Context: an optimization exercise on an open-source flow, tuned for small area and a short achievable clock period. The choices shown serve that exercise and are no tape-out recipe.
The RTL was checked by simulation tests, not by an equivalence proof against the original design.
Some runs may be left out. An edit can pass the tests and still lose a function that they never use.
Power is estimated from default activity; no workload was simulated.

Figure 1. The metal 1 layer (run 1).
Drawn at 1 px/micron. Supply wires on this layer in gray.
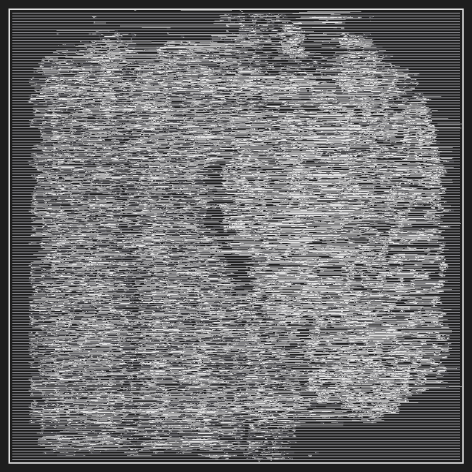
Figure 2. Nets reached from selected ports (run 1).
Drawn at 1 px/micron.
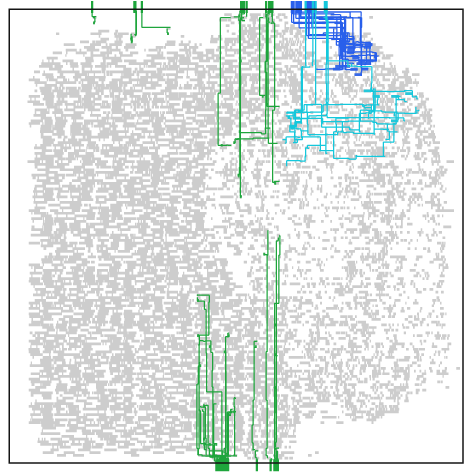
Figure 3. Top view of the die (run 1).
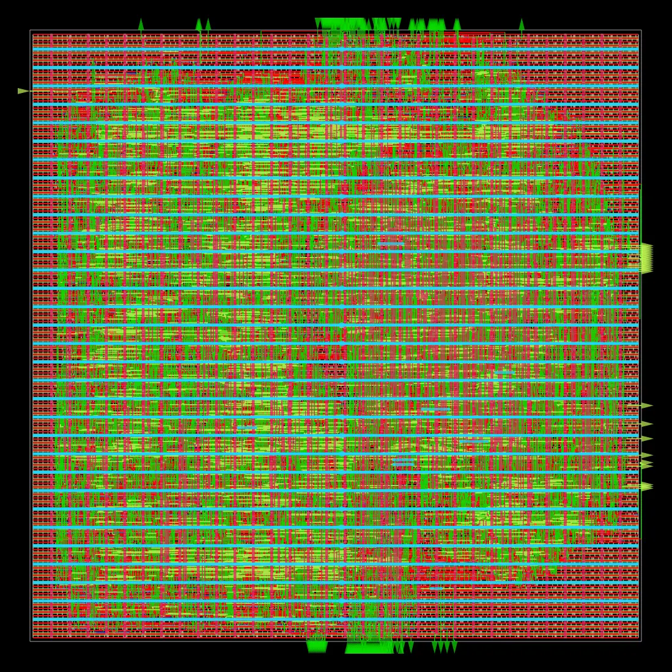
**flow/config.mk**
```make
export PLATFORM = sky130hd
export DESIGN_NAME = RISC_top
export DESIGN_NICKNAME = RISC_top
export VERILOG_FILES = /design/flow/design.v
export SDC_FILE = /design/flow/constraint.sdc
export NUM_CORES = 4
export LEC_CHECK = 0
export CAP_MARGIN = 20
export CORE_MARGIN = 2
export CORE_UTILIZATION = 40
export SLEW_MARGIN = 20
```
**flow/constraint.sdc**
```tcl
create_clock -name core_clock -period 8.0 [get_ports {clk}]
set_input_delay 1.6000 -clock core_clock [delete_from_list [all_inputs] [get_ports {clk}]]
set_output_delay 1.6000 -clock core_clock [all_outputs]
set_load 0.01 [all_outputs]
```
**flow/design.v**
```verilog
parameter NOP = 7'b0000000;
parameter ADD = 7'b0000010;
parameter SUB = 7'b0000101;
parameter SLT = 7'b1100101;
parameter AND = 7'b0001000;
parameter OR  = 7'b0001010;
parameter XOR = 7'b0001100; 
parameter ST  = 7'b0000001;
parameter LD  = 7'b0100001;
parameter ADI = 7'b0100010; 
parameter SBI = 7'b0100101;
parameter NOT = 7'b0101110;
parameter ANI = 7'b0101000;
parameter ORI = 7'b0101010;
parameter XRI = 7'b0101100;
parameter AIU = 7'b1100010;
parameter SIU = 7'b1000101;
parameter MOV = 7'b1000000;
parameter LSL = 7'b0110000;
parameter LSR = 7'b0110001;
parameter ASL = 7'b0110010;
parameter ASR = 7'b0110011;
parameter ROL = 7'b0110100;
parameter ROR = 7'b0110101;
parameter RLC = 7'b0110110; 
parameter RRC = 7'b0110111;
parameter JMR = 7'b1100001;
parameter BZ  = 7'b0100000;
parameter BNZ = 7'b1100000;
parameter JMP = 7'b1000100;
parameter JML = 7'b0000111;
`timescale 1ns / 1ps
module mux_2to1_32bit(
    input   [31:0] inA,
    input   [31:0] inB,
    input          select,
    output [31:0] out
    );
  assign out = select ?inA:inB;  
endmodule
`timescale 1ns / 1ps
module alu(
   input [31:0]  A,   
   input [31:0]  B,   
   input [3:0] 	 Gselect,  
   output reg    C,   
   output reg	 V,   
   output [31:0] G   
);
   reg [32:0] result;
   assign G = result[31:0];
    localparam transferA = 3'b000;
    localparam incrementA = 3'b001;
    localparam addition = 3'b010;
    localparam add_carry1 = 3'b011;
    localparam A_plus_notB = 3'b100;
    localparam subtraction = 3'b101;
    localparam decrementA = 3'b110;    
    localparam transferA2 = 3'b111; 
    localparam andAB = 3'b00x;
    localparam orAB = 3'b01x;
    localparam xorAB = 3'b10x;
    localparam notA = 3'b11x;
    always @ (*)
    begin
           case(Gselect[3])
            0:
            begin 
                case(Gselect[2:0])
                    transferA: result=A;
                    incrementA: result = A+1;
                    addition:result = A+B;
                    add_carry1:result = A+B+1;
                    A_plus_notB:result = A+~B;
                    subtraction:result = A+~B+1;
                    decrementA:result = A-1;
                    transferA2:result = A;
                    default:result=0; 
                 endcase
             end
             1:
             begin
                 casex(Gselect[2:0])
                    andAB: result = A&B;
                    orAB: result = A|B;
                    xorAB: result = A^B;
                    notA: result = ~A;   
                    default:result=0;                 
                endcase
            end
        endcase        
        C = result[32];
        V = (A[31] == B[31]) ? 1'b0 : (~(A[31] ^ B[31])) ^ (G[31]);        
    end
 endmodule 
`timescale 1ns / 1ps
module BarrelShifter(
    input [31:0] A,
    input [31:0] B,
    input [5:0] SH,
    input [2:0] Hselect,         
    input L,     
    output reg [31:0] H
    );
    parameter logical = 0, arithmetic = 1, rot = 2;
    wire [63:0] LOGICAL;
    wire [63:0] ARITHMETIC;
    wire [63:0] ROT;
    reg [63:0] H_out;   
    assign LOGICAL = {32'b0, A};
    assign ARITHMETIC = {{32{A[31]}}, A};
    assign ROT = {A,A};
    always @(*) begin   
        case(Hselect)
            logical: H_out = L ? LOGICAL << SH : LOGICAL >> SH;
            arithmetic: H_out = L ? ARITHMETIC << SH : ARITHMETIC >> SH;
            rot: H_out = L ? ROT >> (32-SH) : ROT >> SH;
            default: H_out = A;
         endcase
         H = ((Hselect == 3'd3) & L) ? H_out[63:32] : H_out;
    end
endmodule
`timescale 1ns / 1ps
module functionunit(
   input [31:0]  A,  
   input [31:0]  B,  
   input  [4:0] FS,
   input [4:0] SH,
   output reg [31:0] F,  
   output 	 C,   
   output 	 V,   
   output reg	 N,   
   output reg	 Z   
    );
    wire MFselect;
    wire [3:0]Gselect;
    wire [1:0] Hselect;
    wire [31:0] g_out;
    wire [31:0] h_out;
    wire [31:0] f_out;
    assign MFselect = FS [4];
    assign Gselect  = FS[3:0];
    assign Hselect  = FS[3:2];
    alu aluF(
        .A  (A),
        .B  (B),
        .Gselect (Gselect),
        .C  (C),       
        .V  (V),       
        .G  (g_out)
        );
   BarrelShifter bs(
        .A(A),
        .B(B),
        .SH({1'b0, SH}),
        .Hselect(FS[3:1]),
        .L(!FS[0]),
        .H(h_out)
    );
  mux_2to1_32bit muxf ( .inA (h_out),
                          .inB (g_out),
                          .select (MFselect),
                          .out (f_out)  
                            ); 
   always @(*) begin   
        F = f_out;
        Z = ~| f_out;
        N = f_out[31];
   end 
endmodule
`timescale 1ns / 1ps
module InstructionDecoder(
    input	[31:0]	ir ,
    output	reg RW,PS,MW,MB,MA,CS,
    output	reg [4:0]	FS,
    output	reg [1:0]	MD,BS
    );
     parameter NOP = 7'b0000000;
parameter ADD = 7'b0000010;
parameter SUB = 7'b0000101;
parameter SLT = 7'b1100101;
parameter AND = 7'b0001000;
parameter OR  = 7'b0001010;
parameter XOR = 7'b0001100; 
parameter ST  = 7'b0000001;
parameter LD  = 7'b0100001;
parameter ADI = 7'b0100010; 
parameter SBI = 7'b0100101;
parameter NOT = 7'b0101110;
parameter ANI = 7'b0101000;
parameter ORI = 7'b0101010;
parameter XRI = 7'b0101100;
parameter AIU = 7'b1100010;
parameter SIU = 7'b1000101;
parameter MOV = 7'b1000000;
parameter LSL = 7'b0110000;
parameter LSR = 7'b0110001;
parameter ASL = 7'b0110010;
parameter ASR = 7'b0110011;
parameter ROL = 7'b0110100;
parameter ROR = 7'b0110101;
parameter RLC = 7'b0110110; 
parameter RRC = 7'b0110111;
parameter JMR = 7'b1100001;
parameter BZ  = 7'b0100000;
parameter BNZ = 7'b1100000;
parameter JMP = 7'b1000100;
parameter JML = 7'b0000111;
    wire [6:0] opcode;
    assign opcode=ir[31:25];
    always @(*)
        case(opcode)
        NOP: 
                {RW, MD, BS, PS, MW, FS, MB, MA, CS} = 15'b0_00_00_0_0_00000_0_0_0;
            ADD: 
                {RW, MD, BS, PS, MW, FS, MB, MA, CS} = 15'b1_00_00_0_0_00010_0_0_0;
            SUB: 
                {RW, MD, BS, PS, MW, FS, MB, MA, CS} = 15'b1_00_00_0_0_00101_0_0_0;
            SLT: 
                {RW, MD, BS, PS, MW, FS, MB, MA, CS} = 15'b1_10_00_0_0_00101_0_0_0;
            AND: 
                {RW, MD, BS, PS, MW, FS, MB, MA, CS} = 15'b1_00_00_0_0_01000_0_0_0;
            OR: 
                {RW, MD, BS, PS, MW, FS, MB, MA, CS} = 15'b1_00_00_0_0_01010_0_0_0;
            XOR: 
                {RW, MD, BS, PS, MW, FS, MB, MA, CS} = 15'b1_00_00_0_0_01100_0_0_0;
            ST: 
                {RW, MD, BS, PS, MW, FS, MB, MA, CS} = 15'b0_00_00_0_1_00000_0_0_0;
            LD: 
                {RW, MD, BS, PS, MW, FS, MB, MA, CS} = 15'b1_01_00_0_0_00000_0_0_0;
            ADI: 
                {RW, MD, BS, PS, MW, FS, MB, MA, CS} = 15'b1_00_00_0_0_00010_1_0_1;
            SBI: 
                {RW, MD, BS, PS, MW, FS, MB, MA, CS} = 15'b1_00_00_0_0_00101_1_0_1;
            NOT: 
                {RW, MD, BS, PS, MW, FS, MB, MA, CS} = 15'b1_00_00_0_0_01110_0_0_0;
            ANI: 
                {RW, MD, BS, PS, MW, FS, MB, MA, CS} = 15'b1_00_00_0_0_01000_1_0_0;
            ORI: 
                {RW, MD, BS, PS, MW, FS, MB, MA, CS} = 15'b1_00_00_0_0_01010_1_0_0;
            XRI: 
                {RW, MD, BS, PS, MW, FS, MB, MA, CS} = 15'b1_00_00_0_0_01100_1_0_0;
            AIU: 
                {RW, MD, BS, PS, MW, FS, MB, MA, CS} = 15'b1_00_00_0_0_00010_1_0_0;
            SIU: 
                {RW, MD, BS, PS, MW, FS, MB, MA, CS} = 15'b1_00_00_0_0_00101_1_0_0;
            MOV: 
                {RW, MD, BS, PS, MW, FS, MB, MA, CS} = 15'b1_00_00_0_0_00000_0_0_0;
            LSL: 
                {RW, MD, BS, PS, MW, FS, MB, MA, CS} = 15'b1_00_00_0_0_10000_0_0_0;
            LSR: 
                {RW, MD, BS, PS, MW, FS, MB, MA, CS} = 15'b1_00_00_0_0_10001_0_0_0;
            ASL: 
                {RW, MD, BS, PS, MW, FS, MB, MA, CS} = 15'b1_00_00_0_0_10010_0_0_0;
            ASR: 
                {RW, MD, BS, PS, MW, FS, MB, MA, CS} = 15'b1_00_00_0_0_10011_0_0_0;
            ROL: 
                {RW, MD, BS, PS, MW, FS, MB, MA, CS} = 15'b1_00_00_0_0_10100_0_0_0;
            ROR: 
                {RW, MD, BS, PS, MW, FS, MB, MA, CS} = 15'b1_00_00_0_0_10101_0_0_0;
            RLC: 
                {RW, MD, BS, PS, MW, FS, MB, MA, CS} = 15'b1_00_00_0_0_10110_0_0_0;
            RRC: 
                {RW, MD, BS, PS, MW, FS, MB, MA, CS} = 15'b1_00_00_0_0_10111_0_0_0;
            JMR: 
                {RW, MD, BS, PS, MW, FS, MB, MA, CS} = 15'b0_00_10_0_0_00000_0_0_0;
            BZ: 
                {RW, MD, BS, PS, MW, FS, MB, MA, CS} = 15'b0_00_01_0_0_00000_1_0_1;
            BNZ: 
                {RW, MD, BS, PS, MW, FS, MB, MA, CS} = 15'b0_00_01_1_0_00000_1_0_1;
            JMP: 
                {RW, MD, BS, PS, MW, FS, MB, MA, CS} = 15'b0_00_11_0_0_00000_1_0_1;
            JML: 
                {RW, MD, BS, PS, MW, FS, MB, MA, CS} = 15'b1_00_11_0_0_00111_1_1_1;
            default: 
                {RW, MD, BS, PS, MW, FS, MB, MA, CS} = 15'b0_00_00_0_0_00000_0_0_0;
         endcase
endmodule
`timescale 1ns / 1ps
module DOF(
   input [15:0] pc_1,
   input [31:0] ir,
   input [31:0] A_data,B_data, 
   output [4:0] DA,SH,FS,
   output  RW,PS,MW,     
    output [1:0]	MD,BS,
    output [15:0] pc_2,
    output [31:0] BusA,BusB,
    output [31:0] CU,
    output [4:0] AA,  
    output [4:0] BA  
    );
    wire [6:0] opcode;
    wire [14:0] IM;
    assign opcode=ir[31:25];
    assign IM=ir[14:0];
    assign DA=ir[24:20];    
    assign AA=ir[19:15];
    assign BA=ir[14:10];
    assign SH=ir[4:0];
    assign pc_2=pc_1;
    wire MA,MB,CS;
    mux_2to1_32bit muxa ( .inA ({16'b0,pc_1[15:0]}),
                          .inB (A_data),
                          .select (MA),
                           .out (BusA)
    ); 
    mux_2to1_32bit muxb ( .inA (CU),
                          .inB (B_data),
                          .select (MB),
                           .out (BusB)
    ); 
    InstructionDecoder id (	.ir (ir) ,
                            .RW (RW),
                            .MD (MD),
                            .BS (BS),
                            .PS (PS),
                            .MW (MW),
                            .FS (FS),
                            .MA (MA),
                            .MB (MB),
                            .CS (CS)                            
                            );
        assign  CU = CS ? {{17{IM[14]}}, IM[14:0]} : {{17{1'b0}}, IM[14:0]};  
endmodule
`timescale 1ns / 1ps
module EX(
    input [15:0] pc_2,
    input [4:0] DA,SH,FS,
    input  RW,PS,MW,    
    input [1:0]	MD,BS,
    input [31:0] BusA,BusB,
    output RW_EX,
    output [4:0] DA_EX,
    output [1:0] MD_EX,
    output [31:0] F,
    output  NxorV,C,V,N,Z,
    output [31:0] BrA,
    output [31:0] RAA,
    output MW_EX,
    output [5:0] memaddr,
    output [31:0] datain
    );
    assign BrA = pc_2 + BusB;
    assign RAA=BusA;   
    functionunit fu (
        .A(BusA),
        .B(BusB),
        .FS(FS),
        .SH(SH),
        .C(C),
        .V(V),
        .N(N),
        .Z(Z),
        .F(F)
    );
    assign NxorV=N^V;
    assign MW_EX = MW;
    assign memaddr = BusA[5:0];
    assign datain = BusB;
    assign RW_EX = RW;
    assign DA_EX = DA;
    assign MD_EX = MD;  
endmodule
`timescale 1ns / 1ps
module WB(
    input RW,
    input [4:0] DA,
    input [1:0] MD,
    input NxorV,
    input [31:0] F,
    input [31:0] Data_out,
    output reg [31:0] BusD
    );
    always @(*) begin
        case (MD) 
            2'b00: BusD = F;
            2'b01: BusD = Data_out;
            2'b10: BusD = {{31'b0}, NxorV};
            default: BusD = F;
        endcase
    end
endmodule
`timescale 1ns / 1ps
module preIF(
   input [1:0]  BS, 
   input PS,  
   input Z,
   input [15:0] nPC,
   input [31:0] BrA,
   input [31:0] RAA,
   output [15:0] PC_out
       );
assign PC_out = ((BS==0)||(BS==1 && PS==0 && Z==0)||(BS==1 && PS==1 && Z==1))  ? nPC :
            ((BS==1 && PS==0 && Z==1)||(BS==1 && PS==1 && Z==0)||(BS==3))  ? BrA  :
            (BS==2) ? RAA : 0 ;    
endmodule
`timescale 1ns / 1ps
module RegFile(
input clk,rst,
	input RW,
	input C,V,N,Z,
	input [4:0] FS,
	input [4:0] AA,BA,DA,
	input [31:0] Writedata,	
	output [31:0] A_data,B_data	
	);
	reg [31:0] Registers [0:31];
	integer i;
    always @(posedge clk) begin 
        if(rst)
            for(i = 0; i < 32; i = i + 1)
                Registers[i] <= i;          
        else begin  
            if (FS !=0)
                Registers[31] <= {28'b0,Z,V,N,C};         
             if(RW) begin 
                if (DA != 5'b0)                                            
                Registers[DA] <= Writedata;
              end   
        end
        end
wire [31:0] flags = {28'b0,Z,V,N,C};
assign A_data = (RW && DA != 5'b0 && DA == AA) ? Writedata :
                (AA == 5'd31 && FS != 0) ? flags : Registers[AA];
assign B_data = (RW && DA != 5'b0 && DA == BA) ? Writedata :
                (BA == 5'd31 && FS != 0) ? flags : Registers[BA];
endmodule
`timescale 1ns / 1ps
`timescale 1ns / 1ps
module RISC_top(
    input clk,rst,
    output [15:0] imem_addr,
    input  [31:0] imem_data,
    output        dmem_we,
    output [5:0]  dmem_addr,
    output [31:0] dmem_wdata,
    input  [31:0] dmem_rdata,
    output        wb_we,
    output [4:0]  wb_addr,
    output [31:0] wb_data
    );
    reg [15:0] pc_reg;
    wire [15:0] pc_1;  
    wire [31:0] ir;  
    assign imem_addr = pc_reg;
    assign ir = imem_data;
    assign pc_1 = pc_reg + 16'b1;
    wire [31:0] A_data;
    wire [31:0] B_data;
    wire [4:0] DA,SH,FS;
    wire RW,PS,MW;    
    wire [1:0] MD,BS;
    wire [15:0] pc_2;
    wire [31:0] BusA,BusB;
    wire [31:0] CU;  
    wire [4:0] AA,BA;
    reg [15:0] pc_1_latch;               
    reg [31:0] ir_latch;  
    DOF df (
            .pc_1(pc_1_latch), 
            .ir (ir_latch), 
            .A_data (A_data), 
            .B_data (B_data), 
            .DA (DA),
            .AA (AA),
            .BA (BA),
            .SH (SH),
            .FS (FS),
            .RW (RW),
            .PS (PS),
            .MW (MW),
            .MD (MD),
            .BS (BS),
            .pc_2 (pc_2),
            .BusA (BusA),
            .BusB (BusB),
            .CU (CU)  
            );                       
    reg [4:0] DA_latch,SH_latch,FS_latch;
    reg RW_latch,PS_latch,MW_latch;    
    reg [1:0] MD_latch,BS_latch;
    reg [31:0] BusA_latch,BusB_latch;
    wire RW_EX,NxorV,C,V,N,Z;
    wire [4:0] DA_EX;
    wire [1:0] MD_EX;
    wire [31:0] F;
    wire [31:0] RAA;
    wire [31:0] BrA;
    wire [31:0] Data_out;
    reg [15:0] pc_2_latch;
    EX ex1 ( .pc_2(pc_2_latch),
            .DA (DA_latch),
            .SH (SH_latch),
            .FS (FS_latch),
            .RW (RW_latch),
            .PS (PS_latch),
            .MW (MW_latch),
            .MD (MD_latch),
            .BS (BS_latch),
            .BusA (BusA_latch),
            .BusB (BusB_latch),
            .RW_EX (RW_EX),
            .DA_EX (DA_EX),
            .MD_EX (MD_EX),
            .F (F),
            .NxorV (NxorV),.C (C),.V (V),.N (N),.Z (Z),
            .BrA (BrA),
            .RAA (RAA),
            .MW_EX (dmem_we),
            .memaddr (dmem_addr),
            .datain (dmem_wdata)
    );
    assign Data_out = dmem_rdata;
    wire [15:0] npc_mux;
    preIF mc (        .BS (BS_latch),
                        .PS (PS_latch),
                        .Z (Z),
                        .nPC (pc_1), 
                        .BrA (BrA),
                        .RAA (RAA),
                        .PC_out (npc_mux)
                       ); 
    wire[31:0] BusD;
    reg RW_EX_latch,NxorV_latch;
    reg [4:0]DA_EX_latch;
    reg [1:0]MD_EX_latch;
    reg [31:0]F_latch,Data_out_latch;
    WB wb1 (
            .RW (RW_EX_latch),
            .DA (DA_EX_latch),
            .MD (MD_EX_latch),
            .NxorV (NxorV_latch),
            .F (F_latch),
            .Data_out (Data_out_latch),
            .BusD (BusD)
            );
     RegFile rf1 ( .clk (clk),
                  .rst (rst),  
                   .RW (RW_EX_latch), 
                   .AA (AA), 
                   .BA (BA), 
                   .DA (DA_EX_latch), 
                   .Writedata (BusD), 
                   .A_data (A_data), 
                   .B_data (B_data), 
                   .C (C),
                   .V (V),
                   .N (N),
                   .Z (Z),
                   .FS (FS_latch)
                );
    assign wb_we   = RW_EX_latch && (DA_EX_latch != 5'b0);
    assign wb_addr = DA_EX_latch;
    assign wb_data = BusD;
    always @(posedge clk) begin
        if (rst) begin
            {pc_reg, pc_1_latch, pc_2_latch} <= {16'b0, 16'b0, 16'b0};
            ir_latch <= 32'b0;
            {RW_latch, DA_latch, MD_latch, BS_latch, PS_latch, MW_latch, FS_latch, SH_latch} <= {1'b0, 5'b0, 2'b0, 2'b0, 1'b0, 1'b0, 5'b0, 5'b0};
            {BusA_latch, BusB_latch} <= {32'b0, 32'b0};
            RW_EX_latch<=0;
            DA_EX_latch<=0;
            MD_EX_latch<=0;
            F_latch<=0;
            NxorV_latch<=0;
            Data_out_latch<=0;
            end
         else begin
            pc_reg<=npc_mux;  
            pc_1_latch<=pc_1;
            ir_latch<=ir;  
            pc_2_latch<=pc_2;         
            RW_latch<=RW;
            DA_latch<=DA;
            MD_latch<=MD;
            SH_latch<=SH;
            FS_latch<=FS;
            PS_latch<=PS;
            MW_latch<=MW;
            BS_latch<=BS;
            BusA_latch<=BusA;
            BusB_latch<=BusB;
            RW_EX_latch<=RW_EX;
            DA_EX_latch<=DA_EX;
            MD_EX_latch<=MD_EX;
            F_latch<=F;
            NxorV_latch<=NxorV;
            Data_out_latch<=Data_out;
            end
    end        
endmodule
```
**flow/run.sh**
```bash
#!/bin/bash
# synth_recipe.tcl (not shown) runs the flow's synth.tcl, then flattens the netlist and writes it again
# the make line also repeats each setting of config.mk as NAME=value (left out here)
make -C /OpenROAD-flow-scripts/flow DESIGN_CONFIG=/design/flow/config.mk WORK_HOME=/design/flow/orfs CLKGATE_MAP_FILE= SYNTH_SCRIPT=/design/flow/synth_recipe.tcl finish
```
==> notes.md, run 1 <==
After global routing the overflow that remains totals 0. The cell leakage power came out at about 30 nW. The path with the worst hold slack has its endpoint at FS_latch[3]. The number of optimization iterations in the first detailed-route pass is 6. The worst path buffer plus inverter count came out at 3.

Setup repair after global routing left no endpoint under its margin. The largest register by flop count is rf1.Registers. The number of global-route vias before repair is 65,000. The clock tree root driver cell is clkbuf_16. The first-pass GRT wire length came out at approximately 500,000 microns. The count of cell types in the netlist came out at 115.

The final worst-path setup slack came out at ~0.50 ns. The depth of the worst hold-timing path is 1. The final RePlAce weighted congestion came out at roughly 1.1.

Dividing the detail-routed via count by the number of cells gives 6.69. The number of gates resized after cts is 0. Counting the inverters off the clock network in the layout gives around 210. The power per cell area is 204 nW/um^2. The met2 wire length came out at roughly 170,000 microns. The fraction of registers with async set or reset after synthesis came out at 0%.

The clock buffer count is about 180. The number of clock buffers added by TritonCTS is about 140. The vias after detailed routing is between 60,000 and 70,000.

In this run the number of H-tree levels came out at 4. The count of state elements after synthesis is between 1,000 and 1,500. The setup slack at placement is approximately 0.98 ns. In the post-synthesis netlist, the cell with the most instances is nor2_1. The portion of the layout cell area used by clock cells came out at around 5%. The final routed wirelength across all metal layers is approximately 360,000 microns. The total core area is about 200,000 sq um. The clock-pin slew reported for the worst setup and hold paths after clock tree synthesis is approximately 0.060 ns. The peak per-stage delay on the critical path came out at 0.85 ns. After detailed routing, the number of remaining DRC violations is 0. The fraction of the yosys area taken by sequential cells came out at between 40 and 50%. Measured along the x axis, the die boundary spans 452 microns.

The commonest cells after synthesis are 1,323 x nor2_1, 1,024 x edfxtp_1, 588 x mux4_2. The number of maximum-capacitance constraint violations came out at 0. For this run, the number of Yosys warnings is 7. The standard-cell row count is about 160. The worst-case IR drop observed on VDD is about 230 uV. The number of instances in the synthesized netlist came out at roughly 7,300. By startpoint and endpoint, the worst setup path is classified as flip-flop to flip-flop. The sequential share of cell area is ~40%. The deepest clock path buffer count came out at 3. The last element of the critical path is pc_reg[9]. The primary flip-flop cell chosen by synthesis mapping is edfxtp_1.

In this run the most critical hold path is launched from FS[3]. The number of cells on the critical path is 21. In the final layout, the multi-input gates occupy ~42,000 sq um. The footprint of the flip-flops and latches came out at approximately 36,000 sq um. In the finished design the tool counted flip-flops and latches totalling between 1,000 and 1,500. In this run the most used layer during global routing was met2. TritonCTS built the clock tree. The data required time of the critical path is about 8.7 ns. The register-to-register setup slack is about 0.50 ns. The run finished with no timing, DRC or antenna violations. The layout contains a multi-input combinational cell count of 5,156. Walking the worst path, the cells encountered are and2_1 > nand2_1 > inv_1 > ha_1 > nor2b_1 > o211ai_1 > a21oi_1 > a21oi_1 > o211ai_1 > nand2_1 > xor2_1 > a211oi_1 > a311oi_1 > o211ai_1 > nor4_1 > buf_4 > and4_1 > a21oi_2 > buf_4 > o31a_1 > a221oi_1.

The proportion of layout cells with a drive suffix above 1 came out at roughly 19%. The average wire per standard cell is roughly 36 microns. In the final timing run, aggregate negative setup slack is 0 ns. At the pin with the least slew margin, the transition time is 1.31 ns. Buffers added to address setup during post-CTS repair amount to 0. The worst register-to-register path begins at FS_latch[2]. Across the placement rows, the number of tap cells is between 2,000 and 3,000. The fill cell total of the finished layout is ~18,000. By area, multi-input combinational cells come first.

Global routing used under 10% of the available met3 tracks. The starting density of the core is 40.2%. The critical path launch point type is a flip-flop.

The most critical setup path has its startpoint at FS_latch[2]. The violation count after the first detailed-route iteration came out at ~10,000. The number of antenna repair diodes came out at 9. The total number of clock tree sinks came out at ~1,300. The initial antenna violation count is 18.

The area share of the leading cell type in the synthesized netlist came out at about two fifths. The number of cells on the worst reg-to-reg path came out at 21. For the worst-skew pair, the clock arrives at the later sink with an insertion delay of between 0.8 and 0.9 ns. Dividing the final minimum period by the clock period gives ~94%. The proportion of cell area occupied by multi-input gates came out at 46.3%. After legalization and detailed placement, the total HPWL measured approximately 250,000 microns. The number of non-clock buffers in the layout came out at 457.

The worst clock skew came out at 0.0529 ns. The area overhead of the layout relative to synthesis is 12.1%. The number of nets in the layout is ~7,500. The critical path data arrival time is around 8.2 ns. The cell with the most instances on the worst path is o211ai_1.

Based on the critical path, the design can be clocked at up to approximately 130 MHz. The routed wire length on met3 came out at roughly 38,000 microns. Counting flops with a built-in enable in the synthesized netlist gives between 1,000 and 1,500. The critical path's top delay family is compound AO/OA/AOI/OAI gates. For this run, global-route usage on met2 was measured as between 50 and 60%. After synthesis, the cell types taking the most area are edfxtp_1 38%, mux4_2 16%, nor2_1 6.2%, dfxtp_1 6.2%, mux2i_1 5.0%. Setup violations remaining at the end of the flow were counted as 0. The pin count of the biggest net entering global routing came out at 90. Routed signal wires occupy layers up through met5.

The non-clock buffering overhead in the final layout came out at approximately 4.4%. The worst path needs approximately 7.5 ns of the cycle, external delays included. The total routed wire length on the met1 layer is approximately 130,000 microns. The post-synthesis instance area came out at about 80,000 sq um. The overall fraction of global-route tracks in use came out at 34.8%. The detail route stage leaves a number of antenna-violating nets equal to 0. The post-synthesis area per instance is between 10 and 15 sq um. The worst hold path belongs to the class flip-flop to flip-flop. The hold buffer count at CTS is 0. The count of pins over their slew limit came out at 0. STA classifies the critical path endpoint as a flip-flop. The highest-delay cell along the critical path is nor4_1.
-- Figure 1 (at the start) --
nets with wire on the layer	7,162
wire length on this layer	131 mm
share of all routed wire	36%

-- Figure 2 (at the start) --
color	port	direction	end cells	buffers	wire
blue	imem_addr	output	16	16	2,040 microns
cyan	dmem_addr	output	6	11	2,120 microns
green	wb_data	output	32	32	3,880 microns

-- Figure 3 (at the start) --
Die Ht: 452 microns
area enclosed by the die boundary: 204,000 sq um
fin util: 45.1%
I/O pin count: 159

[run 1: cell families after synthesis]
logic type | after synthesis | share of synthesized area [%]
compound gates | 1393 | 11.7
fa+ha+maj | 166 | 2.62
xor+xnor | 109 | 1.19
other cells | 1 | 0.00467
flops | 1271 | 44.4
simple gates | 2400 | 13.2
buf+inv | 895 | 4.41
mux | 1056 | 22.4
[run 1: cells in the final DEF (no fill, tap or decap), types with 157 or more instances in the layout]
cell	count
mux4_2	588
inv_1	197
dfxtp_1	228
mux2i_1	398
edfxtp_1	1024
nand2_1	414
clkdlybuf4s50_1	157
a21oi_1	301
ha_1	160
o21ai_0	273
nor2_1	1320
buf_4	289
[run 1: metrics by stage]
stage | hold WS (ns) | cells | instance area [sq um]
6_report | 0.427 | 10000 | 90100
5_1_grt | 0.439 | 10000 | 90100
4_1_cts | 0.434 | 10000 | 90100
3_5_place_dp | 0.423 | 9753 | 85500
3_3_place_gp | 0.417 | 9753 | 85500
2_1_floorplan | 0.410 | 7322 | 80400
[run 1: where the power goes]
part           internal [mW]  leakage (nW)  switching, mW
Combinational           1.41          15.8           2.81
Sequential              7.39          12.5          0.221
Clock                   3.67          2.20           2.86
## Run 2: files that changed since run 1, shown whole
==> flow/design.v <==
parameter NOP = 7'b0000000;
parameter ADD = 7'b0000010;
parameter SUB = 7'b0000101;
parameter SLT = 7'b1100101;
parameter AND = 7'b0001000;
parameter OR  = 7'b0001010;
parameter XOR = 7'b0001100; 
parameter ST  = 7'b0000001;
parameter LD  = 7'b0100001;
parameter ADI = 7'b0100010; 
parameter SBI = 7'b0100101;
parameter NOT = 7'b0101110;
parameter ANI = 7'b0101000;
parameter ORI = 7'b0101010;
parameter XRI = 7'b0101100;
parameter AIU = 7'b1100010;
parameter SIU = 7'b1000101;
parameter MOV = 7'b1000000;
parameter LSL = 7'b0110000;
parameter LSR = 7'b0110001;
parameter ASL = 7'b0110010;
parameter ASR = 7'b0110011;
parameter ROL = 7'b0110100;
parameter ROR = 7'b0110101;
parameter RLC = 7'b0110110; 
parameter RRC = 7'b0110111;
parameter JMR = 7'b1100001;
parameter BZ  = 7'b0100000;
parameter BNZ = 7'b1100000;
parameter JMP = 7'b1000100;
parameter JML = 7'b0000111;
`timescale 1ns / 1ps
module RISC_top(
    input clk,rst,
    output [15:0] imem_addr,
    input  [31:0] imem_data,
    output        dmem_we,
    output [5:0]  dmem_addr,
    output [31:0] dmem_wdata,
    input  [31:0] dmem_rdata,
    output        wb_we,
    output [4:0]  wb_addr,
    output [31:0] wb_data
    );
     parameter NOP = 7'b0000000;
parameter ADD = 7'b0000010;
parameter SUB = 7'b0000101;
parameter SLT = 7'b1100101;
parameter AND = 7'b0001000;
parameter OR  = 7'b0001010;
parameter XOR = 7'b0001100; 
parameter ST  = 7'b0000001;
parameter LD  = 7'b0100001;
parameter ADI = 7'b0100010; 
parameter SBI = 7'b0100101;
parameter NOT = 7'b0101110;
parameter ANI = 7'b0101000;
parameter ORI = 7'b0101010;
parameter XRI = 7'b0101100;
parameter AIU = 7'b1100010;
parameter SIU = 7'b1000101;
parameter MOV = 7'b1000000;
parameter LSL = 7'b0110000;
parameter LSR = 7'b0110001;
parameter ASL = 7'b0110010;
parameter ASR = 7'b0110011;
parameter ROL = 7'b0110100;
parameter ROR = 7'b0110101;
parameter RLC = 7'b0110110; 
parameter RRC = 7'b0110111;
parameter JMR = 7'b1100001;
parameter BZ  = 7'b0100000;
parameter BNZ = 7'b1100000;
parameter JMP = 7'b1000100;
parameter JML = 7'b0000111;
    reg  [15:0] pc;
    wire [15:0] pc_inc = pc + 16'd1;
    assign imem_addr = pc;
    reg  [15:0] d_pc1;
    reg  [6:0]  d_op;
    reg  [24:0] d_ir;
    reg         w_we;        
    reg  [4:0]  w_da;
    reg  [31:0] w_data;
    reg  [31:0] e_A, e_B;
    reg  [15:0] e_bra;
    reg  [4:0]  e_da, e_sh, e_rot;
    reg         e_rwnz, e_mw, e_fwe;
    reg         e_bz, e_bnz, e_jr, e_j;
    reg         e_ld, e_slt;
    reg         e_bsel, e_binv, e_cin, e_log, e_mf;
    reg  [1:0]  e_lop;
    reg         e_kl, e_kr, e_knone, e_fill;
    reg RW, PS, MW, MB, MA, CS;
    reg [4:0] FS;
    reg [1:0] MD, BS;
    always @(*)
        case (d_op)
            ADD: {RW, MD, BS, PS, MW, FS, MB, MA, CS} = 15'b1_00_00_0_0_00010_0_0_0;
            SUB: {RW, MD, BS, PS, MW, FS, MB, MA, CS} = 15'b1_00_00_0_0_00101_0_0_0;
            SLT: {RW, MD, BS, PS, MW, FS, MB, MA, CS} = 15'b1_10_00_0_0_00101_0_0_0;
            AND: {RW, MD, BS, PS, MW, FS, MB, MA, CS} = 15'b1_00_00_0_0_01000_0_0_0;
            OR:  {RW, MD, BS, PS, MW, FS, MB, MA, CS} = 15'b1_00_00_0_0_01010_0_0_0;
            XOR: {RW, MD, BS, PS, MW, FS, MB, MA, CS} = 15'b1_00_00_0_0_01100_0_0_0;
            ST:  {RW, MD, BS, PS, MW, FS, MB, MA, CS} = 15'b0_00_00_0_1_00000_0_0_0;
            LD:  {RW, MD, BS, PS, MW, FS, MB, MA, CS} = 15'b1_01_00_0_0_00000_0_0_0;
            ADI: {RW, MD, BS, PS, MW, FS, MB, MA, CS} = 15'b1_00_00_0_0_00010_1_0_1;
            SBI: {RW, MD, BS, PS, MW, FS, MB, MA, CS} = 15'b1_00_00_0_0_00101_1_0_1;
            NOT: {RW, MD, BS, PS, MW, FS, MB, MA, CS} = 15'b1_00_00_0_0_01110_0_0_0;
            ANI: {RW, MD, BS, PS, MW, FS, MB, MA, CS} = 15'b1_00_00_0_0_01000_1_0_0;
            ORI: {RW, MD, BS, PS, MW, FS, MB, MA, CS} = 15'b1_00_00_0_0_01010_1_0_0;
            XRI: {RW, MD, BS, PS, MW, FS, MB, MA, CS} = 15'b1_00_00_0_0_01100_1_0_0;
            AIU: {RW, MD, BS, PS, MW, FS, MB, MA, CS} = 15'b1_00_00_0_0_00010_1_0_0;
            SIU: {RW, MD, BS, PS, MW, FS, MB, MA, CS} = 15'b1_00_00_0_0_00101_1_0_0;
            MOV: {RW, MD, BS, PS, MW, FS, MB, MA, CS} = 15'b1_00_00_0_0_00000_0_0_0;
            LSL: {RW, MD, BS, PS, MW, FS, MB, MA, CS} = 15'b1_00_00_0_0_10000_0_0_0;
            LSR: {RW, MD, BS, PS, MW, FS, MB, MA, CS} = 15'b1_00_00_0_0_10001_0_0_0;
            ASL: {RW, MD, BS, PS, MW, FS, MB, MA, CS} = 15'b1_00_00_0_0_10010_0_0_0;
            ASR: {RW, MD, BS, PS, MW, FS, MB, MA, CS} = 15'b1_00_00_0_0_10011_0_0_0;
            ROL: {RW, MD, BS, PS, MW, FS, MB, MA, CS} = 15'b1_00_00_0_0_10100_0_0_0;
            ROR: {RW, MD, BS, PS, MW, FS, MB, MA, CS} = 15'b1_00_00_0_0_10101_0_0_0;
            RLC: {RW, MD, BS, PS, MW, FS, MB, MA, CS} = 15'b1_00_00_0_0_10110_0_0_0;
            RRC: {RW, MD, BS, PS, MW, FS, MB, MA, CS} = 15'b1_00_00_0_0_10111_0_0_0;
            JMR: {RW, MD, BS, PS, MW, FS, MB, MA, CS} = 15'b0_00_10_0_0_00000_0_0_0;
            BZ:  {RW, MD, BS, PS, MW, FS, MB, MA, CS} = 15'b0_00_01_0_0_00000_1_0_1;
            BNZ: {RW, MD, BS, PS, MW, FS, MB, MA, CS} = 15'b0_00_01_1_0_00000_1_0_1;
            JMP: {RW, MD, BS, PS, MW, FS, MB, MA, CS} = 15'b0_00_11_0_0_00000_1_0_1;
            JML: {RW, MD, BS, PS, MW, FS, MB, MA, CS} = 15'b1_00_11_0_0_00111_1_1_1;
            default:
                 {RW, MD, BS, PS, MW, FS, MB, MA, CS} = 15'b0_00_00_0_0_00000_0_0_0;
        endcase
    wire [4:0]  DA = d_ir[24:20];
    wire [4:0]  AA = d_ir[19:15];
    wire [4:0]  BA = d_ir[14:10];
    wire [4:0]  SH = d_ir[4:0];
    wire [14:0] IM = d_ir[14:0];
    wire [31:0] CU = {{17{CS & IM[14]}}, IM};
    reg  [31:0] R [1:31];
    wire [31:0] ra = (AA == 5'd0) ? 32'd0 : R[AA];
    wire [31:0] rb = (BA == 5'd0) ? 32'd0 : R[BA];
    wire wbA = w_we & (w_da == AA);
    wire wbB = w_we & (w_da == BA);
    wire w31 = w_we & (w_da == 5'd31);
    wire fA = ~MA & e_fwe & (AA == 5'd31) & ~w31;
    wire fB = ~MB & e_fwe & (BA == 5'd31) & ~w31;
    wire [31:0] A_pre = MA ? {16'b0, d_pc1} : fA ? 32'd0 : wbA ? w_data : ra;
    wire [31:0] B_pre = MB ? CU             : fB ? 32'd0 : wbB ? w_data : rb;
    wire [3:0] flags;    
    wire [31:0] BusA = A_pre | {28'b0, flags & {4{fA}}};
    wire [31:0] BusB = B_pre | {28'b0, flags & {4{fB}}};
    wire [3:0] G = FS[3:0];
    wire [15:0] bra = d_pc1 + {IM[14], IM};
    wire left = ~FS[0];
    always @(posedge clk) begin
        d_pc1 <= pc_inc;
        d_ir  <= imem_data[24:0];
        e_A   <= BusA;
        e_B   <= BusB;
        e_bra <= bra;
        e_da  <= DA;
        e_sh  <= SH;
        e_rot <= (FS[3:1] == 3'd3) ? 5'd0 : left ? (5'd0 - SH) : SH;
        e_ld   <= (MD == 2'b01);
        e_slt  <= (MD == 2'b10);
        e_bsel <= (G == 4'd2) | (G == 4'd3) | (G == 4'd4) | (G == 4'd5);
        e_binv <= (G == 4'd4) | (G == 4'd5) | (G == 4'd6);
        e_cin  <= (G == 4'd1) | (G == 4'd3) | (G == 4'd5);
        e_log  <= ~FS[4] & FS[3];
        e_lop  <= FS[2:1];
        e_mf   <= FS[4];
        e_kl   <= (FS[3:2] == 2'b00) & ~FS[0];
        e_kr   <= (FS[3:2] == 2'b00) &  FS[0];
        e_knone <= (FS[3:0] == 4'b0110);
        e_fill <= (FS[3:0] == 4'b0011);
        w_da   <= e_da;
    end
    always @(posedge clk) begin
        if (rst) begin
            pc <= 16'd0;
            d_op <= 7'd0;
            {e_rwnz, e_mw, e_fwe, e_bz, e_bnz, e_jr, e_j} <= 7'd0;
            w_we <= 1'b0;
        end else begin
            d_op   <= imem_data[31:25];
            e_rwnz <= RW & (DA != 5'd0);
            e_mw   <= MW;
            e_fwe  <= (FS != 5'd0);
            e_bz   <= (BS == 2'b01) & ~PS;
            e_bnz  <= (BS == 2'b01) &  PS;
            e_jr   <= (BS == 2'b10);
            e_j    <= (BS == 2'b11);
            w_we   <= e_rwnz;
            pc     <= npc;
        end
    end
    assign dmem_we    = e_mw;
    assign dmem_addr  = e_A[5:0];
    assign dmem_wdata = e_B;
    wire [31:0] A = e_A;
    wire [31:0] B = e_B;
    wire [31:0] Y = (B & {32{e_bsel}}) ^ {32{e_binv}};
    wire [32:0] S = {1'b0, A} + {1'b0, Y} + {32'd0, e_cin};
    reg  [31:0] L;
    always @(*)
        case (e_lop)
            2'b00: L = A & B;
            2'b01: L = A | B;
            2'b10: L = A ^ B;
            default: L = ~A;
        endcase
    wire [31:0] Gr = e_log ? L : S[31:0];
    wire Cf = e_log ? (e_lop == 2'b11) : (S[32] ^ e_binv);
    wire Vf = (A[31] ^ B[31]) & Gr[31];
    wire [31:0] r0 = e_rot[0] ? {A[0],     A[31:1]}  : A;
    wire [31:0] r1 = e_rot[1] ? {r0[1:0],  r0[31:2]} : r0;
    wire [31:0] r2 = e_rot[2] ? {r1[3:0],  r1[31:4]} : r1;
    wire [31:0] r3 = e_rot[3] ? {r2[7:0],  r2[31:8]} : r2;
    wire [31:0] r4 = e_rot[4] ? {r3[15:0], r3[31:16]} : r3;
    reg  [31:0] tge;     
    reg  [31:0] keep;
    integer k;
    always @(*) begin
        for (k = 0; k < 32; k = k + 1) tge[k] = (k >= e_sh);
        for (k = 0; k < 32; k = k + 1)
            keep[k] = ~e_knone & ((e_kl & tge[k]) | (e_kr & tge[31-k]) | ~(e_kl | e_kr));
    end
    wire fillb = e_fill & A[31];
    wire [31:0] H = (r4 & keep) | (~keep & {32{fillb}});
    wire [31:0] F = e_mf ? H : Gr;
    wire Nf = F[31];
    wire Zf = ~|F;
    assign flags = {Zf, Vf, Nf, Cf};
    wire [31:0] BusD = e_ld ? dmem_rdata : e_slt ? {31'b0, Nf ^ Vf} : F;
    always @(posedge clk) w_data <= BusD;
    wire az = ~|A;
    wire take = e_j | (e_bz & az) | (e_bnz & ~az);
    wire [15:0] npc = take ? e_bra : e_jr ? A[15:0] : pc_inc;
    assign wb_we   = w_we;
    assign wb_addr = w_da;
    assign wb_data = w_data;
    wire [31:0] wd_r0 = w_data & {32{~rst}};
    wire [31:0] wd_r1 = w_data | {32{rst}};
    genvar i, b;
    generate
        for (i = 1; i < 31; i = i + 1) begin : gr
            wire [31:0] rv = i;
            wire [31:0] d;
            for (b = 0; b < 32; b = b + 1) begin : gb
                assign d[b] = rv[b] ? wd_r1[b] : wd_r0[b];
            end
            always @(posedge clk)
                if (rst | (w_we && w_da == i))
                    R[i] <= d;
        end
    endgenerate
    wire [31:0] d31 = rst ? 32'd31 : w31 ? w_data : {28'b0, flags};
    always @(posedge clk)
        if (rst | w31 | e_fwe)
            R[31] <= d31;
endmodule
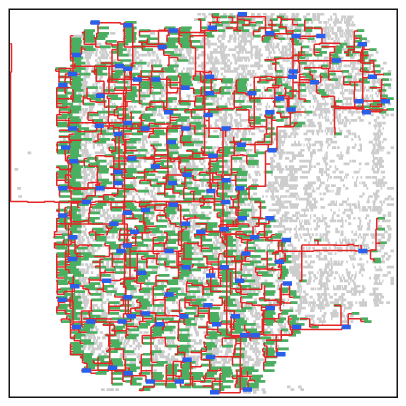
Figure 4: run 2, clock network drawn from the DEF.
Drawn at 1 px/micron.
[red] clock wires | length: 14,500 microns
[blue] clock drivers | count: 118
[green] flip-flops | count: 1,217
routed clock nets	119

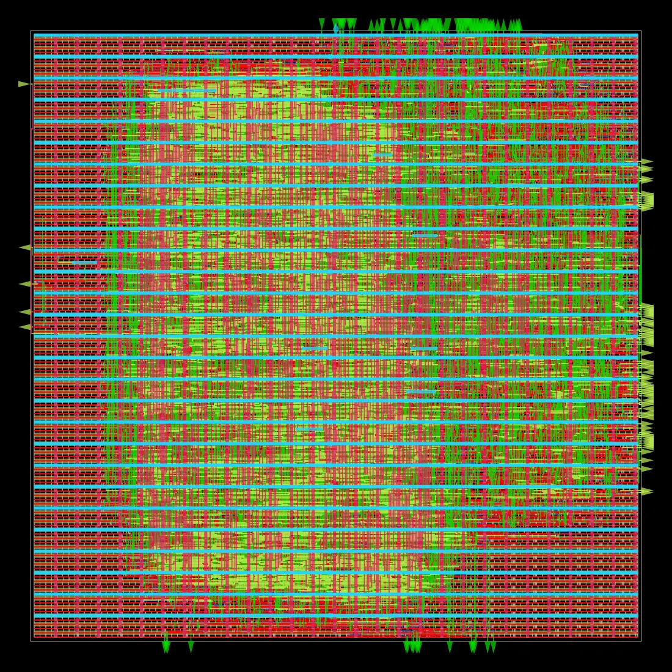
Figure 5: run 2, top view of the die.
summed area of non-filler cells in the final layout: 67,000 sq um
Finished Layout Cells: 6,904

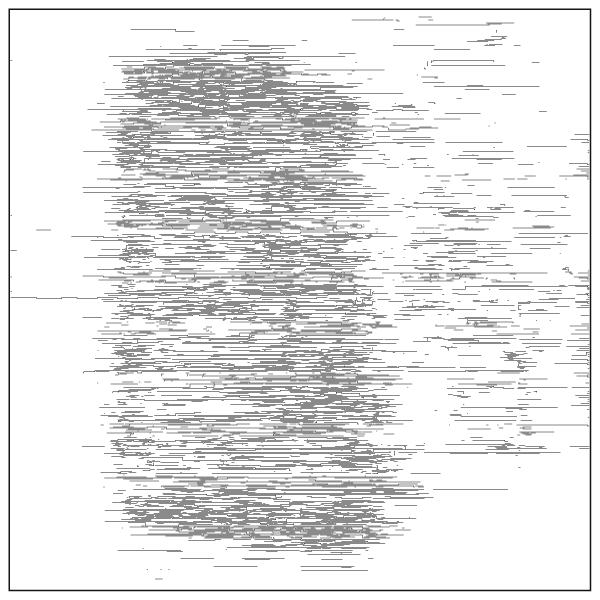
Figure 6: run 2, the metal 3 layer.
Drawn at 1.5 px/micron.
share of all routed wire	16%
longest straight run	165 microns
main direction	horizontal

==> notes.md, run 2 <==
The count of state elements after synthesis came out at 1,217 (-4.2%). The final RePlAce weighted congestion came out at 1.00 (-7.8%). The final antenna-violating net count came out at 0 (unchanged). The total number of clock tree sinks came out at 1,217 (-4.2%). The area overhead of the layout relative to synthesis is 14.6%.

The count of cell types in the netlist was 88 (-23%). The most common cell after layout, fill and taps aside is edfxtp_1. The vias after detailed routing is 51,700 (-23%). Ranked by instance count, the synthesized netlist is headed by 992 x edfxtp_1, 326 x clkbuf_1, 311 x a221oi_1. The actual transition at the worst max-transition pin is 1.24 ns (-0.0701 ns).

The clock buffer count was 149 (-18%). The initial antenna violation count was 16 (-2). The number of top-level design ports is 159 (unchanged). The standard-cell row count is 140 (-15%). Setup repair after global routing left no endpoint under its margin. The post-synthesis area per instance came to 12.2 sq um (+10%). Summed over all instances, the cell type with the most area after synthesis is edfxtp_1.

Among all cell classes, the greatest summed area belongs to registers. The number of antenna repair diodes is 13 (+4). The final setup violation count is 0 (unchanged).

The placement-stage cell area is 63,000 sq um (-26%). The fill cell total of the finished layout was 13,100 (-29%). TritonCTS built the clock tree.

The worst clock skew came out at 0.0542 ns (+0.00131 ns). The violation count after the first detailed-route iteration was 10,700 (+3.4%). The HPWL after detailed placement came out at 169,000 microns (-32%).

The area of the die is 149,000 sq um (-27%). The chip width was 386 microns (-15%). The routed via count divided by cell count is 7.48 (+12%). The depth of the worst hold-timing path came out at 0 (-1). The number of nets in the layout came out at 5,060 (-32%). The path class of the tightest hold or removal check is flip-flop to flip-flop. Leaving out fill and tap cells, the most frequent cells in the layout are 992 x edfxtp_1, 311 x a221oi_1, 294 x a22o_1, 287 x nand2_1, 258 x a22oi_1. The most critical setup path has its endpoint at R[31][3]. The pin count of the biggest net entering global routing is 54 (-40%). The critical path launch point type is a flip-flop.

The largest individual stage delay along the critical path comes from the cell a2111oi_0. The startpoint identified for the worst hold timing path is e_da[1]. The post-route DRC violation count came out at 0 (unchanged). The worst slew margin relative to its limit came out at between 10% and 20%. The area of the multi-input gates is 23,000 sq um (-45%). The final critical-path share of the clock period is 70.7% (-23 points).

The register-to-register setup slack was 2.35 ns (+1.85 ns). The area share of the leading cell type in the synthesized netlist came to 50.9% (+13 points). The worst setup path is captured at a flip-flop. The capture endpoint of the worst hold path is w_da[1]. The critical path data arrival time is 6.25 ns (-1.94 ns). The minimum clock period after layout came to 5.65 ns (-1.85 ns). The layout inverter count without the clock tree is 131 (-38%). The overall fraction of global-route tracks in use was 38.1% (+3.3 points). The starting density of the core came out at 40.2% (about the same). The hold buffer count at CTS came out at 0 (unchanged). The post-synthesis instance area is 58,500 sq um (-27%).

The portion of the layout cell area used by clock cells is 6.04% (+1.0 points). The number of optimization iterations in the first detailed-route pass was 10 (+4). In this design, the largest share of critical-path delay is due to simple AND/OR/NAND/NOR gates. The count of flip-flops with a built-in enable after synthesis came out at 992 (-3.1%). The number of instances in the synthesized netlist came out at 4,810 (-34%). The overall die height came out at 386 microns (-15%). The power per cell area came out at 277 nW/um^2 (+36%).

The non-clock buffering overhead in the final layout was 4.20% (-0.19 points). The number of gates resized after cts came to 0 (unchanged). By startpoint and endpoint, the worst setup path is classified as flip-flop to flip-flop. The proportion of cell area occupied by multi-input gates came out at 34.2% (-12 points). The count of pins over their slew limit is 0 (unchanged). The highest clock frequency the design can meet came out at 177 MHz (+33%).

The number of post-CTS setup repair buffers came out at 0 (unchanged). In the post-synthesis netlist, the cell with the most instances is edfxtp_1. The tree is rooted in a clkbuf_16. The number of cells on the critical path came out at 16 (-24%). The multi-input combinational cell count is 3,083 (-40%). The deepest clock path buffer count was 3 (unchanged). The sequential share of cell area is 51.2% (+11 points).

The proportion of layout cells with a drive suffix above 1 is 11.5% (-7.1 points). The number of non-clock buffers in the layout came out at 323 (-29%). The count of inserted tapcells is 1,917 (-28%). The source of the worst register-to-register timing path is e_bsel. The fraction of the yosys area taken by sequential cells came out at 58.6% (+14 points). The average wire per standard cell is 42.7 microns (+18%). The clock latency on the worst-skew pair is 0.79 ns (-0.04 ns). The run finished with no timing, DRC or antenna violations. The number of maximum-capacitance constraint violations is 0 (unchanged). The yosys synthesis warning count is 34 (+27). The worst path buffer plus inverter count is 1 (-2). The cell leakage power is 23.4 nW (-23%). The clock-pin slew reported for the worst setup and hold paths after clock tree synthesis came to 0.07 ns (about the same).

After synthesis, the cell types taking the most area are edfxtp_1 51%, dfxtp_1 7.7%, a221oi_1 4.7%, a22o_1 4.4%, a22oi_1 3.3%. The final routed wirelength across all metal layers came out at 295,000 microns (-19%). The footprint of the flip-flops and latches came out at 34,300 sq um (-4.0%). The first-pass GRT wire length is 399,000 microns (-21%). The number of sequential storage elements came out at 1,217 (-4.2%).

The total core area came to 145,000 sq um (-27%). The data required time of the critical path is 8.59 ns (-0.10 ns). The sum of negative setup slack came to 0 ns (unchanged). The cell count after placement came out at 6,671 (-32%).

The number of buffers inserted during clock tree synthesis is 118 (-15%). The number of cells on the worst reg-to-reg path came out at 16 (-24%). The primary flip-flop cell chosen by synthesis mapping is edfxtp_1. The count of H-tree levels built during CTS was 3 (-1).

The number of global-route vias before repair came out at 48,000 (-26%). The peak supply drop is 194 uV (-17%). The fraction of registers with async set or reset after synthesis came to 0% (unchanged). The peak per-stage delay on the critical path came to 0.63 ns (-0.22 ns).

The most critical setup path has its startpoint at e_bsel. The largest register by flop count is R. Walking the worst path, the cells encountered are buf_4 > nand2_1 > xor2_1 > fa_1 > fa_1 > nor2b_1 > o2111a_1 > o31ai_1 > a2111oi_0 > o211ai_1 > nor3b_1 > nor4_2 > nand4_1 > nor4_1 > nand4_1 > o21ai_1. The final global-route overflow total came out at 0 (unchanged).
## run 2: cells by family after synthesis
| kind of cell | after synthesis | share of synthesized area, % |
|---|---|---|
| AO/OA/AOI/OAI | 1610 | 20.7 |
| flip-flops | 1217 | 58.6 |
| AND/OR/NAND/NOR | 1098 | 9.20 |
| buffers and inverters | 510 | 3.37 |
| multiplexers | 170 | 4.28 |
| adder cells (fa/ha/maj) | 120 | 2.61 |
| XOR/XNOR | 85 | 1.27 |
## run 2: per-layer routing
layer	vias to the layer above	wire length, microns	GRT usage [%]
met4	16	28600	27.4
li1	19600	-	-
met2	5570	121000	55.3
met5	-	133	0
met1	24700	97700	45.3
met3	1823	47800	15.8
## run 2: metrics by stage
step	worst slack [ns]	hold slack [ns]	util (%)	total power [mW]
2_1_floorplan	3.30	0.310	-	10.5
3_3_place_gp	2.63	0.310	43.3	12.5
3_5_place_dp	2.62	0.312	43.3	12.5
4_1_cts	2.53	0.304	46.1	18.3
5_1_grt	2.20	0.307	46.1	18.9
6_report	2.35	0.320	46.1	18.6
## run 2: power breakdown
part	internal (mW)	total [mW]	switching (mW)
clock	3.36	5.94	2.58
sequential	8.16	9.19	1.03
combinational	1.15	3.45	2.29
## Run 3: files that changed since run 2, shown whole
==> flow/design.v <==
parameter NOP = 7'b0000000;
parameter ADD = 7'b0000010;
parameter SUB = 7'b0000101;
parameter SLT = 7'b1100101;
parameter AND = 7'b0001000;
parameter OR  = 7'b0001010;
parameter XOR = 7'b0001100; 
parameter ST  = 7'b0000001;
parameter LD  = 7'b0100001;
parameter ADI = 7'b0100010; 
parameter SBI = 7'b0100101;
parameter NOT = 7'b0101110;
parameter ANI = 7'b0101000;
parameter ORI = 7'b0101010;
parameter XRI = 7'b0101100;
parameter AIU = 7'b1100010;
parameter SIU = 7'b1000101;
parameter MOV = 7'b1000000;
parameter LSL = 7'b0110000;
parameter LSR = 7'b0110001;
parameter ASL = 7'b0110010;
parameter ASR = 7'b0110011;
parameter ROL = 7'b0110100;
parameter ROR = 7'b0110101;
parameter RLC = 7'b0110110; 
parameter RRC = 7'b0110111;
parameter JMR = 7'b1100001;
parameter BZ  = 7'b0100000;
parameter BNZ = 7'b1100000;
parameter JMP = 7'b1000100;
parameter JML = 7'b0000111;
`timescale 1ns / 1ps
module RISC_top(
    input clk,rst,
    output [15:0] imem_addr,
    input  [31:0] imem_data,
    output        dmem_we,
    output [5:0]  dmem_addr,
    output [31:0] dmem_wdata,
    input  [31:0] dmem_rdata,
    output        wb_we,
    output [4:0]  wb_addr,
    output [31:0] wb_data
    );
     parameter NOP = 7'b0000000;
parameter ADD = 7'b0000010;
parameter SUB = 7'b0000101;
parameter SLT = 7'b1100101;
parameter AND = 7'b0001000;
parameter OR  = 7'b0001010;
parameter XOR = 7'b0001100; 
parameter ST  = 7'b0000001;
parameter LD  = 7'b0100001;
parameter ADI = 7'b0100010; 
parameter SBI = 7'b0100101;
parameter NOT = 7'b0101110;
parameter ANI = 7'b0101000;
parameter ORI = 7'b0101010;
parameter XRI = 7'b0101100;
parameter AIU = 7'b1100010;
parameter SIU = 7'b1000101;
parameter MOV = 7'b1000000;
parameter LSL = 7'b0110000;
parameter LSR = 7'b0110001;
parameter ASL = 7'b0110010;
parameter ASR = 7'b0110011;
parameter ROL = 7'b0110100;
parameter ROR = 7'b0110101;
parameter RLC = 7'b0110110; 
parameter RRC = 7'b0110111;
parameter JMR = 7'b1100001;
parameter BZ  = 7'b0100000;
parameter BNZ = 7'b1100000;
parameter JMP = 7'b1000100;
parameter JML = 7'b0000111;
    reg  [15:0] pc;
    wire [15:0] pc_inc = pc + 16'd1;
    assign imem_addr = pc;
    reg  [15:0] d_pc1;
    reg  [6:0]  d_op;
    reg  [24:0] d_ir;
    reg         w_we;        
    reg  [4:0]  w_da;
    reg  [31:0] w_data;
    reg         rst_q;       
    always @(posedge clk) rst_q <= rst;
    reg  [31:0] e_A, e_Y;
    reg         e_x31, e_ca, e_cx;
    reg         e_fadd, e_fsh, e_oadd, e_olog, e_osh, e_old, e_oslt;
    reg  [15:0] e_bra;
    reg  [4:0]  e_da, e_sh;
    reg  [3:0]  e_rs0, e_rs1;
    reg         e_rs2;
    reg         e_rwnz, e_mw, e_fwe;
    reg         e_bz, e_bnz, e_jr, e_j;
    reg         e_cin, e_log;
    reg         e_land, e_lor, e_lxor, e_lnot;
    reg         e_kl, e_kr, e_knone, e_fill;
    wire oADD = d_op == ADD, oSUB = d_op == SUB, oSLT = d_op == SLT, oAND = d_op == AND;
    wire oOR  = d_op == OR,  oXOR = d_op == XOR, oST  = d_op == ST,  oLD  = d_op == LD;
    wire oADI = d_op == ADI, oSBI = d_op == SBI, oNOT = d_op == NOT, oANI = d_op == ANI;
    wire oORI = d_op == ORI, oXRI = d_op == XRI, oAIU = d_op == AIU, oSIU = d_op == SIU;
    wire oMOV = d_op == MOV, oLSL = d_op == LSL, oLSR = d_op == LSR, oASL = d_op == ASL;
    wire oASR = d_op == ASR, oROL = d_op == ROL, oROR = d_op == ROR, oRLC = d_op == RLC;
    wire oRRC = d_op == RRC, oJMR = d_op == JMR, oBZ  = d_op == BZ,  oBNZ = d_op == BNZ;
    wire oJMP = d_op == JMP, oJML = d_op == JML;
    wire sh_op = oLSL | oLSR | oASL | oASR | oROL | oROR | oRLC | oRRC;
    wire RW = oADD | oSUB | oSLT | oAND | oOR | oXOR | oLD | oADI | oSBI | oNOT | oANI |
              oORI | oXRI | oAIU | oSIU | oMOV | sh_op | oJML;
    wire [1:0] MD = {oSLT, oLD};
    wire [1:0] BS = {oJMR | oJMP | oJML, oBZ | oBNZ | oJMP | oJML};
    wire PS = oBNZ;
    wire MW = oST;
    wire [4:0] FS;
    assign FS[4] = sh_op;
    assign FS[3] = oAND | oOR | oXOR | oNOT | oANI | oORI | oXRI;
    assign FS[2] = oSUB | oSLT | oXOR | oSBI | oNOT | oXRI | oSIU | oROL | oROR | oRLC | oRRC | oJML;
    assign FS[1] = oADD | oOR | oADI | oNOT | oORI | oAIU | oASL | oASR | oRLC | oRRC | oJML;
    assign FS[0] = oSUB | oSLT | oSBI | oSIU | oLSR | oASR | oROR | oRRC | oJML;
    function [4:0] opnd_ctl;
        input [6:0] op;
        case (op)
            ADD, ASL, ASR, ADI, AIU:  opnd_ctl = {1'b0, op == ADI || op == AIU, op == ADI, 2'b10};
            SUB, SLT, ROL, ROR:       opnd_ctl = 5'b00011;
            SBI:                      opnd_ctl = 5'b01111;
            SIU:                      opnd_ctl = 5'b01011;
            RLC:                      opnd_ctl = 5'b00001;
            AND, OR, XOR, NOT, ST:    opnd_ctl = 5'b00010;
            ANI, ORI, XRI:            opnd_ctl = 5'b01010;
            BZ, BNZ, JMP:             opnd_ctl = 5'b01100;
            JML:                      opnd_ctl = 5'b11100;
            default:                  opnd_ctl = 5'b00000;
        endcase
    endfunction
    reg MA, MB, CS, bsel, binv;
    always @(posedge clk) {MA, MB, CS, bsel, binv} <= opnd_ctl(imem_data[31:25]);
    wire [4:0]  DA = d_ir[24:20];
    wire [4:0]  AA = d_ir[19:15];
    wire [4:0]  BA = d_ir[14:10];
    wire [4:0]  SH = d_ir[4:0];
    wire [14:0] IM = d_ir[14:0];
    wire [31:0] CU = {{17{CS & IM[14]}}, IM};
    reg  [31:0] R [1:31];
    reg  [31:1] d_ra, d_rb;
    integer q;
    always @(posedge clk)
        for (q = 1; q < 32; q = q + 1) begin
            d_ra[q] <= imem_data[19:15] == q;
            d_rb[q] <= imem_data[14:10] == q;
        end
    reg  [31:0] ra, rb;
    always @(*) begin
        ra = 32'd0;
        rb = 32'd0;
        for (q = 1; q < 32; q = q + 1) begin
            ra = ra | (R[q] & {32{d_ra[q]}});
            rb = rb | (R[q] & {32{d_rb[q]}});
        end
    end
    wire [4:0] nAA = imem_data[19:15];
    wire [4:0] nBA = imem_data[14:10];
    wire nw31 = e_rwnz & (e_da == 5'd31);
    wire dof_fwe = (FS != 5'd0);
    reg d_wbA, d_wbB, d_fA, d_fB;
    always @(posedge clk) begin
        d_wbA <= e_rwnz & (e_da == nAA);
        d_wbB <= e_rwnz & (e_da == nBA);
        d_fA  <= dof_fwe & (nAA == 5'd31) & ~nw31;
        d_fB  <= dof_fwe & (nBA == 5'd31) & ~nw31;
    end
    wire wbA = d_wbA;
    wire wbB = d_wbB;
    wire w31 = w_we & (w_da == 5'd31);
    wire fA = ~MA & d_fA;
    wire fB = ~MB & d_fB;
    wire [31:0] A_pre = MA ? {16'b0, d_pc1} : fA ? 32'd0 : wbA ? w_data : ra;
    wire [31:0] B_pre = MB ? CU             : fB ? 32'd0 : wbB ? w_data : rb;
    wire [3:0] G = FS[3:0];
    wire arith = ~FS[4] & ~FS[3];
    wire logic_op = ~FS[4] & FS[3];
    wire [31:0] Y_pre = (B_pre & {32{bsel}}) ^ {32{binv}};
    wire [15:0] bra = d_pc1 + {IM[14], IM};
    wire left = ~FS[0];
    wire [4:0] rot = (FS[3:1] == 3'd3) ? 5'd0 : left ? (5'd0 - SH) : SH;
    wire ld = (MD == 2'b01);
    wire slt = (MD == 2'b10);
    always @(posedge clk) begin
        d_pc1 <= pc_inc;
        d_ir  <= imem_data[24:0];
        e_A   <= eA_d;
        e_Y   <= eY_d;
        e_x31 <= A_pre[31] ^ B_pre[31];
        e_bra <= bra;
        e_da  <= DA;
        e_sh  <= SH;
        e_rs0 <= 4'b1 << rot[1:0];
        e_rs1 <= 4'b1 << rot[3:2];
        e_rs2 <= rot[4];
        e_cin  <= (G == 4'd1) | (G == 4'd3) | (G == 4'd5);
        e_ca   <= ~logic_op;
        e_cx   <= logic_op ? (FS[2:1] == 2'b11) : binv;
        e_log  <= logic_op;
        e_land <= FS[2:1] == 2'b00;
        e_lor  <= FS[2:1] == 2'b01;
        e_lxor <= FS[2:1] == 2'b10;
        e_lnot <= FS[2:1] == 2'b11;
        e_fadd <= ~FS[4] & ~FS[3];
        e_fsh  <= FS[4];
        e_oadd <= arith & ~ld & ~slt;
        e_olog <= logic_op;
        e_osh  <= FS[4];
        e_old  <= ld;
        e_oslt <= slt;
        e_kl   <= (FS[3:2] == 2'b00) & ~FS[0];
        e_kr   <= (FS[3:2] == 2'b00) &  FS[0];
        e_knone <= (FS[3:0] == 4'b0110);
        e_fill <= (FS[3:0] == 4'b0011);
        w_da   <= e_da;
    end
    always @(posedge clk) begin
        if (rst) begin
            pc <= 16'd0;
            d_op <= 7'd0;
            {e_rwnz, e_mw, e_fwe, e_bz, e_bnz, e_jr, e_j} <= 7'd0;
            w_we <= 1'b0;
        end else begin
            d_op   <= imem_data[31:25];
            e_rwnz <= RW & (DA != 5'd0);
            e_mw   <= MW;
            e_fwe  <= (FS != 5'd0);
            e_bz   <= (BS == 2'b01) & ~PS;
            e_bnz  <= (BS == 2'b01) &  PS;
            e_jr   <= (BS == 2'b10);
            e_j    <= (BS == 2'b11);
            w_we   <= e_rwnz;
            pc     <= npc;
        end
    end
    assign dmem_we    = e_mw;
    assign dmem_addr  = e_A[5:0];
    assign dmem_wdata = e_Y;
    wire [31:0] A = e_A;
    wire [31:0] Y = e_Y;
    wire [31:0] kp;
    wire [32:0] kc;
    ks_carry32 add (.a(A), .b(Y), .cin(e_cin), .p(kp), .c(kc));
    wire [31:0] zk = {A[30:0] | Y[30:0], e_cin};
    wire Zadd = ~|(A ^ Y ^ zk);
    wire [31:0] L = ({32{e_land}} & A & Y) | ({32{e_lor}} & (A | Y)) |
                    ({32{e_lxor}} & kp) | ({32{e_lnot}} & ~A);
    wire [31:0] r1 = ({32{e_rs0[0]}} & A) | ({32{e_rs0[1]}} & {A[0], A[31:1]}) |
                     ({32{e_rs0[2]}} & {A[1:0], A[31:2]}) | ({32{e_rs0[3]}} & {A[2:0], A[31:3]});
    wire [31:0] r3 = ({32{e_rs1[0]}} & r1) | ({32{e_rs1[1]}} & {r1[3:0], r1[31:4]}) |
                     ({32{e_rs1[2]}} & {r1[7:0], r1[31:8]}) | ({32{e_rs1[3]}} & {r1[11:0], r1[31:12]});
    wire [31:0] r4 = e_rs2 ? {r3[15:0], r3[31:16]} : r3;
    reg  [31:0] tge;     
    reg  [31:0] keep;
    integer k;
    always @(*) begin
        for (k = 0; k < 32; k = k + 1) tge[k] = (k >= e_sh);
        for (k = 0; k < 32; k = k + 1)
            keep[k] = ~e_knone & ((e_kl & tge[k]) | (e_kr & tge[31-k]) | ~(e_kl | e_kr));
    end
    wire fillb = e_fill & A[31];
    wire [31:0] H = (r4 & keep) | (~keep & {32{fillb}});
    reg  [31:0] zmask;
    always @(*)
        for (k = 0; k < 32; k = k + 1) zmask[k] = keep[31-k];
    wire Zsh = ~|(A & zmask);
    wire Zf = (e_fadd & Zadd) | (e_log & ~|L) | (e_fsh & Zsh);
    wire N1 = (e_fadd & ~kp[31]) | (e_log & L[31]) | (e_fsh & H[31]);
    wire N0 = (e_fadd &  kp[31]) | (e_log & L[31]) | (e_fsh & H[31]);
    wire V1 = e_x31 & (e_log ? L[31] : ~kp[31]);
    wire V0 = e_x31 & (e_log ? L[31] :  kp[31]);
    wire C1 = e_ca ^ e_cx;
    wire C0 = e_cx;
    wire [2:0] fl1 = {V1, N1, C1};
    wire [2:0] fl0 = {V0, N0, C0};
    wire [2:0] fsel = {kc[31], kc[31], kc[32]};
    wire [2:0] eA_1 = A_pre[2:0] | (fl1 & {3{fA}});
    wire [2:0] eA_0 = A_pre[2:0] | (fl0 & {3{fA}});
    wire [2:0] eY_1 = fB ? ((fl1 & {3{bsel}}) ^ {3{binv}}) : Y_pre[2:0];
    wire [2:0] eY_0 = fB ? ((fl0 & {3{bsel}}) ^ {3{binv}}) : Y_pre[2:0];
    wire [2:0] eA_lo, eY_lo;
    lmux #(3) mxa (.s(fsel), .a1(eA_1), .a0(eA_0), .y(eA_lo));
    lmux #(3) mxy (.s(fsel), .a1(eY_1), .a0(eY_0), .y(eY_lo));
    wire [31:0] eA_d = {A_pre[31:4], A_pre[3] | (Zf & fA), eA_lo};
    wire [31:0] eY_d = {Y_pre[31:4], fB ? ((Zf & bsel) ^ binv) : Y_pre[3], eY_lo};
    wire [31:0] d31_o = rst_q ? 32'd31 : w_data;
    wire        d31_f = ~rst_q & ~w31;
    wire [2:0]  d31_1 = d31_f ? fl1 : d31_o[2:0];
    wire [2:0]  d31_0 = d31_f ? fl0 : d31_o[2:0];
    wire [2:0]  d31_lo;
    lmux #(3) mxr (.s(fsel), .a1(d31_1), .a0(d31_0), .y(d31_lo));
    wire [31:0] d31 = d31_f ? {28'b0, Zf, d31_lo} : {d31_o[31:3], d31_lo};
    wire [31:0] other = ({32{e_olog}} & L) | ({32{e_osh}} & H) | ({32{e_old}} & dmem_rdata);
    wire [31:0] bd_1 = ({32{e_oadd}} & ~kp) | other;
    wire [31:0] bd_0 = ({32{e_oadd}} &  kp) | other;
    wire s0 = kp[0] ^ e_cin;
    wire bd0_1 = (e_oadd & s0) | other[0] | (e_oslt & ~e_x31 & ~kp[31]);
    wire bd0_0 = (e_oadd & s0) | other[0] | (e_oslt & ~e_x31 &  kp[31]);
    wire [31:0] BusD;
    lmux #(31) mxd (.s(kc[31:1]), .a1(bd_1[31:1]), .a0(bd_0[31:1]), .y(BusD[31:1]));
    lmux #(1)  mxd0 (.s(kc[31]), .a1(bd0_1), .a0(bd0_0), .y(BusD[0]));
    always @(posedge clk) w_data <= BusD;
    wire az = ~|A;
    wire take = e_j | (e_bz & az) | (e_bnz & ~az);
    wire [15:0] npc = take ? e_bra : e_jr ? A[15:0] : pc_inc;
    assign wb_we   = w_we;
    assign wb_addr = w_da;
    assign wb_data = w_data;
    wire [31:0] wd_r0 = w_data & {32{~rst_q}};
    wire [31:0] wd_r1 = w_data | {32{rst_q}};
    genvar i, b;
    generate
        for (i = 1; i < 31; i = i + 1) begin : gr
            wire [31:0] rv = i;
            wire [31:0] d;
            for (b = 0; b < 32; b = b + 1) begin : gb
                assign d[b] = rv[b] ? wd_r1[b] : wd_r0[b];
            end
            always @(posedge clk)
                if (rst_q | (w_we && w_da == i))
                    R[i] <= d;
        end
    endgenerate
    always @(posedge clk)
        if (rst_q | w31 | e_fwe)
            R[31] <= d31;
endmodule
module ks_carry32(
    input  [31:0] a, b,
    input         cin,
    output [31:0] p,
    output [32:0] c
    );
    reg  [31:0] kg, kp;
    integer d, k;
    always @(*) begin
        kg = a & b;
        kp = a ^ b;
        for (d = 1; d < 32; d = d * 2)
            for (k = 31; k >= d; k = k - 1) begin
                kg[k] = kg[k] | (kp[k] & kg[k-d]);
                kp[k] = kp[k] & kp[k-d];
            end
        kg = kg | (kp & {32{cin}});
    end
    assign p = a ^ b;
    assign c = {kg, cin};
endmodule
module lmux #(parameter W = 1) (
    input  [W-1:0] s, a1, a0,
    output [W-1:0] y
    );
    assign y = (s & a1) | (~s & a0);
endmodule
==> flow/config.mk <==
export PLATFORM = sky130hd
export DESIGN_NAME = RISC_top
export DESIGN_NICKNAME = RISC_top
export VERILOG_FILES = /design/flow/design.v
export SDC_FILE = /design/flow/constraint.sdc
export NUM_CORES = 4
export LEC_CHECK = 0
export CAP_MARGIN = 20
export CORE_MARGIN = 2
export CORE_UTILIZATION = 40
export CTS_CLUSTER_DIAMETER = 80
export CTS_CLUSTER_SIZE = 20
export SETUP_SLACK_MARGIN = 5.0
export SLEW_MARGIN = 20
export SYNTH_HIERARCHICAL = 1
export TNS_END_PERCENT = 0
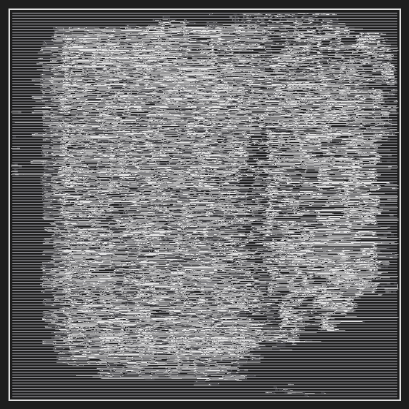
Figure 7: run 3, the metal 1 layer.
Drawn at 1 px/micron. Supply wires on this layer in gray.
share of all routed wire	33%
wire length on this layer	102 mm
longest straight run	134 microns
nets with wire on the layer	4,906
main direction	horizontal

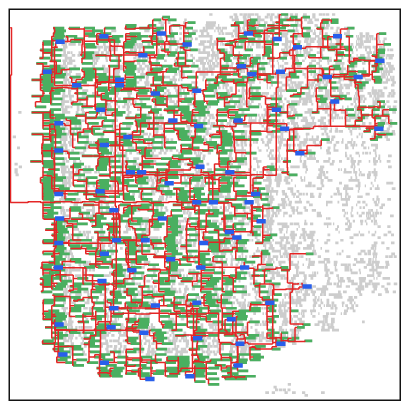
Figure 8: run 3, clock network drawn from the DEF.
Drawn at 1 px/micron.
[red] clock wires | length: 14,500 microns
[blue] clock drivers | count: 79
[green] flip-flops | count: 1,285
routed clock nets	80

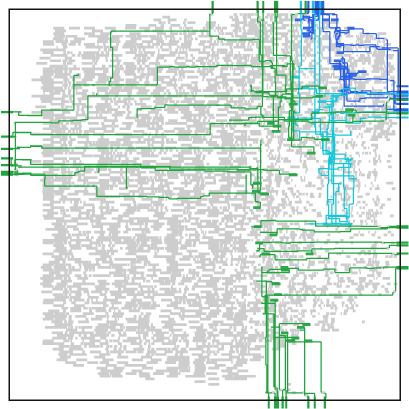
Figure 9: run 3, nets reached from selected ports.
Drawn at 1 px/micron.
color	port	direction	end cells	buffers	wire
green	wb_data	output	32	35	6,530 microns
cyan	dmem_addr	output	6	6	1,870 microns
blue	imem_addr	output	16	16	1,330 microns

==> notes.md, run 3 <==
The flow ran to the end and the layout has no timing, DRC or antenna violations. The final critical-path share of the clock period came out at 43.9% (-27 points). The number of standard cells in the layout, taps in and fillers out came out at 6,996 (+1.3%). The fill cell total of the finished layout is 13,400 (+2.3%). The largest register by flop count is R.

The routed via count divided by cell count came to 7.55 (+0.96%). The final standard cell utilization of the core is 45.0% (-1.1 points). The power per cell area was 257 nW/um^2 (-7.1%). The starting density of the core was 40.2% (about the same). The setup slack at placement is 4.26 ns (+1.64 ns).

The overall fraction of global-route tracks in use came to 39.1% (+1.0 points). The final antenna-violating net count is 0 (unchanged). The hold buffer count at CTS is 0 (unchanged). The number of instances in the synthesized netlist was 4,971 (+3.3%). The total number of clock tree sinks is 1,285 (+5.6%). The final global-route overflow total came out at 0 (unchanged).

The capture endpoint of the worst hold path is e_da[4]. STA classifies the critical path endpoint as a flip-flop. The vias after detailed routing was 52,800 (+2.3%). The data required time of the critical path is 8.66 ns (+0.07 ns). The total core area came out at 148,000 sq um (+1.6%). The first-pass GRT wire length was 410,000 microns (+3.0%). The met2 wire length is 124,000 microns (+3.0%).

The area overhead of the layout relative to synthesis is 11.9%. The post-route DRC violation count is 0 (unchanged). TritonCTS built the clock tree. The peak supply drop is 195 uV (+0.65%). In the layout the commonest cells are 992 x edfxtp_1, 602 x a22oi_1, 288 x nand2_1, 250 x a22o_1, 242 x a221oi_1. The sum of negative setup slack is 0 ns (unchanged). The portion of total power attributed to the clock network was 25.5% (-6.5 points). The final setup violation count came out at 0 (unchanged). Setup repair after global routing could not meet its margin everywhere. The launching element of the worst setup path is d_ra[14].

The overall die height came out at 389 microns (+0.77%). The post-route cell area came out at 66,500 sq um (-0.86%). The minimum clock period after layout came out at 3.51 ns (-2.14 ns).

The chip width came out at 389 microns (+0.77%). The pin count of the biggest net entering global routing is 50 (-7.4%). The actual transition at the worst max-transition pin was 1.33 ns (+0.0886 ns). The class of the most critical setup path is flip-flop to flip-flop. The startpoint of the worst hold path is d_ir[24]. The number of nets in the layout came to 5,161 (+2.0%).

The depth of the worst hold-timing path came to 0 (unchanged). The register-to-register setup slack came out at 4.49 ns (+2.14 ns). The routed wire length on met3 was 51,000 microns (+6.5%). The highest layer touched by signal routing is met5. The net switching power came out at 5.67 mW (-3.9%). The total power after layout came to 17.1 mW (-7.9%). The post-synthesis instance area was 59,400 sq um (+1.6%). The violation count after the first detailed-route iteration was 9,728 (-9.4%). The total routed wire length on the met1 layer came to 102,000 microns (+4.3%).

The final worst-path setup slack is 4.49 ns (+2.14 ns). The number of buffers inserted during clock tree synthesis came to 79 (-33%). The post-synthesis area per instance is 12.0 sq um (-1.7%). The cell leakage power came out at 23.5 nW (+0.54%). The clock latency on the worst-skew pair came out at 0.75 ns (-0.04 ns). The highest clock frequency the design can meet came out at 285 MHz (+61%). The HPWL after detailed placement came out at 173,000 microns (+2.3%). The final routed wirelength across all metal layers came to 307,000 microns (+4.1%). The peak per-stage delay on the critical path is 1.05 ns (+0.42 ns). The average wire per standard cell is 43.9 microns (+2.7%). The cell count after placement is 6,834 (+2.4%).

The number of global-route vias before repair came out at 49,200 (+2.3%). The standard-cell row count was 141 (+0.71%). The post-route worst hold slack was 0.353 ns (+0.0332 ns). The number of optimization iterations in the first detailed-route pass is 14 (+4). The critical path data arrival time came out at 4.18 ns (-2.07 ns). The deepest clock path buffer count is 3 (unchanged). The number of maximum-capacitance constraint violations came to 0 (unchanged).
run 3: what timing repair did:
item / 4_1_cts / 5_1_grt
pin swaps: 1 / 21
setup buffers: 12 / 15
cloned: 0 / 0
gates resized for setup: 197 / 48
setup endpoints to repair: 209 / 182
run 3: area by class of cell:
class	instances	area, sq um	area share [%]
antenna	8	20.0	0.0301
sequential	1285	35900	54.1
multi-input combinational	3162	22200	33.3
tap	1930	2410	3.63
clock inverter	18	238	0.358
inverter	123	469	0.706
timing repair buffer	362	3050	4.58
clock buffer	108	2180	3.28
run 3: power groups by stage:
stage | combinational (mW) | clock (mW) | sequential [mW]
after floorplan | 1.73 | 0 | 8.94
after global placement | 3.14 | 0 | 9.42
after detailed placement | 3.14 | 0 | 9.43
after CTS | 3.16 | 4.34 | 9.29
after global routing | 3.47 | 4.58 | 9.41
final | 3.40 | 4.37 | 9.35
run 3: layer usage:
layer  vias up  GRT usage [%]
met4        24           27.4
li1      20100              -
met2      5448           56.3
met5         -              0
met1     25700           46.7
met3      1654           17.1
run 3: worst max-delay path: cells and delay by family, from the launching register on:
kind	cells	cell delay, ns
buf+inv	1	0.66
simple gates	2	0.22
flops	1	0.91
mux	1	0.18
compound gates	4	1.45
==> run 4: changes to the inputs <==
--- a/flow/config.mk
+++ b/flow/config.mk
@@ -15,2 +15 @@
 export SYNTH_HIERARCHICAL = 1
-export TNS_END_PERCENT = 0
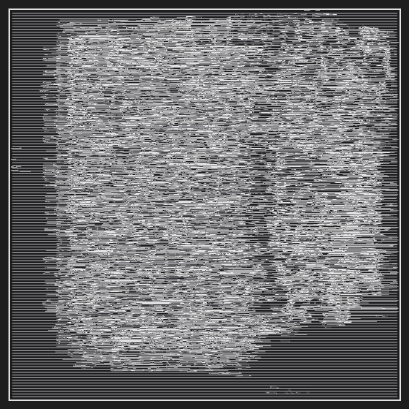
Figure 10: run 4, the metal 1 layer.
Drawn at 1 px/micron. Supply wires on this layer in gray.
wire length on this layer	101 mm
share of all routed wire	33%
longest straight run	103 microns

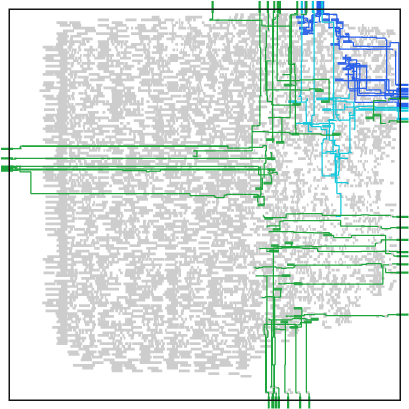
Figure 11: run 4, nets reached from selected ports.
Drawn at 1 px/micron.
color	port	direction	end cells	buffers	wire
green	wb_data	output	32	37	5,280 microns
cyan	dmem_addr	output	6	6	1,210 microns
blue	imem_addr	output	16	16	1,240 microns

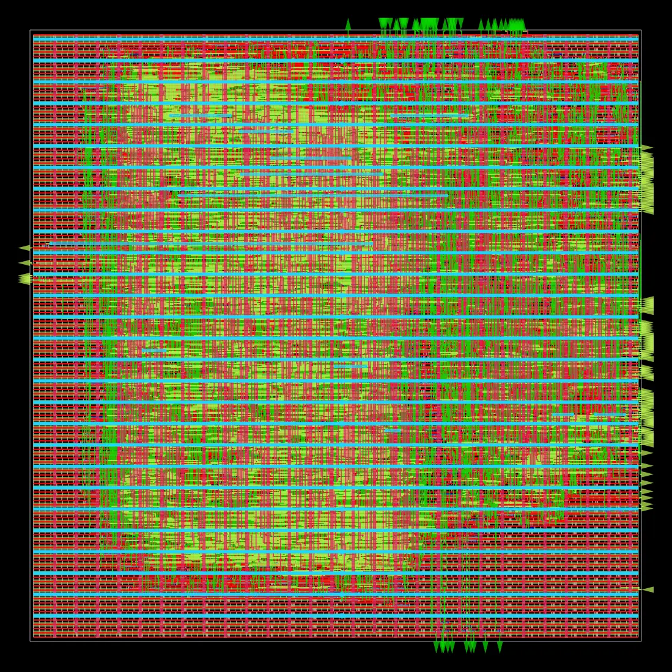
Figure 12: run 4, top view of the die.
cell row count: 141
summed area of non-filler cells in the final layout: 67,600 sq um
fin util: 45.8%
horizontal die dimension: 389 microns

==> notes.md, run 4 <==
The startpoint identified for the worst hold timing path is d_ir[20]. The post-route DRC violation count came out at 0 (unchanged). The portion of total power attributed to the clock network was 25.3% (-0.2 points). The class of the most critical setup path is flip-flop to flip-flop. The number of maximum-capacitance constraint violations is 0 (unchanged).

The peak supply drop is 186 uV (-4.9%). The vias after detailed routing is 53,200 (+0.72%). The number of nets in the layout is 5,218 (+1.1%). The cell count after placement is 6,834 (unchanged). The net switching power is 5.76 mW (+1.6%). The violation count after the first detailed-route iteration is 10,600 (+8.8%).

The critical path data arrival time was 3.68 ns (-0.50 ns). The minimum clock period after layout came to 3.16 ns (-0.351 ns). The post-synthesis instance area is 59,400 sq um (unchanged). STA classifies the critical path endpoint as a flip-flop. The hold buffer count at CTS was 0 (unchanged). Setup repair after global routing could not meet its margin everywhere.

The highest clock frequency the design can meet came out at 316 MHz (+11%). The fill cell total of the finished layout is 13,300 (-0.66%). The power group with the largest share is registers. Compared with the post-synthesis result, the final layout area differs by 13.9%. The starting density of the core came out at 40.2% (unchanged).

The final routed wirelength across all metal layers was 306,000 microns (-0.29%). The first-pass GRT wire length came to 408,000 microns (-0.58%). The total number of clock tree sinks came out at 1,285 (unchanged). The final worst-path setup slack is 4.84 ns (+0.351 ns). The combinational cell power came out at 3.68 mW (+8.2%).

The final antenna-violating net count is 0 (unchanged). The register-to-register setup slack is 4.84 ns (+0.35 ns). The number of standard cells in the layout, taps in and fillers out is 7,048 (+0.74%). The number of instances in the synthesized netlist came out at 4,971 (unchanged). The routed via count divided by cell count came out at 7.55 (about the same).

The deepest clock path buffer count came to 3 (unchanged). The depth of the worst hold-timing path came out at 0 (unchanged). The HPWL after detailed placement is 175,000 microns (+1.1%). The total core area was 148,000 sq um (unchanged). The capture endpoint of the worst hold path is e_da[0]. Grouping stages by cell kind, the critical path spends the most delay in simple AND/OR/NAND/NOR gates. The power attributed to the clock group is 4.38 mW (about the same). The final critical-path share of the clock period came out at 39.5% (-4.4 points).

The worst path buffer plus inverter count came to 1 (unchanged). The number of global-route vias before repair is 49,200 (+0.014%). The peak per-stage delay on the critical path came out at 1.10 ns (+0.05 ns). The pin count of the biggest net entering global routing is 50 (unchanged). The post-route worst hold slack came out at 0.352 ns (-0.00174 ns). The run finished with no timing, DRC or antenna violations. The number of buffers inserted during clock tree synthesis is 79 (unchanged). Counting flops per register, the top entry is R.

The data required time of the critical path is 8.51 ns (-0.15 ns).
## run 4: how the worst max path moves through the flow
stage / start / to / slack [ns] / cells after the start
global placement: e_A[27] / e_Y[3] / 3.98 / 9
global route: e_A[8] / R[31][0] / 4.89 / 8
finish: d_ra[8] / e_A[26] / 4.84 / 6
CTS: e_A[1] / dmem_addr[1] / 4.80 / 1
floorplan: w_da[0] / R[17][0] / 4.77 / 3
detailed placement: e_A[27] / e_Y[3] / 4.11 / 9
## run 4: repair_timing
item	in CTS	in global routing
gates resized for setup	494	158
endpoints found under the setup margin	156	101
setup buffers	64	21
gates cloned	0	0
pin swaps	31	42
## run 4: cell type report
cell class | instances | area share [%]
Sequential cell | 1285 | 53.3
Antenna cell | 8 | 0.0296
Timing Repair Buffer | 419 | 5.27
Tap cell | 1930 | 3.57
Inverter | 123 | 0.705
Clock buffer | 99 | 3.10
Clock inverter | 22 | 0.505
Multi-Input combinational cell | 3162 | 33.5
## run 4: layer usage
layer	up-vias	track usage (%)	routed length, microns
met2	5634	55.9	123000
met3	1748	17.4	51000
met4	24	26.9	30300
met5	-	0.797	703
met1	25600	46.2	101000
li1	20200	-	-
==> run 5: changes to the inputs <==
==> flow/flow/run.sh (new file) <==
#!/bin/bash
# The standard layout (standard.sh) with two layout choices changed:
#  - the input and output ports are buffered with buf_2 cells
#  - clock tree synthesis uses large sink clusters and inserts no dummy loads
# make's full output goes to flow.log in this folder; ORFS's per-step logs
# stay under orfs/logs.
set -euo pipefail
bash standard.sh \
  'BUFFER_PORTS_ARGS=-buffer_cell sky130_fd_sc_hd__buf_2' \
  'CTS_ARGS=-sink_clustering_enable -repair_clock_nets -sink_clustering_size 20 -sink_clustering_max_diameter 80 -dont_use_dummy_load' \
  finish > flow.log 2>&1
==> flow/standard.sh (new file) <==
#!/bin/bash
# synth_recipe.tcl (not shown) runs the flow's synth.tcl, then flattens the netlist and writes it again
# the make line also repeats each setting of config.mk as NAME=value (left out here)
make -C /OpenROAD-flow-scripts/flow DESIGN_CONFIG=/design/flow/config.mk WORK_HOME=/design/flow/orfs CLKGATE_MAP_FILE= SYNTH_SCRIPT=/design/flow/synth_recipe.tcl "${@:-finish}"
--- a/flow/config.mk
+++ b/flow/config.mk
@@ -15 +15,2 @@
 export SYNTH_HIERARCHICAL = 1
+export TNS_END_PERCENT = 0
removed: flow/run.sh
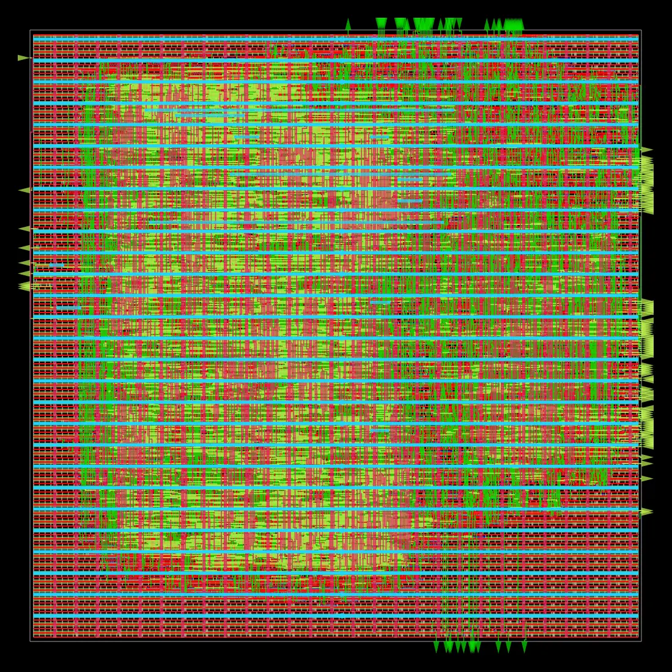
Figure 13: run 5, top view of the die.
summed area of non-filler cells in the final layout: 65,200 sq um
Finished Layout Cells: 6,956
routed wire length: 305,000 microns
area enclosed by the die boundary: 152,000 sq um
fin util: 44.2%

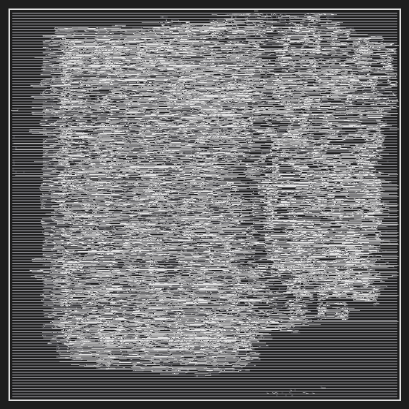
Figure 14: run 5, the metal 1 layer.
Drawn at 1 px/micron. Supply wires on this layer in gray.
nets with wire on the layer	4,895
share of all routed wire	33%

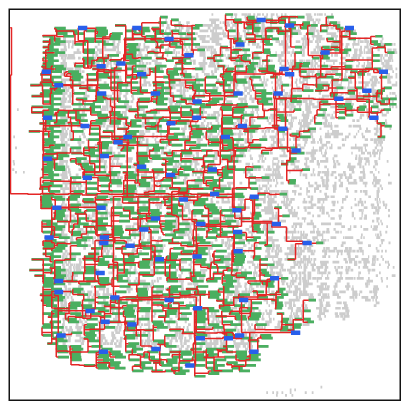
Figure 15: run 5, clock network drawn from the DEF.
Drawn at 1 px/micron.
[red] clock wires | length: 14,500 microns
[green] flip-flops | count: 1,285
[blue] clock drivers | count: 80
routed clock nets	81

==> notes.md, run 5 <==
The register with the most flip-flops in the layout has 992 of them. Setup repair after global routing could not meet its margin everywhere. The met2 usage was 55.6% (-0.29 points). In the final layout, the share of cells above drive strength 1 is 13.7%. The minimum clock period after layout is 3.48 ns (+0.322 ns). The post-synthesis instance area is 59,400 sq um (unchanged). The peak supply drop came out at 168 uV (-9.3%).

The switching portion of total power came out at approximately 33%. The clock buffer count came out at 80 (-19%). The routed via count divided by cell count came out at 7.65 (+1.3%). The worst setup path is captured at a flip-flop.

The cell leakage power came out at roughly 23 nW. The power attributed to the clock group came out at 4.00 mW (-8.7%). The post-route DRC violation count is 0 (unchanged). The number of buffers inserted during clock tree synthesis came out at 80 (+1.3%). The met3 routing resource usage after global routing came out at 17.5% (+0.11 points). The number of maximum-capacitance constraint violations was 0 (unchanged). Traced cell by cell, the critical path runs through buf_4 > a22oi_1 > nand3_1 > nor4_1 > a2111oi_0 > a21oi_1 > o21ai_0 > mux2_4. met2 is the most crowded layer. The tightest min-delay check is of the flip-flop to flip-flop type. Power spread over the standard cell area amounts to 255 nW/um^2. The most common cell after layout, fill and taps aside is edfxtp_1.

The number of instances in the synthesized netlist came out at 4,971 (unchanged). In this run, flip-flops and latches consume between 50% and 60% of the power. Leaving out fill and tap cells, the most frequent cells in the layout are 992 x edfxtp_1, 600 x a22oi_1, 290 x nand2_1, 250 x a22o_1, 246 x a221oi_1. The number of hold violations in the final report is 0. The area overhead of the layout relative to synthesis came out at 9.78%. Combinational logic burns between 15 and 20% of the power.

The vias after detailed routing is 53,200 (+0.019%). The portion of the layout cell area used by clock cells is 3.07% (-0.53 points). TritonCTS built the clock tree.

The clock arrives with between 0.08 and 0.09 ns of skew. The starting density of the core came out at 40.2% (unchanged). The layout inverter count without the clock tree is 123 (unchanged). The cell count after placement came out at 6,827 (-0.10%). The class of the most critical setup path is flip-flop to flip-flop. The number of nets in the layout is 5,157 (-1.2%). The critical path data arrival time came to 4.13 ns (+0.45 ns).

OpenSTA, run right after detailed placement, puts the worst setup slack at ~4.0 ns. During I/O placement, the number of pins put on the boundary was roughly 160. The sequential share of cell area is 54.9% (+1.5 points). At the pin with the least slew margin, the transition time is 1.31 ns. The number of non-clock buffers in the layout was 357 (-15%).

The net switching power was 5.47 mW (-5.0%). The first-pass GRT wire length came out at 408,000 microns (+0.11%). The total number of clock tree sinks is 1,285 (unchanged). The count of inserted tapcells was 1,930 (unchanged). The chip width is 389 microns (unchanged). The combinational cell power came out at 3.30 mW (-10%). The clock-pin slew reported for the worst setup and hold paths after clock tree synthesis came out at roughly 0.090 ns. The proportion of cell area occupied by multi-input gates is 34.0% (+0.53 points). The HPWL after detailed placement came to 172,000 microns (-1.7%). The count of input and output buffers came out at 158. The highest clock frequency the design can meet is 287 MHz (-9.2%). The clock tree root driver cell is clkbuf_16. The initial antenna violation count came out at 19. The number of global-route vias before repair came out at 48,900 (-0.44%). The portion of total power attributed to the clock network came to 24.1% (-1.2 points). The H-tree was split into 3 levels. The count of pins over their slew limit came out at 0.

Summing internal, switching and leakage power gives between 15 and 20 mW. Summed over all failing endpoints, the final setup total negative slack is 0 ns. The pin count of the biggest net entering global routing came out at 54 (+8.0%). The peak per-stage delay on the critical path was 0.97 ns (-0.13 ns). The standard-cell row count came out at 141 (unchanged). The worst slew margin relative to its limit is 11.9%.

The average wire per standard cell came out at 43.8 microns. The overall die height is 389 microns. The internal power is ~11 mW.

For this run, the total global-route usage over all layers was measured as 38.8%. The violation count after the first detailed-route iteration is 10,100 (-4.2%). The non-clock buffering overhead in the final layout is 3.53% (-1.7 points). The final critical-path share of the clock period is 43.6% (+4.0 points).

The number of sequential storage elements was 1,285 (unchanged). The dominant power group in this design is registers. The placement-stage cell area came out at 62,600 sq um.

The area of the multi-input gates came out at about 22,000 sq um. The post-route worst hold slack is 0.348 ns (-0.00384 ns). The flow ran to the end and the layout has no timing, DRC or antenna violations.

The multi-input combinational cell count came out at 3,162 (unchanged). The total core area is 148,000 sq um (unchanged). After global routing the overflow that remains totals 0.

The clock latency on the worst-skew pair came out at roughly 0.74 ns. The highest net fanout along the worst path came out at 20. The data required time of the critical path is 8.64 ns (+0.13 ns). The fraction of met1 tracks used by global routing is 46.3% (+0.14 points).

Ranked by flip-flop count, first place goes to R. During synthesis, Yosys emitted a total of 9 warnings. The footprint of the flip-flops and latches came out at 35,800 sq um. The first detailed-routing pass took 14 iterations. The final setup violation count is 0.

The number of antenna repair diodes is 19 (+11). A synthesized cell averages 12.0 sq um. The final worst-path setup slack was 4.52 ns (-0.322 ns). The sequential-cell power consumption is between 9 and 10 mW. Among all cell classes, the greatest summed area belongs to registers.

The critical path launch point type is a flip-flop. The deepest clock path buffer count is 3 (unchanged). The fill cell total of the finished layout came out at 13,500 (+1.4%). The final antenna-violating net count came out at 0 (unchanged).
==> run 5: path summary, 6_finish.rpt <==
kind	cells past startpoint	endpoint	from	slack [ns]
setup reg to reg	8	e_A[1]	d_ra[2]	4.52
setup / recovery	8	e_A[1]	d_ra[2]	4.52
hold / removal	0	e_da[2]	d_ir[22]	0.35
hold reg to reg	0	e_da[2]	d_ir[22]	0.35
==> run 5: worst max-delay path: cells and delay by family, from the launching register on <==
| kind | cells | cell delay [ns] |
|---|---|---|
| multiplexers | 1 | 0.17 |
| buffers and inverters | 1 | 0.66 |
| flip-flops | 1 | 0.87 |
| AND/OR/NAND/NOR | 2 | 0.22 |
| AO/OA/AOI/OAI | 4 | 1.44 |
==> run 5: metal layers <==
metal	wire length, microns	part of all wire [%]	vias up
met2	123000	40	5720
met1	102000	33	25700
met3	50500	17	1764
met4	28600	9.4	24
met5	655	0.21	-
li1	-	-	20000
==> run 5: timing repair <==
item                       in CTS  in global routing
buffers inserted               12                 16
pin swaps                      11                 18
setup endpoints to repair     115                315
gates cloned                    0                  0
resized for setup              32                 48
hold buffers                    0                  0
==> run 6: changes to the inputs <==
--- a/flow/config.mk
+++ b/flow/config.mk
@@ -9,3 +9,3 @@
 export CORE_MARGIN = 2
-export CORE_UTILIZATION = 40
+export CORE_UTILIZATION = 50
 export CTS_CLUSTER_DIAMETER = 80
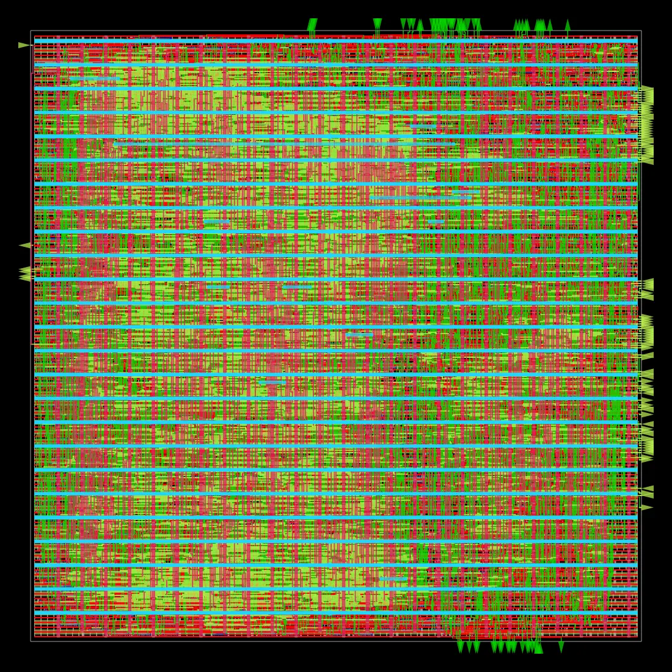
Figure 16: run 6, top view of the die.
Finished Layout Cells: 6,539
summed area of non-filler cells in the final layout: 64,400 sq um
cell row count: 126

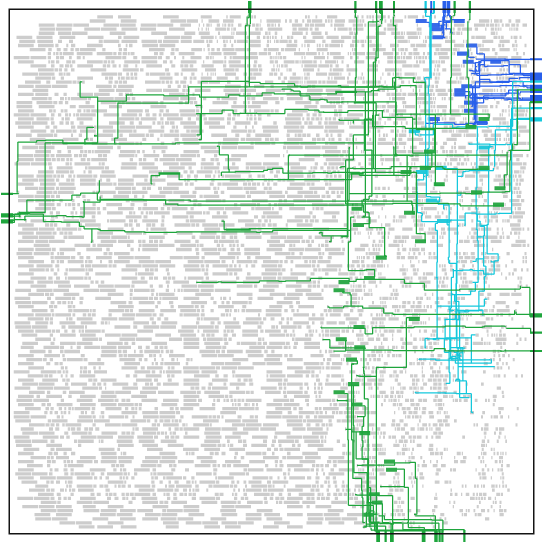
Figure 17: run 6, nets reached from selected ports.
Drawn at 1.5 px/micron.
color	port	direction	end cells	buffers	wire
cyan	dmem_addr	output	6	8	2,050 microns
green	wb_data	output	32	34	7,180 microns
blue	imem_addr	output	16	16	829 microns

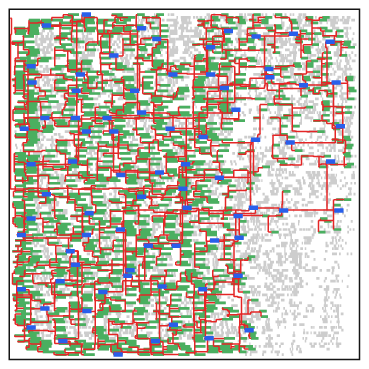
Figure 18: run 6, clock network drawn from the DEF.
Drawn at 1 px/micron.
[blue] clock drivers | count: 78
[red] clock wires | length: 14,300 microns
[green] flip-flops | count: 1,285
routed clock nets	79
flops lie	widely spread

==> notes.md, run 6 <==
The run finished with no timing, DRC or antenna violations. The starting density of the core came out at 50.4% (+10 points). The pin count of the biggest net entering global routing is 56 (+3.7%).

The class of the most critical setup path is flip-flop to flip-flop. The clock-pin slew reported for the worst setup and hold paths after clock tree synthesis came out at 0.08 ns (about the same). The average wire per standard cell is 46.8 microns (+6.7%). The final critical-path share of the clock period is 43.5% (about the same). The layer flagged by global routing as most heavily used is met2. The final global-route overflow total is 0 (unchanged). The hold buffer count at CTS is 0 (unchanged).

The data required time of the critical path came out at 8.63 ns (about the same). The switching portion of total power is 33.0% (+0.071 points). The overall die height came to 349 microns (-10%). The number of top-level design ports is 159 (unchanged). The internal power came out at 11.1 mW (-0.65%). The highest clock frequency the design can meet was 287 MHz (about the same). The number of global-route vias before repair is 49,100 (+0.26%).

The number of hold violations in the final report is 0 (unchanged). The highest net fanout along the worst path came out at 21 (+5.0%). The power per cell area was 257 nW/um^2 (+0.70%).

The actual transition at the worst max-transition pin is 1.28 ns (-0.0317 ns). The peak per-stage delay on the critical path is 1.09 ns (+0.12 ns). The library cells used most frequently in the layout, excluding fill and tap cells, are 992 x edfxtp_1, 602 x a22oi_1, 296 x nand2_1, 250 x a22o_1, 249 x a221oi_1. The area of the die is 122,000 sq um (-20%). The worst hold path belongs to the class flip-flop to flip-flop. The fraction of met1 tracks used by global routing is 58.8% (+12 points). The worst path buffer plus inverter count is 1 (unchanged).

The number of flip-flops in the largest register is 992 (unchanged). The final worst-path setup slack came out at 4.52 ns (+0.00251 ns). The net switching power is 5.46 mW (-0.33%).

The number of buffers inserted during clock tree synthesis is 78 (-2.5%). The number of post-CTS setup repair buffers is 3 (-9). The tree is rooted in a clkbuf_16. The critical path's top delay family is compound AO/OA/AOI/OAI gates. The final routed wirelength across all metal layers came out at 306,000 microns (+0.29%). Relative to the synthesized area, the layout overhead comes to 8.43%. The count of H-tree levels built during CTS is 3 (unchanged). The combinational group share of total power is 19.7% (about the same). More flip-flops sit in one register than any other, and that register is R. The total core area was 118,000 sq um (-20%). The sum of negative setup slack is 0 ns (unchanged). The first-pass GRT wire length is 409,000 microns (about the same).

The detailed router used layers up to and including met5. The TritonCTS clock tree is done. The count of pins over their slew limit came to 0 (unchanged). The portion of total power attributed to the clock network is 23.9% (-0.2 points). The clock latency on the worst-skew pair is 0.74 ns (about the same). Traced cell by cell, the critical path runs through buf_4 > a22o_1 > a221oi_1 > nand3_1 > nor4_1 > a2111oi_0 > a21oi_1 > o21ai_0 > mux2_4.

The total routed wire length on the met1 layer came out at 100,000 microns (-1.5%). STA classifies the critical path endpoint as a flip-flop. The post-synthesis area per instance came to 12.0 sq um (unchanged). The number of nets in the layout came out at 5,140 (-0.33%). STA classifies the critical path startpoint as a flip-flop. The routed via count divided by cell count is 8.13 (+6.2%).

The number of instances in the synthesized netlist is 4,971 (unchanged). The proportion of layout cells with a drive suffix above 1 is 12.8% (-0.92 points). The count of input and output buffers came out at 158 (unchanged). The final antenna-violating net count came out at 0 (unchanged). The cell leakage power came to 23.0 nW (-0.33%). The minimum clock period after layout is 3.48 ns (-0.00251 ns). The worst slew margin relative to its limit is 12.5% (+0.64 points). The met2 wire length came out at 124,000 microns (+0.59%).

The post-route worst hold slack came out at 0.353 ns (+0.00504 ns). The worst clock skew came out at 0.108 ns (+0.0203 ns). The setup slack at placement came out at 4.31 ns (+0.300 ns).

The met3 routing resource usage after global routing is 21.4% (+3.9 points). The final standard cell utilization of the core came out at 54.6% (+10 points). Setup repair after global routing could not meet its margin everywhere. The most common cell after layout, fill and taps aside is edfxtp_1. The placement-stage cell area came out at 62,200 sq um (-0.71%).

The total power after layout is 16.5 mW (-0.54%). The violation count after the first detailed-route iteration is 11,100 (+9.1%).
-- run 6: cell types whose count changed in the layout (fill, tap and decap cells not counted), sizes merged --
cell      previous run  this run
buf                355       342
clkbuf              82        78
clkinvlp             3         0
diode               19        13
inv                119       122
-- run 6: power by group through the flow --
| stage | Combinational (mW) | Clock (mW) | Sequential [mW] |
|---|---|---|---|
| floorplan | 1.73 | 0 | 8.94 |
| global placement | 3.05 | 0 | 9.41 |
| detailed placement | 3.03 | 0 | 9.41 |
| CTS | 3.04 | 3.91 | 9.27 |
| global route | 3.33 | 4.12 | 9.38 |
| finish | 3.25 | 3.94 | 9.34 |
-- run 6: final timing paths --
kind	from	to	slack [ns]	cells past startpoint
setup reg to reg	d_ra[24]	e_A[1]	4.52	9
setup / recovery	d_ra[24]	e_A[1]	4.52	9
hold / removal	d_ir[22]	e_da[2]	0.35	0
hold reg to reg	d_ir[22]	e_da[2]	0.35	0
-- run 6: cell type report --
type                            count  area [sq um]  area share (%)
Timing Repair Buffer              342          2180            3.39
Sequential cell                  1285         35800            55.5
Clock buffer                       78          1950            3.03
Inverter                          123           462           0.717
Tap cell                         1536          1920            2.98
Antenna cell                       13          32.5          0.0505
Multi-Input combinational cell   3162         22100            34.3
==> run 7: changes to the inputs <==
--- a/flow/config.mk
+++ b/flow/config.mk
@@ -9,3 +9,3 @@
 export CORE_MARGIN = 2
-export CORE_UTILIZATION = 50
+export CORE_UTILIZATION = 40
 export CTS_CLUSTER_DIAMETER = 80
@@ -15,2 +15 @@
 export SYNTH_HIERARCHICAL = 1
-export TNS_END_PERCENT = 0
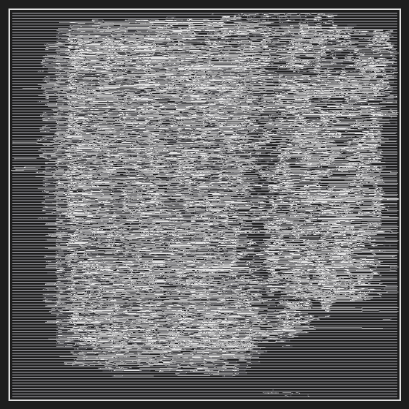
Figure 19: run 7, the metal 1 layer.
Drawn at 1 px/micron. Supply wires on this layer in gray.
longest straight run	94.1 microns
share of all routed wire	33%
nets with wire on the layer	4,928
main direction	horizontal

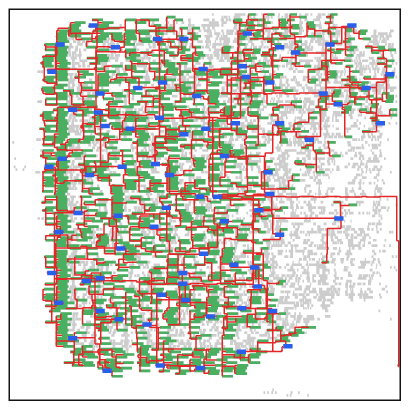
Figure 20: run 7, clock network drawn from the DEF.
Drawn at 1 px/micron.
[red] clock wires | length: 14,100 microns
[blue] clock drivers | count: 79
[green] flip-flops | count: 1,285
routed clock nets	80

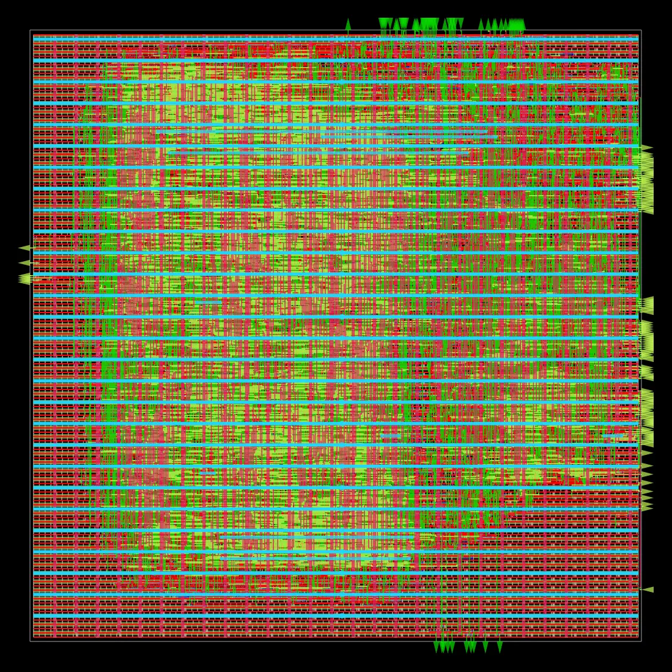
Figure 21: run 7, top view of the die.
Finished Layout Cells: 6,957
fin util: 44.6%

==> notes.md, run 7 <==
The final global-route overflow total is 0 (unchanged). The worst setup path is launched from a flip-flop. The critical path's top delay family is compound AO/OA/AOI/OAI gates. The number of hold violations in the final report is 0 (unchanged).

The register-to-register setup slack was 4.83 ns (+0.31 ns). The number of non-clock buffers in the layout came out at 364 (+6.4%). The number of flip-flops in the largest register is 992 (unchanged). The met3 routing resource usage after global routing is 17.1% (-4.2 points). The most common cell after layout, fill and taps aside is edfxtp_1. The non-clock buffering overhead in the final layout is 3.80% (+0.41 points). The total core area is 148,000 sq um (+25%). The launching element of the worst setup path is d_rb[6]. The final routed wirelength across all metal layers came out at 303,000 microns (-0.95%). The minimum clock period after layout came to 3.17 ns (-0.307 ns).

The tightest min-delay check is of the flip-flop to flip-flop type. The highest clock frequency the design can meet is 315 MHz (+9.7%). The footprint of the flip-flops and latches came to 35,900 sq um (+0.41%). The number of global-route vias before repair came to 49,100 (unchanged). The power per cell area is 253 nW/um^2 (-1.6%). The number of nets in the layout came out at 5,163 (+0.45%). The number of sequential storage elements was 1,285 (unchanged). The final antenna-violating net count is 0 (unchanged).

The actual transition at the worst max-transition pin is 1.29 ns (+0.0101 ns). The combinational group share of total power was 20.1% (+0.4 points). The highest net fanout along the worst path is 22 (+4.8%). The final critical-path share of the clock period is 39.7% (-3.8 points). The met2 wire length is 122,000 microns (-1.8%). The post-synthesis area per instance is 12.0 sq um (unchanged). The portion of total power attributed to the clock network came out at 23.8% (about the same). In the layout the commonest cells are 992 x edfxtp_1, 598 x a22oi_1, 289 x nand2_1, 250 x a22o_1, 234 x a221oi_1. The clock-pin slew reported for the worst setup and hold paths after clock tree synthesis came out at 0.08 ns (about the same).

The cell leakage power came out at 23.3 nW (+1.2%). The portion of the layout cell area used by clock cells came out at 3.00% (-0.029 points). The total routed wire length on the met1 layer came to 99,500 microns (-0.73%).

The data required time of the critical path is 8.49 ns (-0.14 ns). The fraction of met1 tracks used by global routing is 45.5% (-13 points). The multi-input combinational cell count came out at 3,162 (unchanged). The critical path goes through buf_4 > a22o_1 > a221oi_1 > nand3_1 > nor3_1 > a21oi_1 > o21ai_0 > xnor2_1. The proportion of cell area occupied by multi-input gates was 34.2% (-0.064 points). The worst slew margin relative to its limit came out at 13.4% (+0.87 points).

The cell type taking the most area is registers. The switching portion of total power is 32.9% (-0.15 points). In this run the most critical hold path is launched from d_ir[22]. The area of the multi-input gates is 22,500 sq um (+2.1%). The count of H-tree levels built during CTS is 3 (unchanged). The pin count of the biggest net entering global routing is 58 (+3.6%). The count of inserted tapcells came to 1,930 (+26%).

The run finished with no timing, DRC or antenna violations. The internal power came out at 11.2 mW (+0.89%). The highest layer touched by signal routing is met5. STA classifies the critical path endpoint as a flip-flop. TritonCTS built the clock tree.

The number of antenna repair diodes came out at 14 (+1). The clock latency on the worst-skew pair came out at 0.74 ns (about the same). The worst path buffer plus inverter count is 1 (unchanged). The first-pass GRT wire length came out at 406,000 microns (-0.60%).

The sum of negative setup slack was 0 ns (unchanged). The net switching power is 5.47 mW (+0.21%). The layout inverter count without the clock tree is 123 (unchanged). The area of the die came to 152,000 sq um (+25%). Clock tree synthesis selected as its root buffer the cell clkbuf_16. The largest register by flop count is R. The number of buffers inserted during clock tree synthesis is 79 (+1.3%).

The count of pins over their slew limit is 0 (unchanged).
[run 7: power groups by stage]
| stage | clock network (mW) | logic [mW] | registers, mW |
|---|---|---|---|
| floorplan | 0 | 1.73 | 8.94 |
| global placement | 0 | 3.03 | 9.40 |
| detailed placement | 0 | 3.02 | 9.40 |
| CTS | 3.93 | 3.07 | 9.29 |
| global route | 4.14 | 3.43 | 9.40 |
| finish | 3.96 | 3.35 | 9.34 |
[run 7: through the flow]
step	instance area (sq um)	power, mW	instances	setup WS (ns)	hold slack [ns]
finish	65900	16.6	6957	4.83	0.345
global route	65800	17.0	6946	4.85	0.356
CTS	65100	16.3	6918	4.88	0.349
detailed placement	62700	12.4	6830	4.25	0.334
global placement	62700	12.4	6830	4.20	0.335
floorplan	59500	10.7	4971	4.77	0.323
[run 7: path summary, 6_finish.rpt]
check | cells past startpoint | end
hold / removal | 0 | e_da[2]
setup / recovery | 8 | e_Y[23]
hold reg to reg | 0 | e_da[2]
setup reg to reg | 8 | e_Y[23]
[run 7: repair_timing]
action,in CTS,in global routing
gates resized for setup,118,132
hold buffers,0,0
setup buffers,9,23
endpoints found under the setup margin,117,64
pin swaps,8,24
==> run 8: changes to the inputs <==
--- a/flow/flow/run.sh
+++ b/flow/flow/run.sh
@@ -1,3 +1,3 @@
 #!/bin/bash
-# The standard layout (standard.sh) with two layout choices changed:
+# The standard layout (standard.sh) with three layout choices changed:
 #  - the input and output ports are buffered with buf_2 cells
@@ -10,2 +10,3 @@
   'CTS_ARGS=-sink_clustering_enable -repair_clock_nets -sink_clustering_size 20 -sink_clustering_max_diameter 80 -dont_use_dummy_load' \
+  'SETUP_SLACK_MARGIN=5.3' \
   finish > flow.log 2>&1
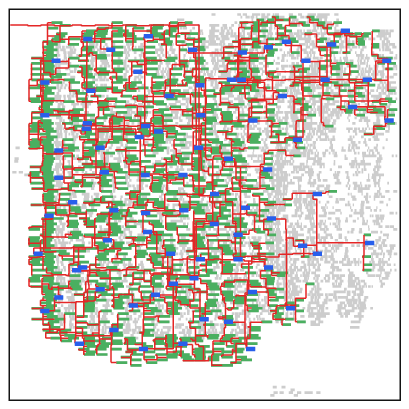
Figure 22: run 8, clock network drawn from the DEF.
Drawn at 1 px/micron.
[green] flip-flops | count: 1,285
[red] clock wires | length: 14,300 microns
[blue] clock drivers | count: 81
flops lie	widely spread
routed clock nets	82

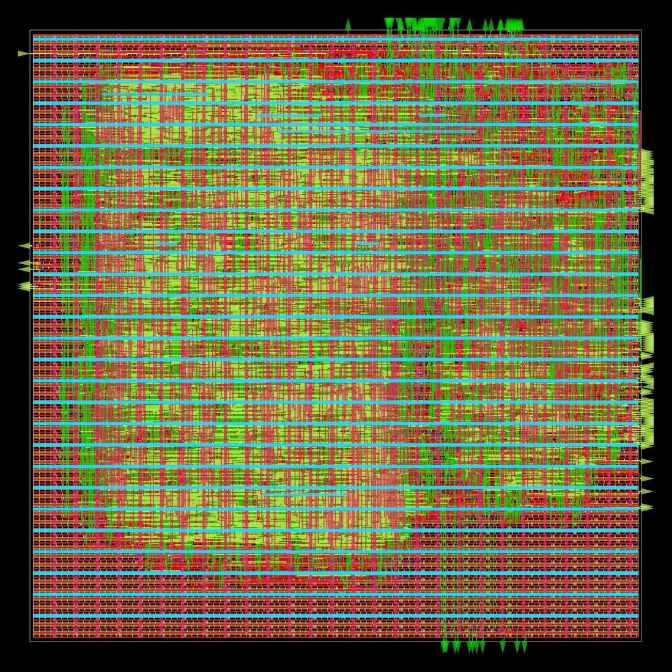
Figure 23: run 8, top view of the die.
Finished Layout Cells: 7,157
fin util: 47.3%
cell row count: 141
summed area of non-filler cells in the final layout: 69,900 sq um

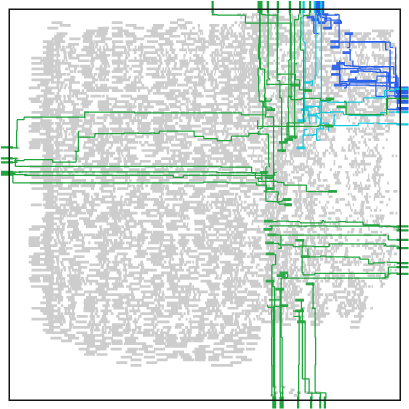
Figure 24: run 8, nets reached from selected ports.
Drawn at 1 px/micron.
color	port	direction	end cells	buffers	wire
green	wb_data	output	32	36	5,520 microns
cyan	dmem_addr	output	6	7	725 microns
blue	imem_addr	output	16	16	1,090 microns

==> notes.md, run 8 <==
The sum of negative setup slack came out at 0 ns (unchanged). The depth of the worst hold-timing path is 0 (unchanged). The highest net fanout along the worst path came out at 5 (-77%). The final routed wirelength across all metal layers was 311,000 microns (+2.8%). The post-synthesis area per instance is 12.0 sq um (unchanged). The post-route worst hold slack came out at 0.351 ns (+0.00616 ns). The number of flip-flops in the largest register is 992 (unchanged). The startpoint of the worst hold path is d_ir[24].

The clock tree root driver cell is clkbuf_16. The flow ran to the end and the layout has no timing, DRC or antenna violations. In this run the critical register-to-register path is captured at e_A[6]. Leaving out fill and tap cells, the most frequent cells in the layout are 992 x edfxtp_1, 584 x a22oi_1, 296 x buf_4, 272 x nand2_1, 249 x a22o_1. The switching portion of total power is 33.1% (+0.20 points).

The total core area was 148,000 sq um (unchanged). The pin count of the biggest net entering global routing came out at 50 (-14%). The path with the worst hold slack has its endpoint at e_da[4].

The count of H-tree levels built during CTS was 3 (unchanged). The first-pass GRT wire length came out at 415,000 microns (+2.2%). The combinational cell power is 4.08 mW (+22%). The met2 wire length was 124,000 microns (+2.1%). The highest clock frequency the design can meet is 339 MHz (+7.5%).

The number of buffers inserted during clock tree synthesis is 81 (+2.5%). The critical path ends at wb_data[12]. The minimum clock period after layout is 2.95 ns (-0.222 ns).

The worst setup path is captured at an output port. The portion of total power attributed to the clock network was 23.0% (-0.8 points). The clock latency on the worst-skew pair came to 0.76 ns (+0.02 ns). The number of hold violations in the final report came to 0 (unchanged). The met3 routing resource usage after global routing came out at 19.0% (+1.8 points). Leaving out fill and tap cells, the most frequent cell in the layout is edfxtp_1. The power per cell area is 249 nW/um^2 (-1.3%). The final critical-path share of the clock period came out at 36.9% (-2.8 points). The area of the die came out at 152,000 sq um (unchanged). The final global-route overflow total was 0 (unchanged). After detailed routing, no signal wire sits above met5. The type of the worst min-delay path is flip-flop to flip-flop.

The count of pins over their slew limit is 0 (unchanged). The largest share of the power goes to registers. The number of cells on the worst reg-to-reg path was 5 (-3). The number of nets in the layout came to 5,361 (+3.8%). In this design, the largest share of critical-path delay is due to flip-flops.

The clock-pin slew reported for the worst setup and hold paths after clock tree synthesis came out at 0.08 ns (about the same). The peak per-stage delay on the critical path came out at 0.51 ns. The data required time of the critical path is 6.40 ns (-2.09 ns).

The fraction of met1 tracks used by global routing came out at 46.0% (+0.50 points). Walking the worst path, the cells encountered are buf_6. TritonCTS built the clock tree.

The total routed wire length on the met1 layer came out at 101,000 microns (+1.8%). The critical path launch point type is a flip-flop. The number of cells on the critical path is 1 (-7). The cell leakage power is 24.8 nW (+6.5%).
==> run 8: timing repair <==
| item | in CTS | in global routing |
|---|---|---|
| gates cloned | 6 | 0 |
| buffers inserted | 158 | 61 |
| hold buffers | 0 | 0 |
| hold endpoints to repair | 0 | 0 |
| pin swaps | 51 | 93 |
| endpoints found under the setup margin | 771 | 365 |
| gates resized for setup | 639 | 228 |
==> run 8: cell type report <==
class                           instances  area, sq um  share of cell area [%]
Tap cell                             1930         2410                    3.45
Multi-Input combinational cell       3162        23500                    33.6
Antenna cell                           16         40.0                  0.0573
Timing Repair Buffer                  558         5150                    7.37
Inverter                              123          494                   0.707
Sequential cell                      1285        36300                    51.9
Clock buffer                           81         2030                    2.90
Timing Repair inverter                  2         12.5                  0.0179
==> run 8: stage by stage <==
stage               utilization [%]  cells  power (mW)  worst slack [ns]  instance area [sq um]
finish                         47.3   7157        17.4              5.05                  69900
global route                   47.3   7145        17.8              5.02                  69900
CTS                            46.3   7079        16.9              5.05                  68400
detailed placement             42.5   6834        12.4              4.35                  62700
global placement               42.5   6833        12.4              4.33                  62700
floorplan                         -   4971        10.7              4.88                  59500
==> run 9: changes to the inputs <==
--- a/flow/flow/run.sh
+++ b/flow/flow/run.sh
@@ -10,3 +10,3 @@
   'CTS_ARGS=-sink_clustering_enable -repair_clock_nets -sink_clustering_size 20 -sink_clustering_max_diameter 80 -dont_use_dummy_load' \
-  'SETUP_SLACK_MARGIN=5.3' \
+  'SETUP_SLACK_MARGIN=5.5' \
   finish > flow.log 2>&1
--- a/flow/config.mk
+++ b/flow/config.mk
@@ -9,3 +9,3 @@
 export CORE_MARGIN = 2
-export CORE_UTILIZATION = 40
+export CORE_UTILIZATION = 45
 export CTS_CLUSTER_DIAMETER = 80
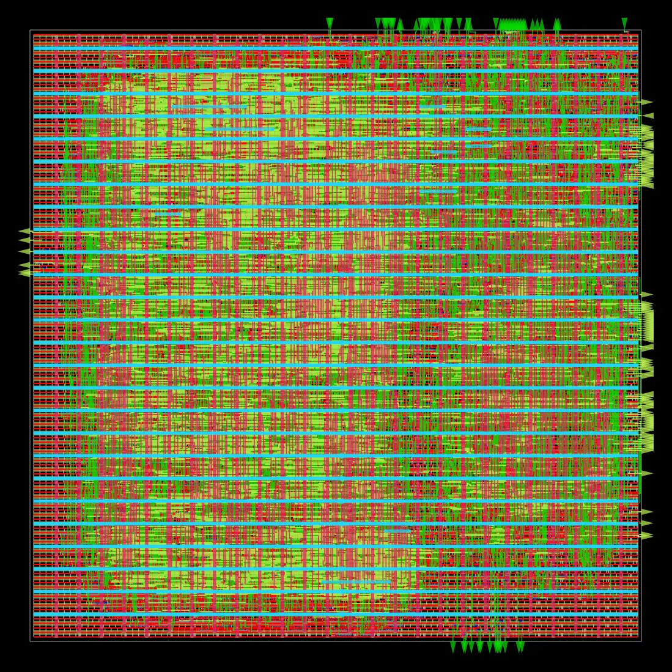
Figure 25: run 9, top view of the die.
cell row count: 133
area enclosed by the die boundary: 135,000 sq um
routed wire length: 313,000 microns
Finished Layout Cells: 7,014
horizontal die dimension: 367 microns

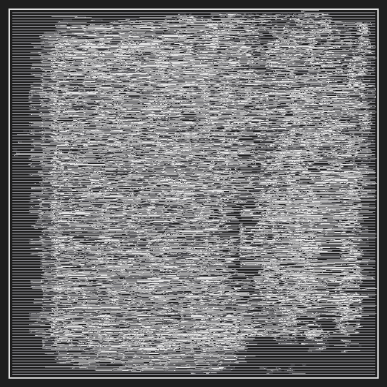
Figure 26: run 9, the metal 1 layer.
Drawn at 1 px/micron. Supply wires on this layer in gray.
share of all routed wire	33%
nets with wire on the layer	5,130

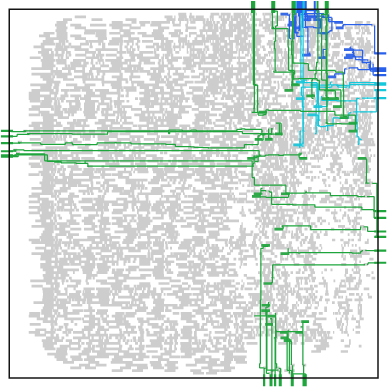
Figure 27: run 9, nets reached from selected ports.
Drawn at 1 px/micron.
color	port	direction	end cells	buffers	wire
cyan	dmem_addr	output	6	6	781 microns
green	wb_data	output	32	37	4,580 microns
blue	imem_addr	output	16	16	714 microns

==> notes.md, run 9 <==
The run finished with no timing, DRC or antenna violations. The highest net fanout along the worst path came out at 22 (+17). The pin count of the biggest net entering global routing came out at 54 (+8.0%). The portion of the layout cell area used by clock cells is 2.73% (-0.17 points). The proportion of cell area occupied by multi-input gates came to 34.0% (+0.38 points). The non-clock buffering overhead in the final layout was 8.26% (+0.89 points). The hold buffer count at CTS came out at 0 (unchanged). The layout inverter count without the clock tree is 123 (-1.6%). The worst register-to-register path ends at e_A[2]. The number of cells on the worst reg-to-reg path is 8 (+3). The sequential share of cell area came out at 51.2% (-0.67 points). The final critical-path share of the clock period is 36.9% (about the same). The count of pins over their slew limit is 0 (unchanged). The number of nets in the layout came out at 5,400 (+0.73%). The fraction of met1 tracks used by global routing came to 53.3% (+7.3 points). Signal routing reaches up to met5.

The power per cell area is 248 nW/um^2 (-0.44%). The number of post-CTS setup repair buffers was 184 (+16%). The minimum clock period after layout is 2.95 ns (-0.000420 ns). The clock-pin slew reported for the worst setup and hold paths after clock tree synthesis came to 0.09 ns (about the same). The total routed wire length on the met1 layer is 102,000 microns (+0.69%). The capture endpoint of the worst hold path is e_da[0]. The depth of the worst hold-timing path is 0 (unchanged).

In the layout the commonest cells are 992 x edfxtp_1, 560 x a22oi_1, 309 x buf_4, 262 x nand2_1, 249 x a22o_1. The placement-stage cell area came out at 62,700 sq um (about the same). The clock latency on the worst-skew pair is 0.73 ns (-0.03 ns).

The number of hold violations in the final report came out at 0 (unchanged). The worst hold path begins at d_ir[20]. The data required time of the critical path came out at 8.65 ns (+2.25 ns).

The footprint of the flip-flops and latches is 36,200 sq um (-0.25%). The combinational cell power is 4.41 mW (+8.1%). The critical path's top delay family is compound AO/OA/AOI/OAI gates.

The sum of negative setup slack was 0 ns (unchanged). In this run the clock root is driven by a clkbuf_16. The cell type taking the most area is registers. The power group with the largest share is registers. The total core area came out at 131,000 sq um (-11%).

The number of flip-flops in the largest register is 992 (unchanged). The peak per-stage delay on the critical path came out at 0.74 ns (+0.23 ns). The count of inserted tapcells came to 1,755 (-9.1%). The multi-input combinational cell count came out at 3,162 (unchanged). The final global-route overflow total came to 0 (unchanged). The number of cells on the critical path came out at 8 (+7).

Following the worst setup path forward leads to its endpoint at e_A[2]. The final RePlAce weighted congestion is around 1.0. The number of gates resized after cts is 778 (+22%). The area of the multi-input gates is 24,000 sq um (+2.2%). The cell count after placement came out at 6,672 (-2.4%).

The number of antenna repair diodes is 9 (-7). The library cell used most frequently in the layout, excluding fill and tap cells, is edfxtp_1. The count of H-tree levels built during CTS was 3 (unchanged). The portion of total power attributed to the clock network came out at 22.3% (-0.7 points).

The post-synthesis area per instance is 12.0 sq um (unchanged). The number of non-clock buffers in the layout came out at 603 (+8.1%). The switching portion of total power is 33.2% (+0.14 points). The cell leakage power is 25.2 nW (+1.7%). The critical path endpoint category is a flip-flop. Traced cell by cell, the critical path runs through buf_6 > a22oi_1 > nand4_1 > nor4_1 > a2111oi_1 > a21oi_1 > o21ai_0 > mux2_4.
==> run 9: cell types whose count changed in the layout (fill, tap and decap cells not counted), moves of 13 or more <==
| cell | before | now |
|---|---|---|
| dfxtp_4 | 148 | 114 |
| buf_4 | 296 | 309 |
| o21ai_2 | 16 | 30 |
| a22oi_2 | 18 | 42 |
| a22oi_1 | 584 | 560 |
| buf_12 | 29 | 48 |
| dfxtp_2 | 54 | 83 |
| o21ai_0 | 114 | 89 |
==> run 9: per-stage QoR <==
step | hold slack (ns) | worst slack (ns) | util (%) | power (mW)
floorplan | 0.323 | 4.98 | - | 10.7
global placement | 0.331 | 4.44 | 47.7 | 12.5
detailed placement | 0.335 | 4.43 | 47.8 | 12.5
CTS | 0.352 | 5.05 | 52.7 | 17.0
global route | 0.355 | 5.05 | 53.8 | 17.9
finish | 0.351 | 5.05 | 53.8 | 17.5
==> run 9: worst reg2reg max path, stage by stage, from the launching register on <==
cell,delay (ns)
dfxtp_2,0.74
buf_6,0.51
a22oi_1,0.23
nand4_1,0.15
nor4_1,0.08
a2111oi_1,0.74
a21oi_1,0.10
o21ai_0,0.13
mux2_4,0.18

==> separate check: timing with driven ports <==
The results above use ideal ports. As a check the final layouts listed here were re-extracted and re-timed, cells and wires unchanged. Step 1 (the two cells are an assumption about what drives the block):
set clk [get_ports {clk}]
set_driving_cell -lib_cell sky130_fd_sc_hd__clkbuf_16 $clk
set_driving_cell -lib_cell sky130_fd_sc_hd__buf_2 [delete_from_list [all_inputs] $clk]
Step 2 adds t to the input delays and takes it off the output delays; t is the mean of the earliest and latest rising clock arrival at the registers after step 1. Input paths then give back, and output paths get back, about the clock's delay inside the block. a / b / c = ideal / step 1 / step 2; a / b = the first two.
run	t, ns	setup slack, ns	slew at the worst register clock pin (ns)
run 1	0.891	0.498 / 0.498 / 0.498	0.07 / 0.07
run 2	0.845	2.347 / 2.347 / 2.347	0.08 / 0.08
run 3	0.796	4.486 / 4.486 / 4.486	0.09 / 0.09
run 4	0.804	4.837 / 4.837 / 4.661	0.10 / 0.10
run 5	0.772	4.516 / 4.516 / 4.516	0.09 / 0.09
run 6	0.756	4.518 / 4.518 / 4.518	0.10 / 0.10
run 7	0.764	4.825 / 4.825 / 4.825	0.09 / 0.09
run 8	0.771	5.047 / 4.965 / 4.875	0.09 / 0.09
run 9	0.778	5.048 / 4.963 / 5.048	0.09 / 0.09
After both steps setup and hold are still met in every run listed. The setup slack of run 4, which loses most, moves by 0.000 ns with the drivers and by -0.176 ns with both steps.
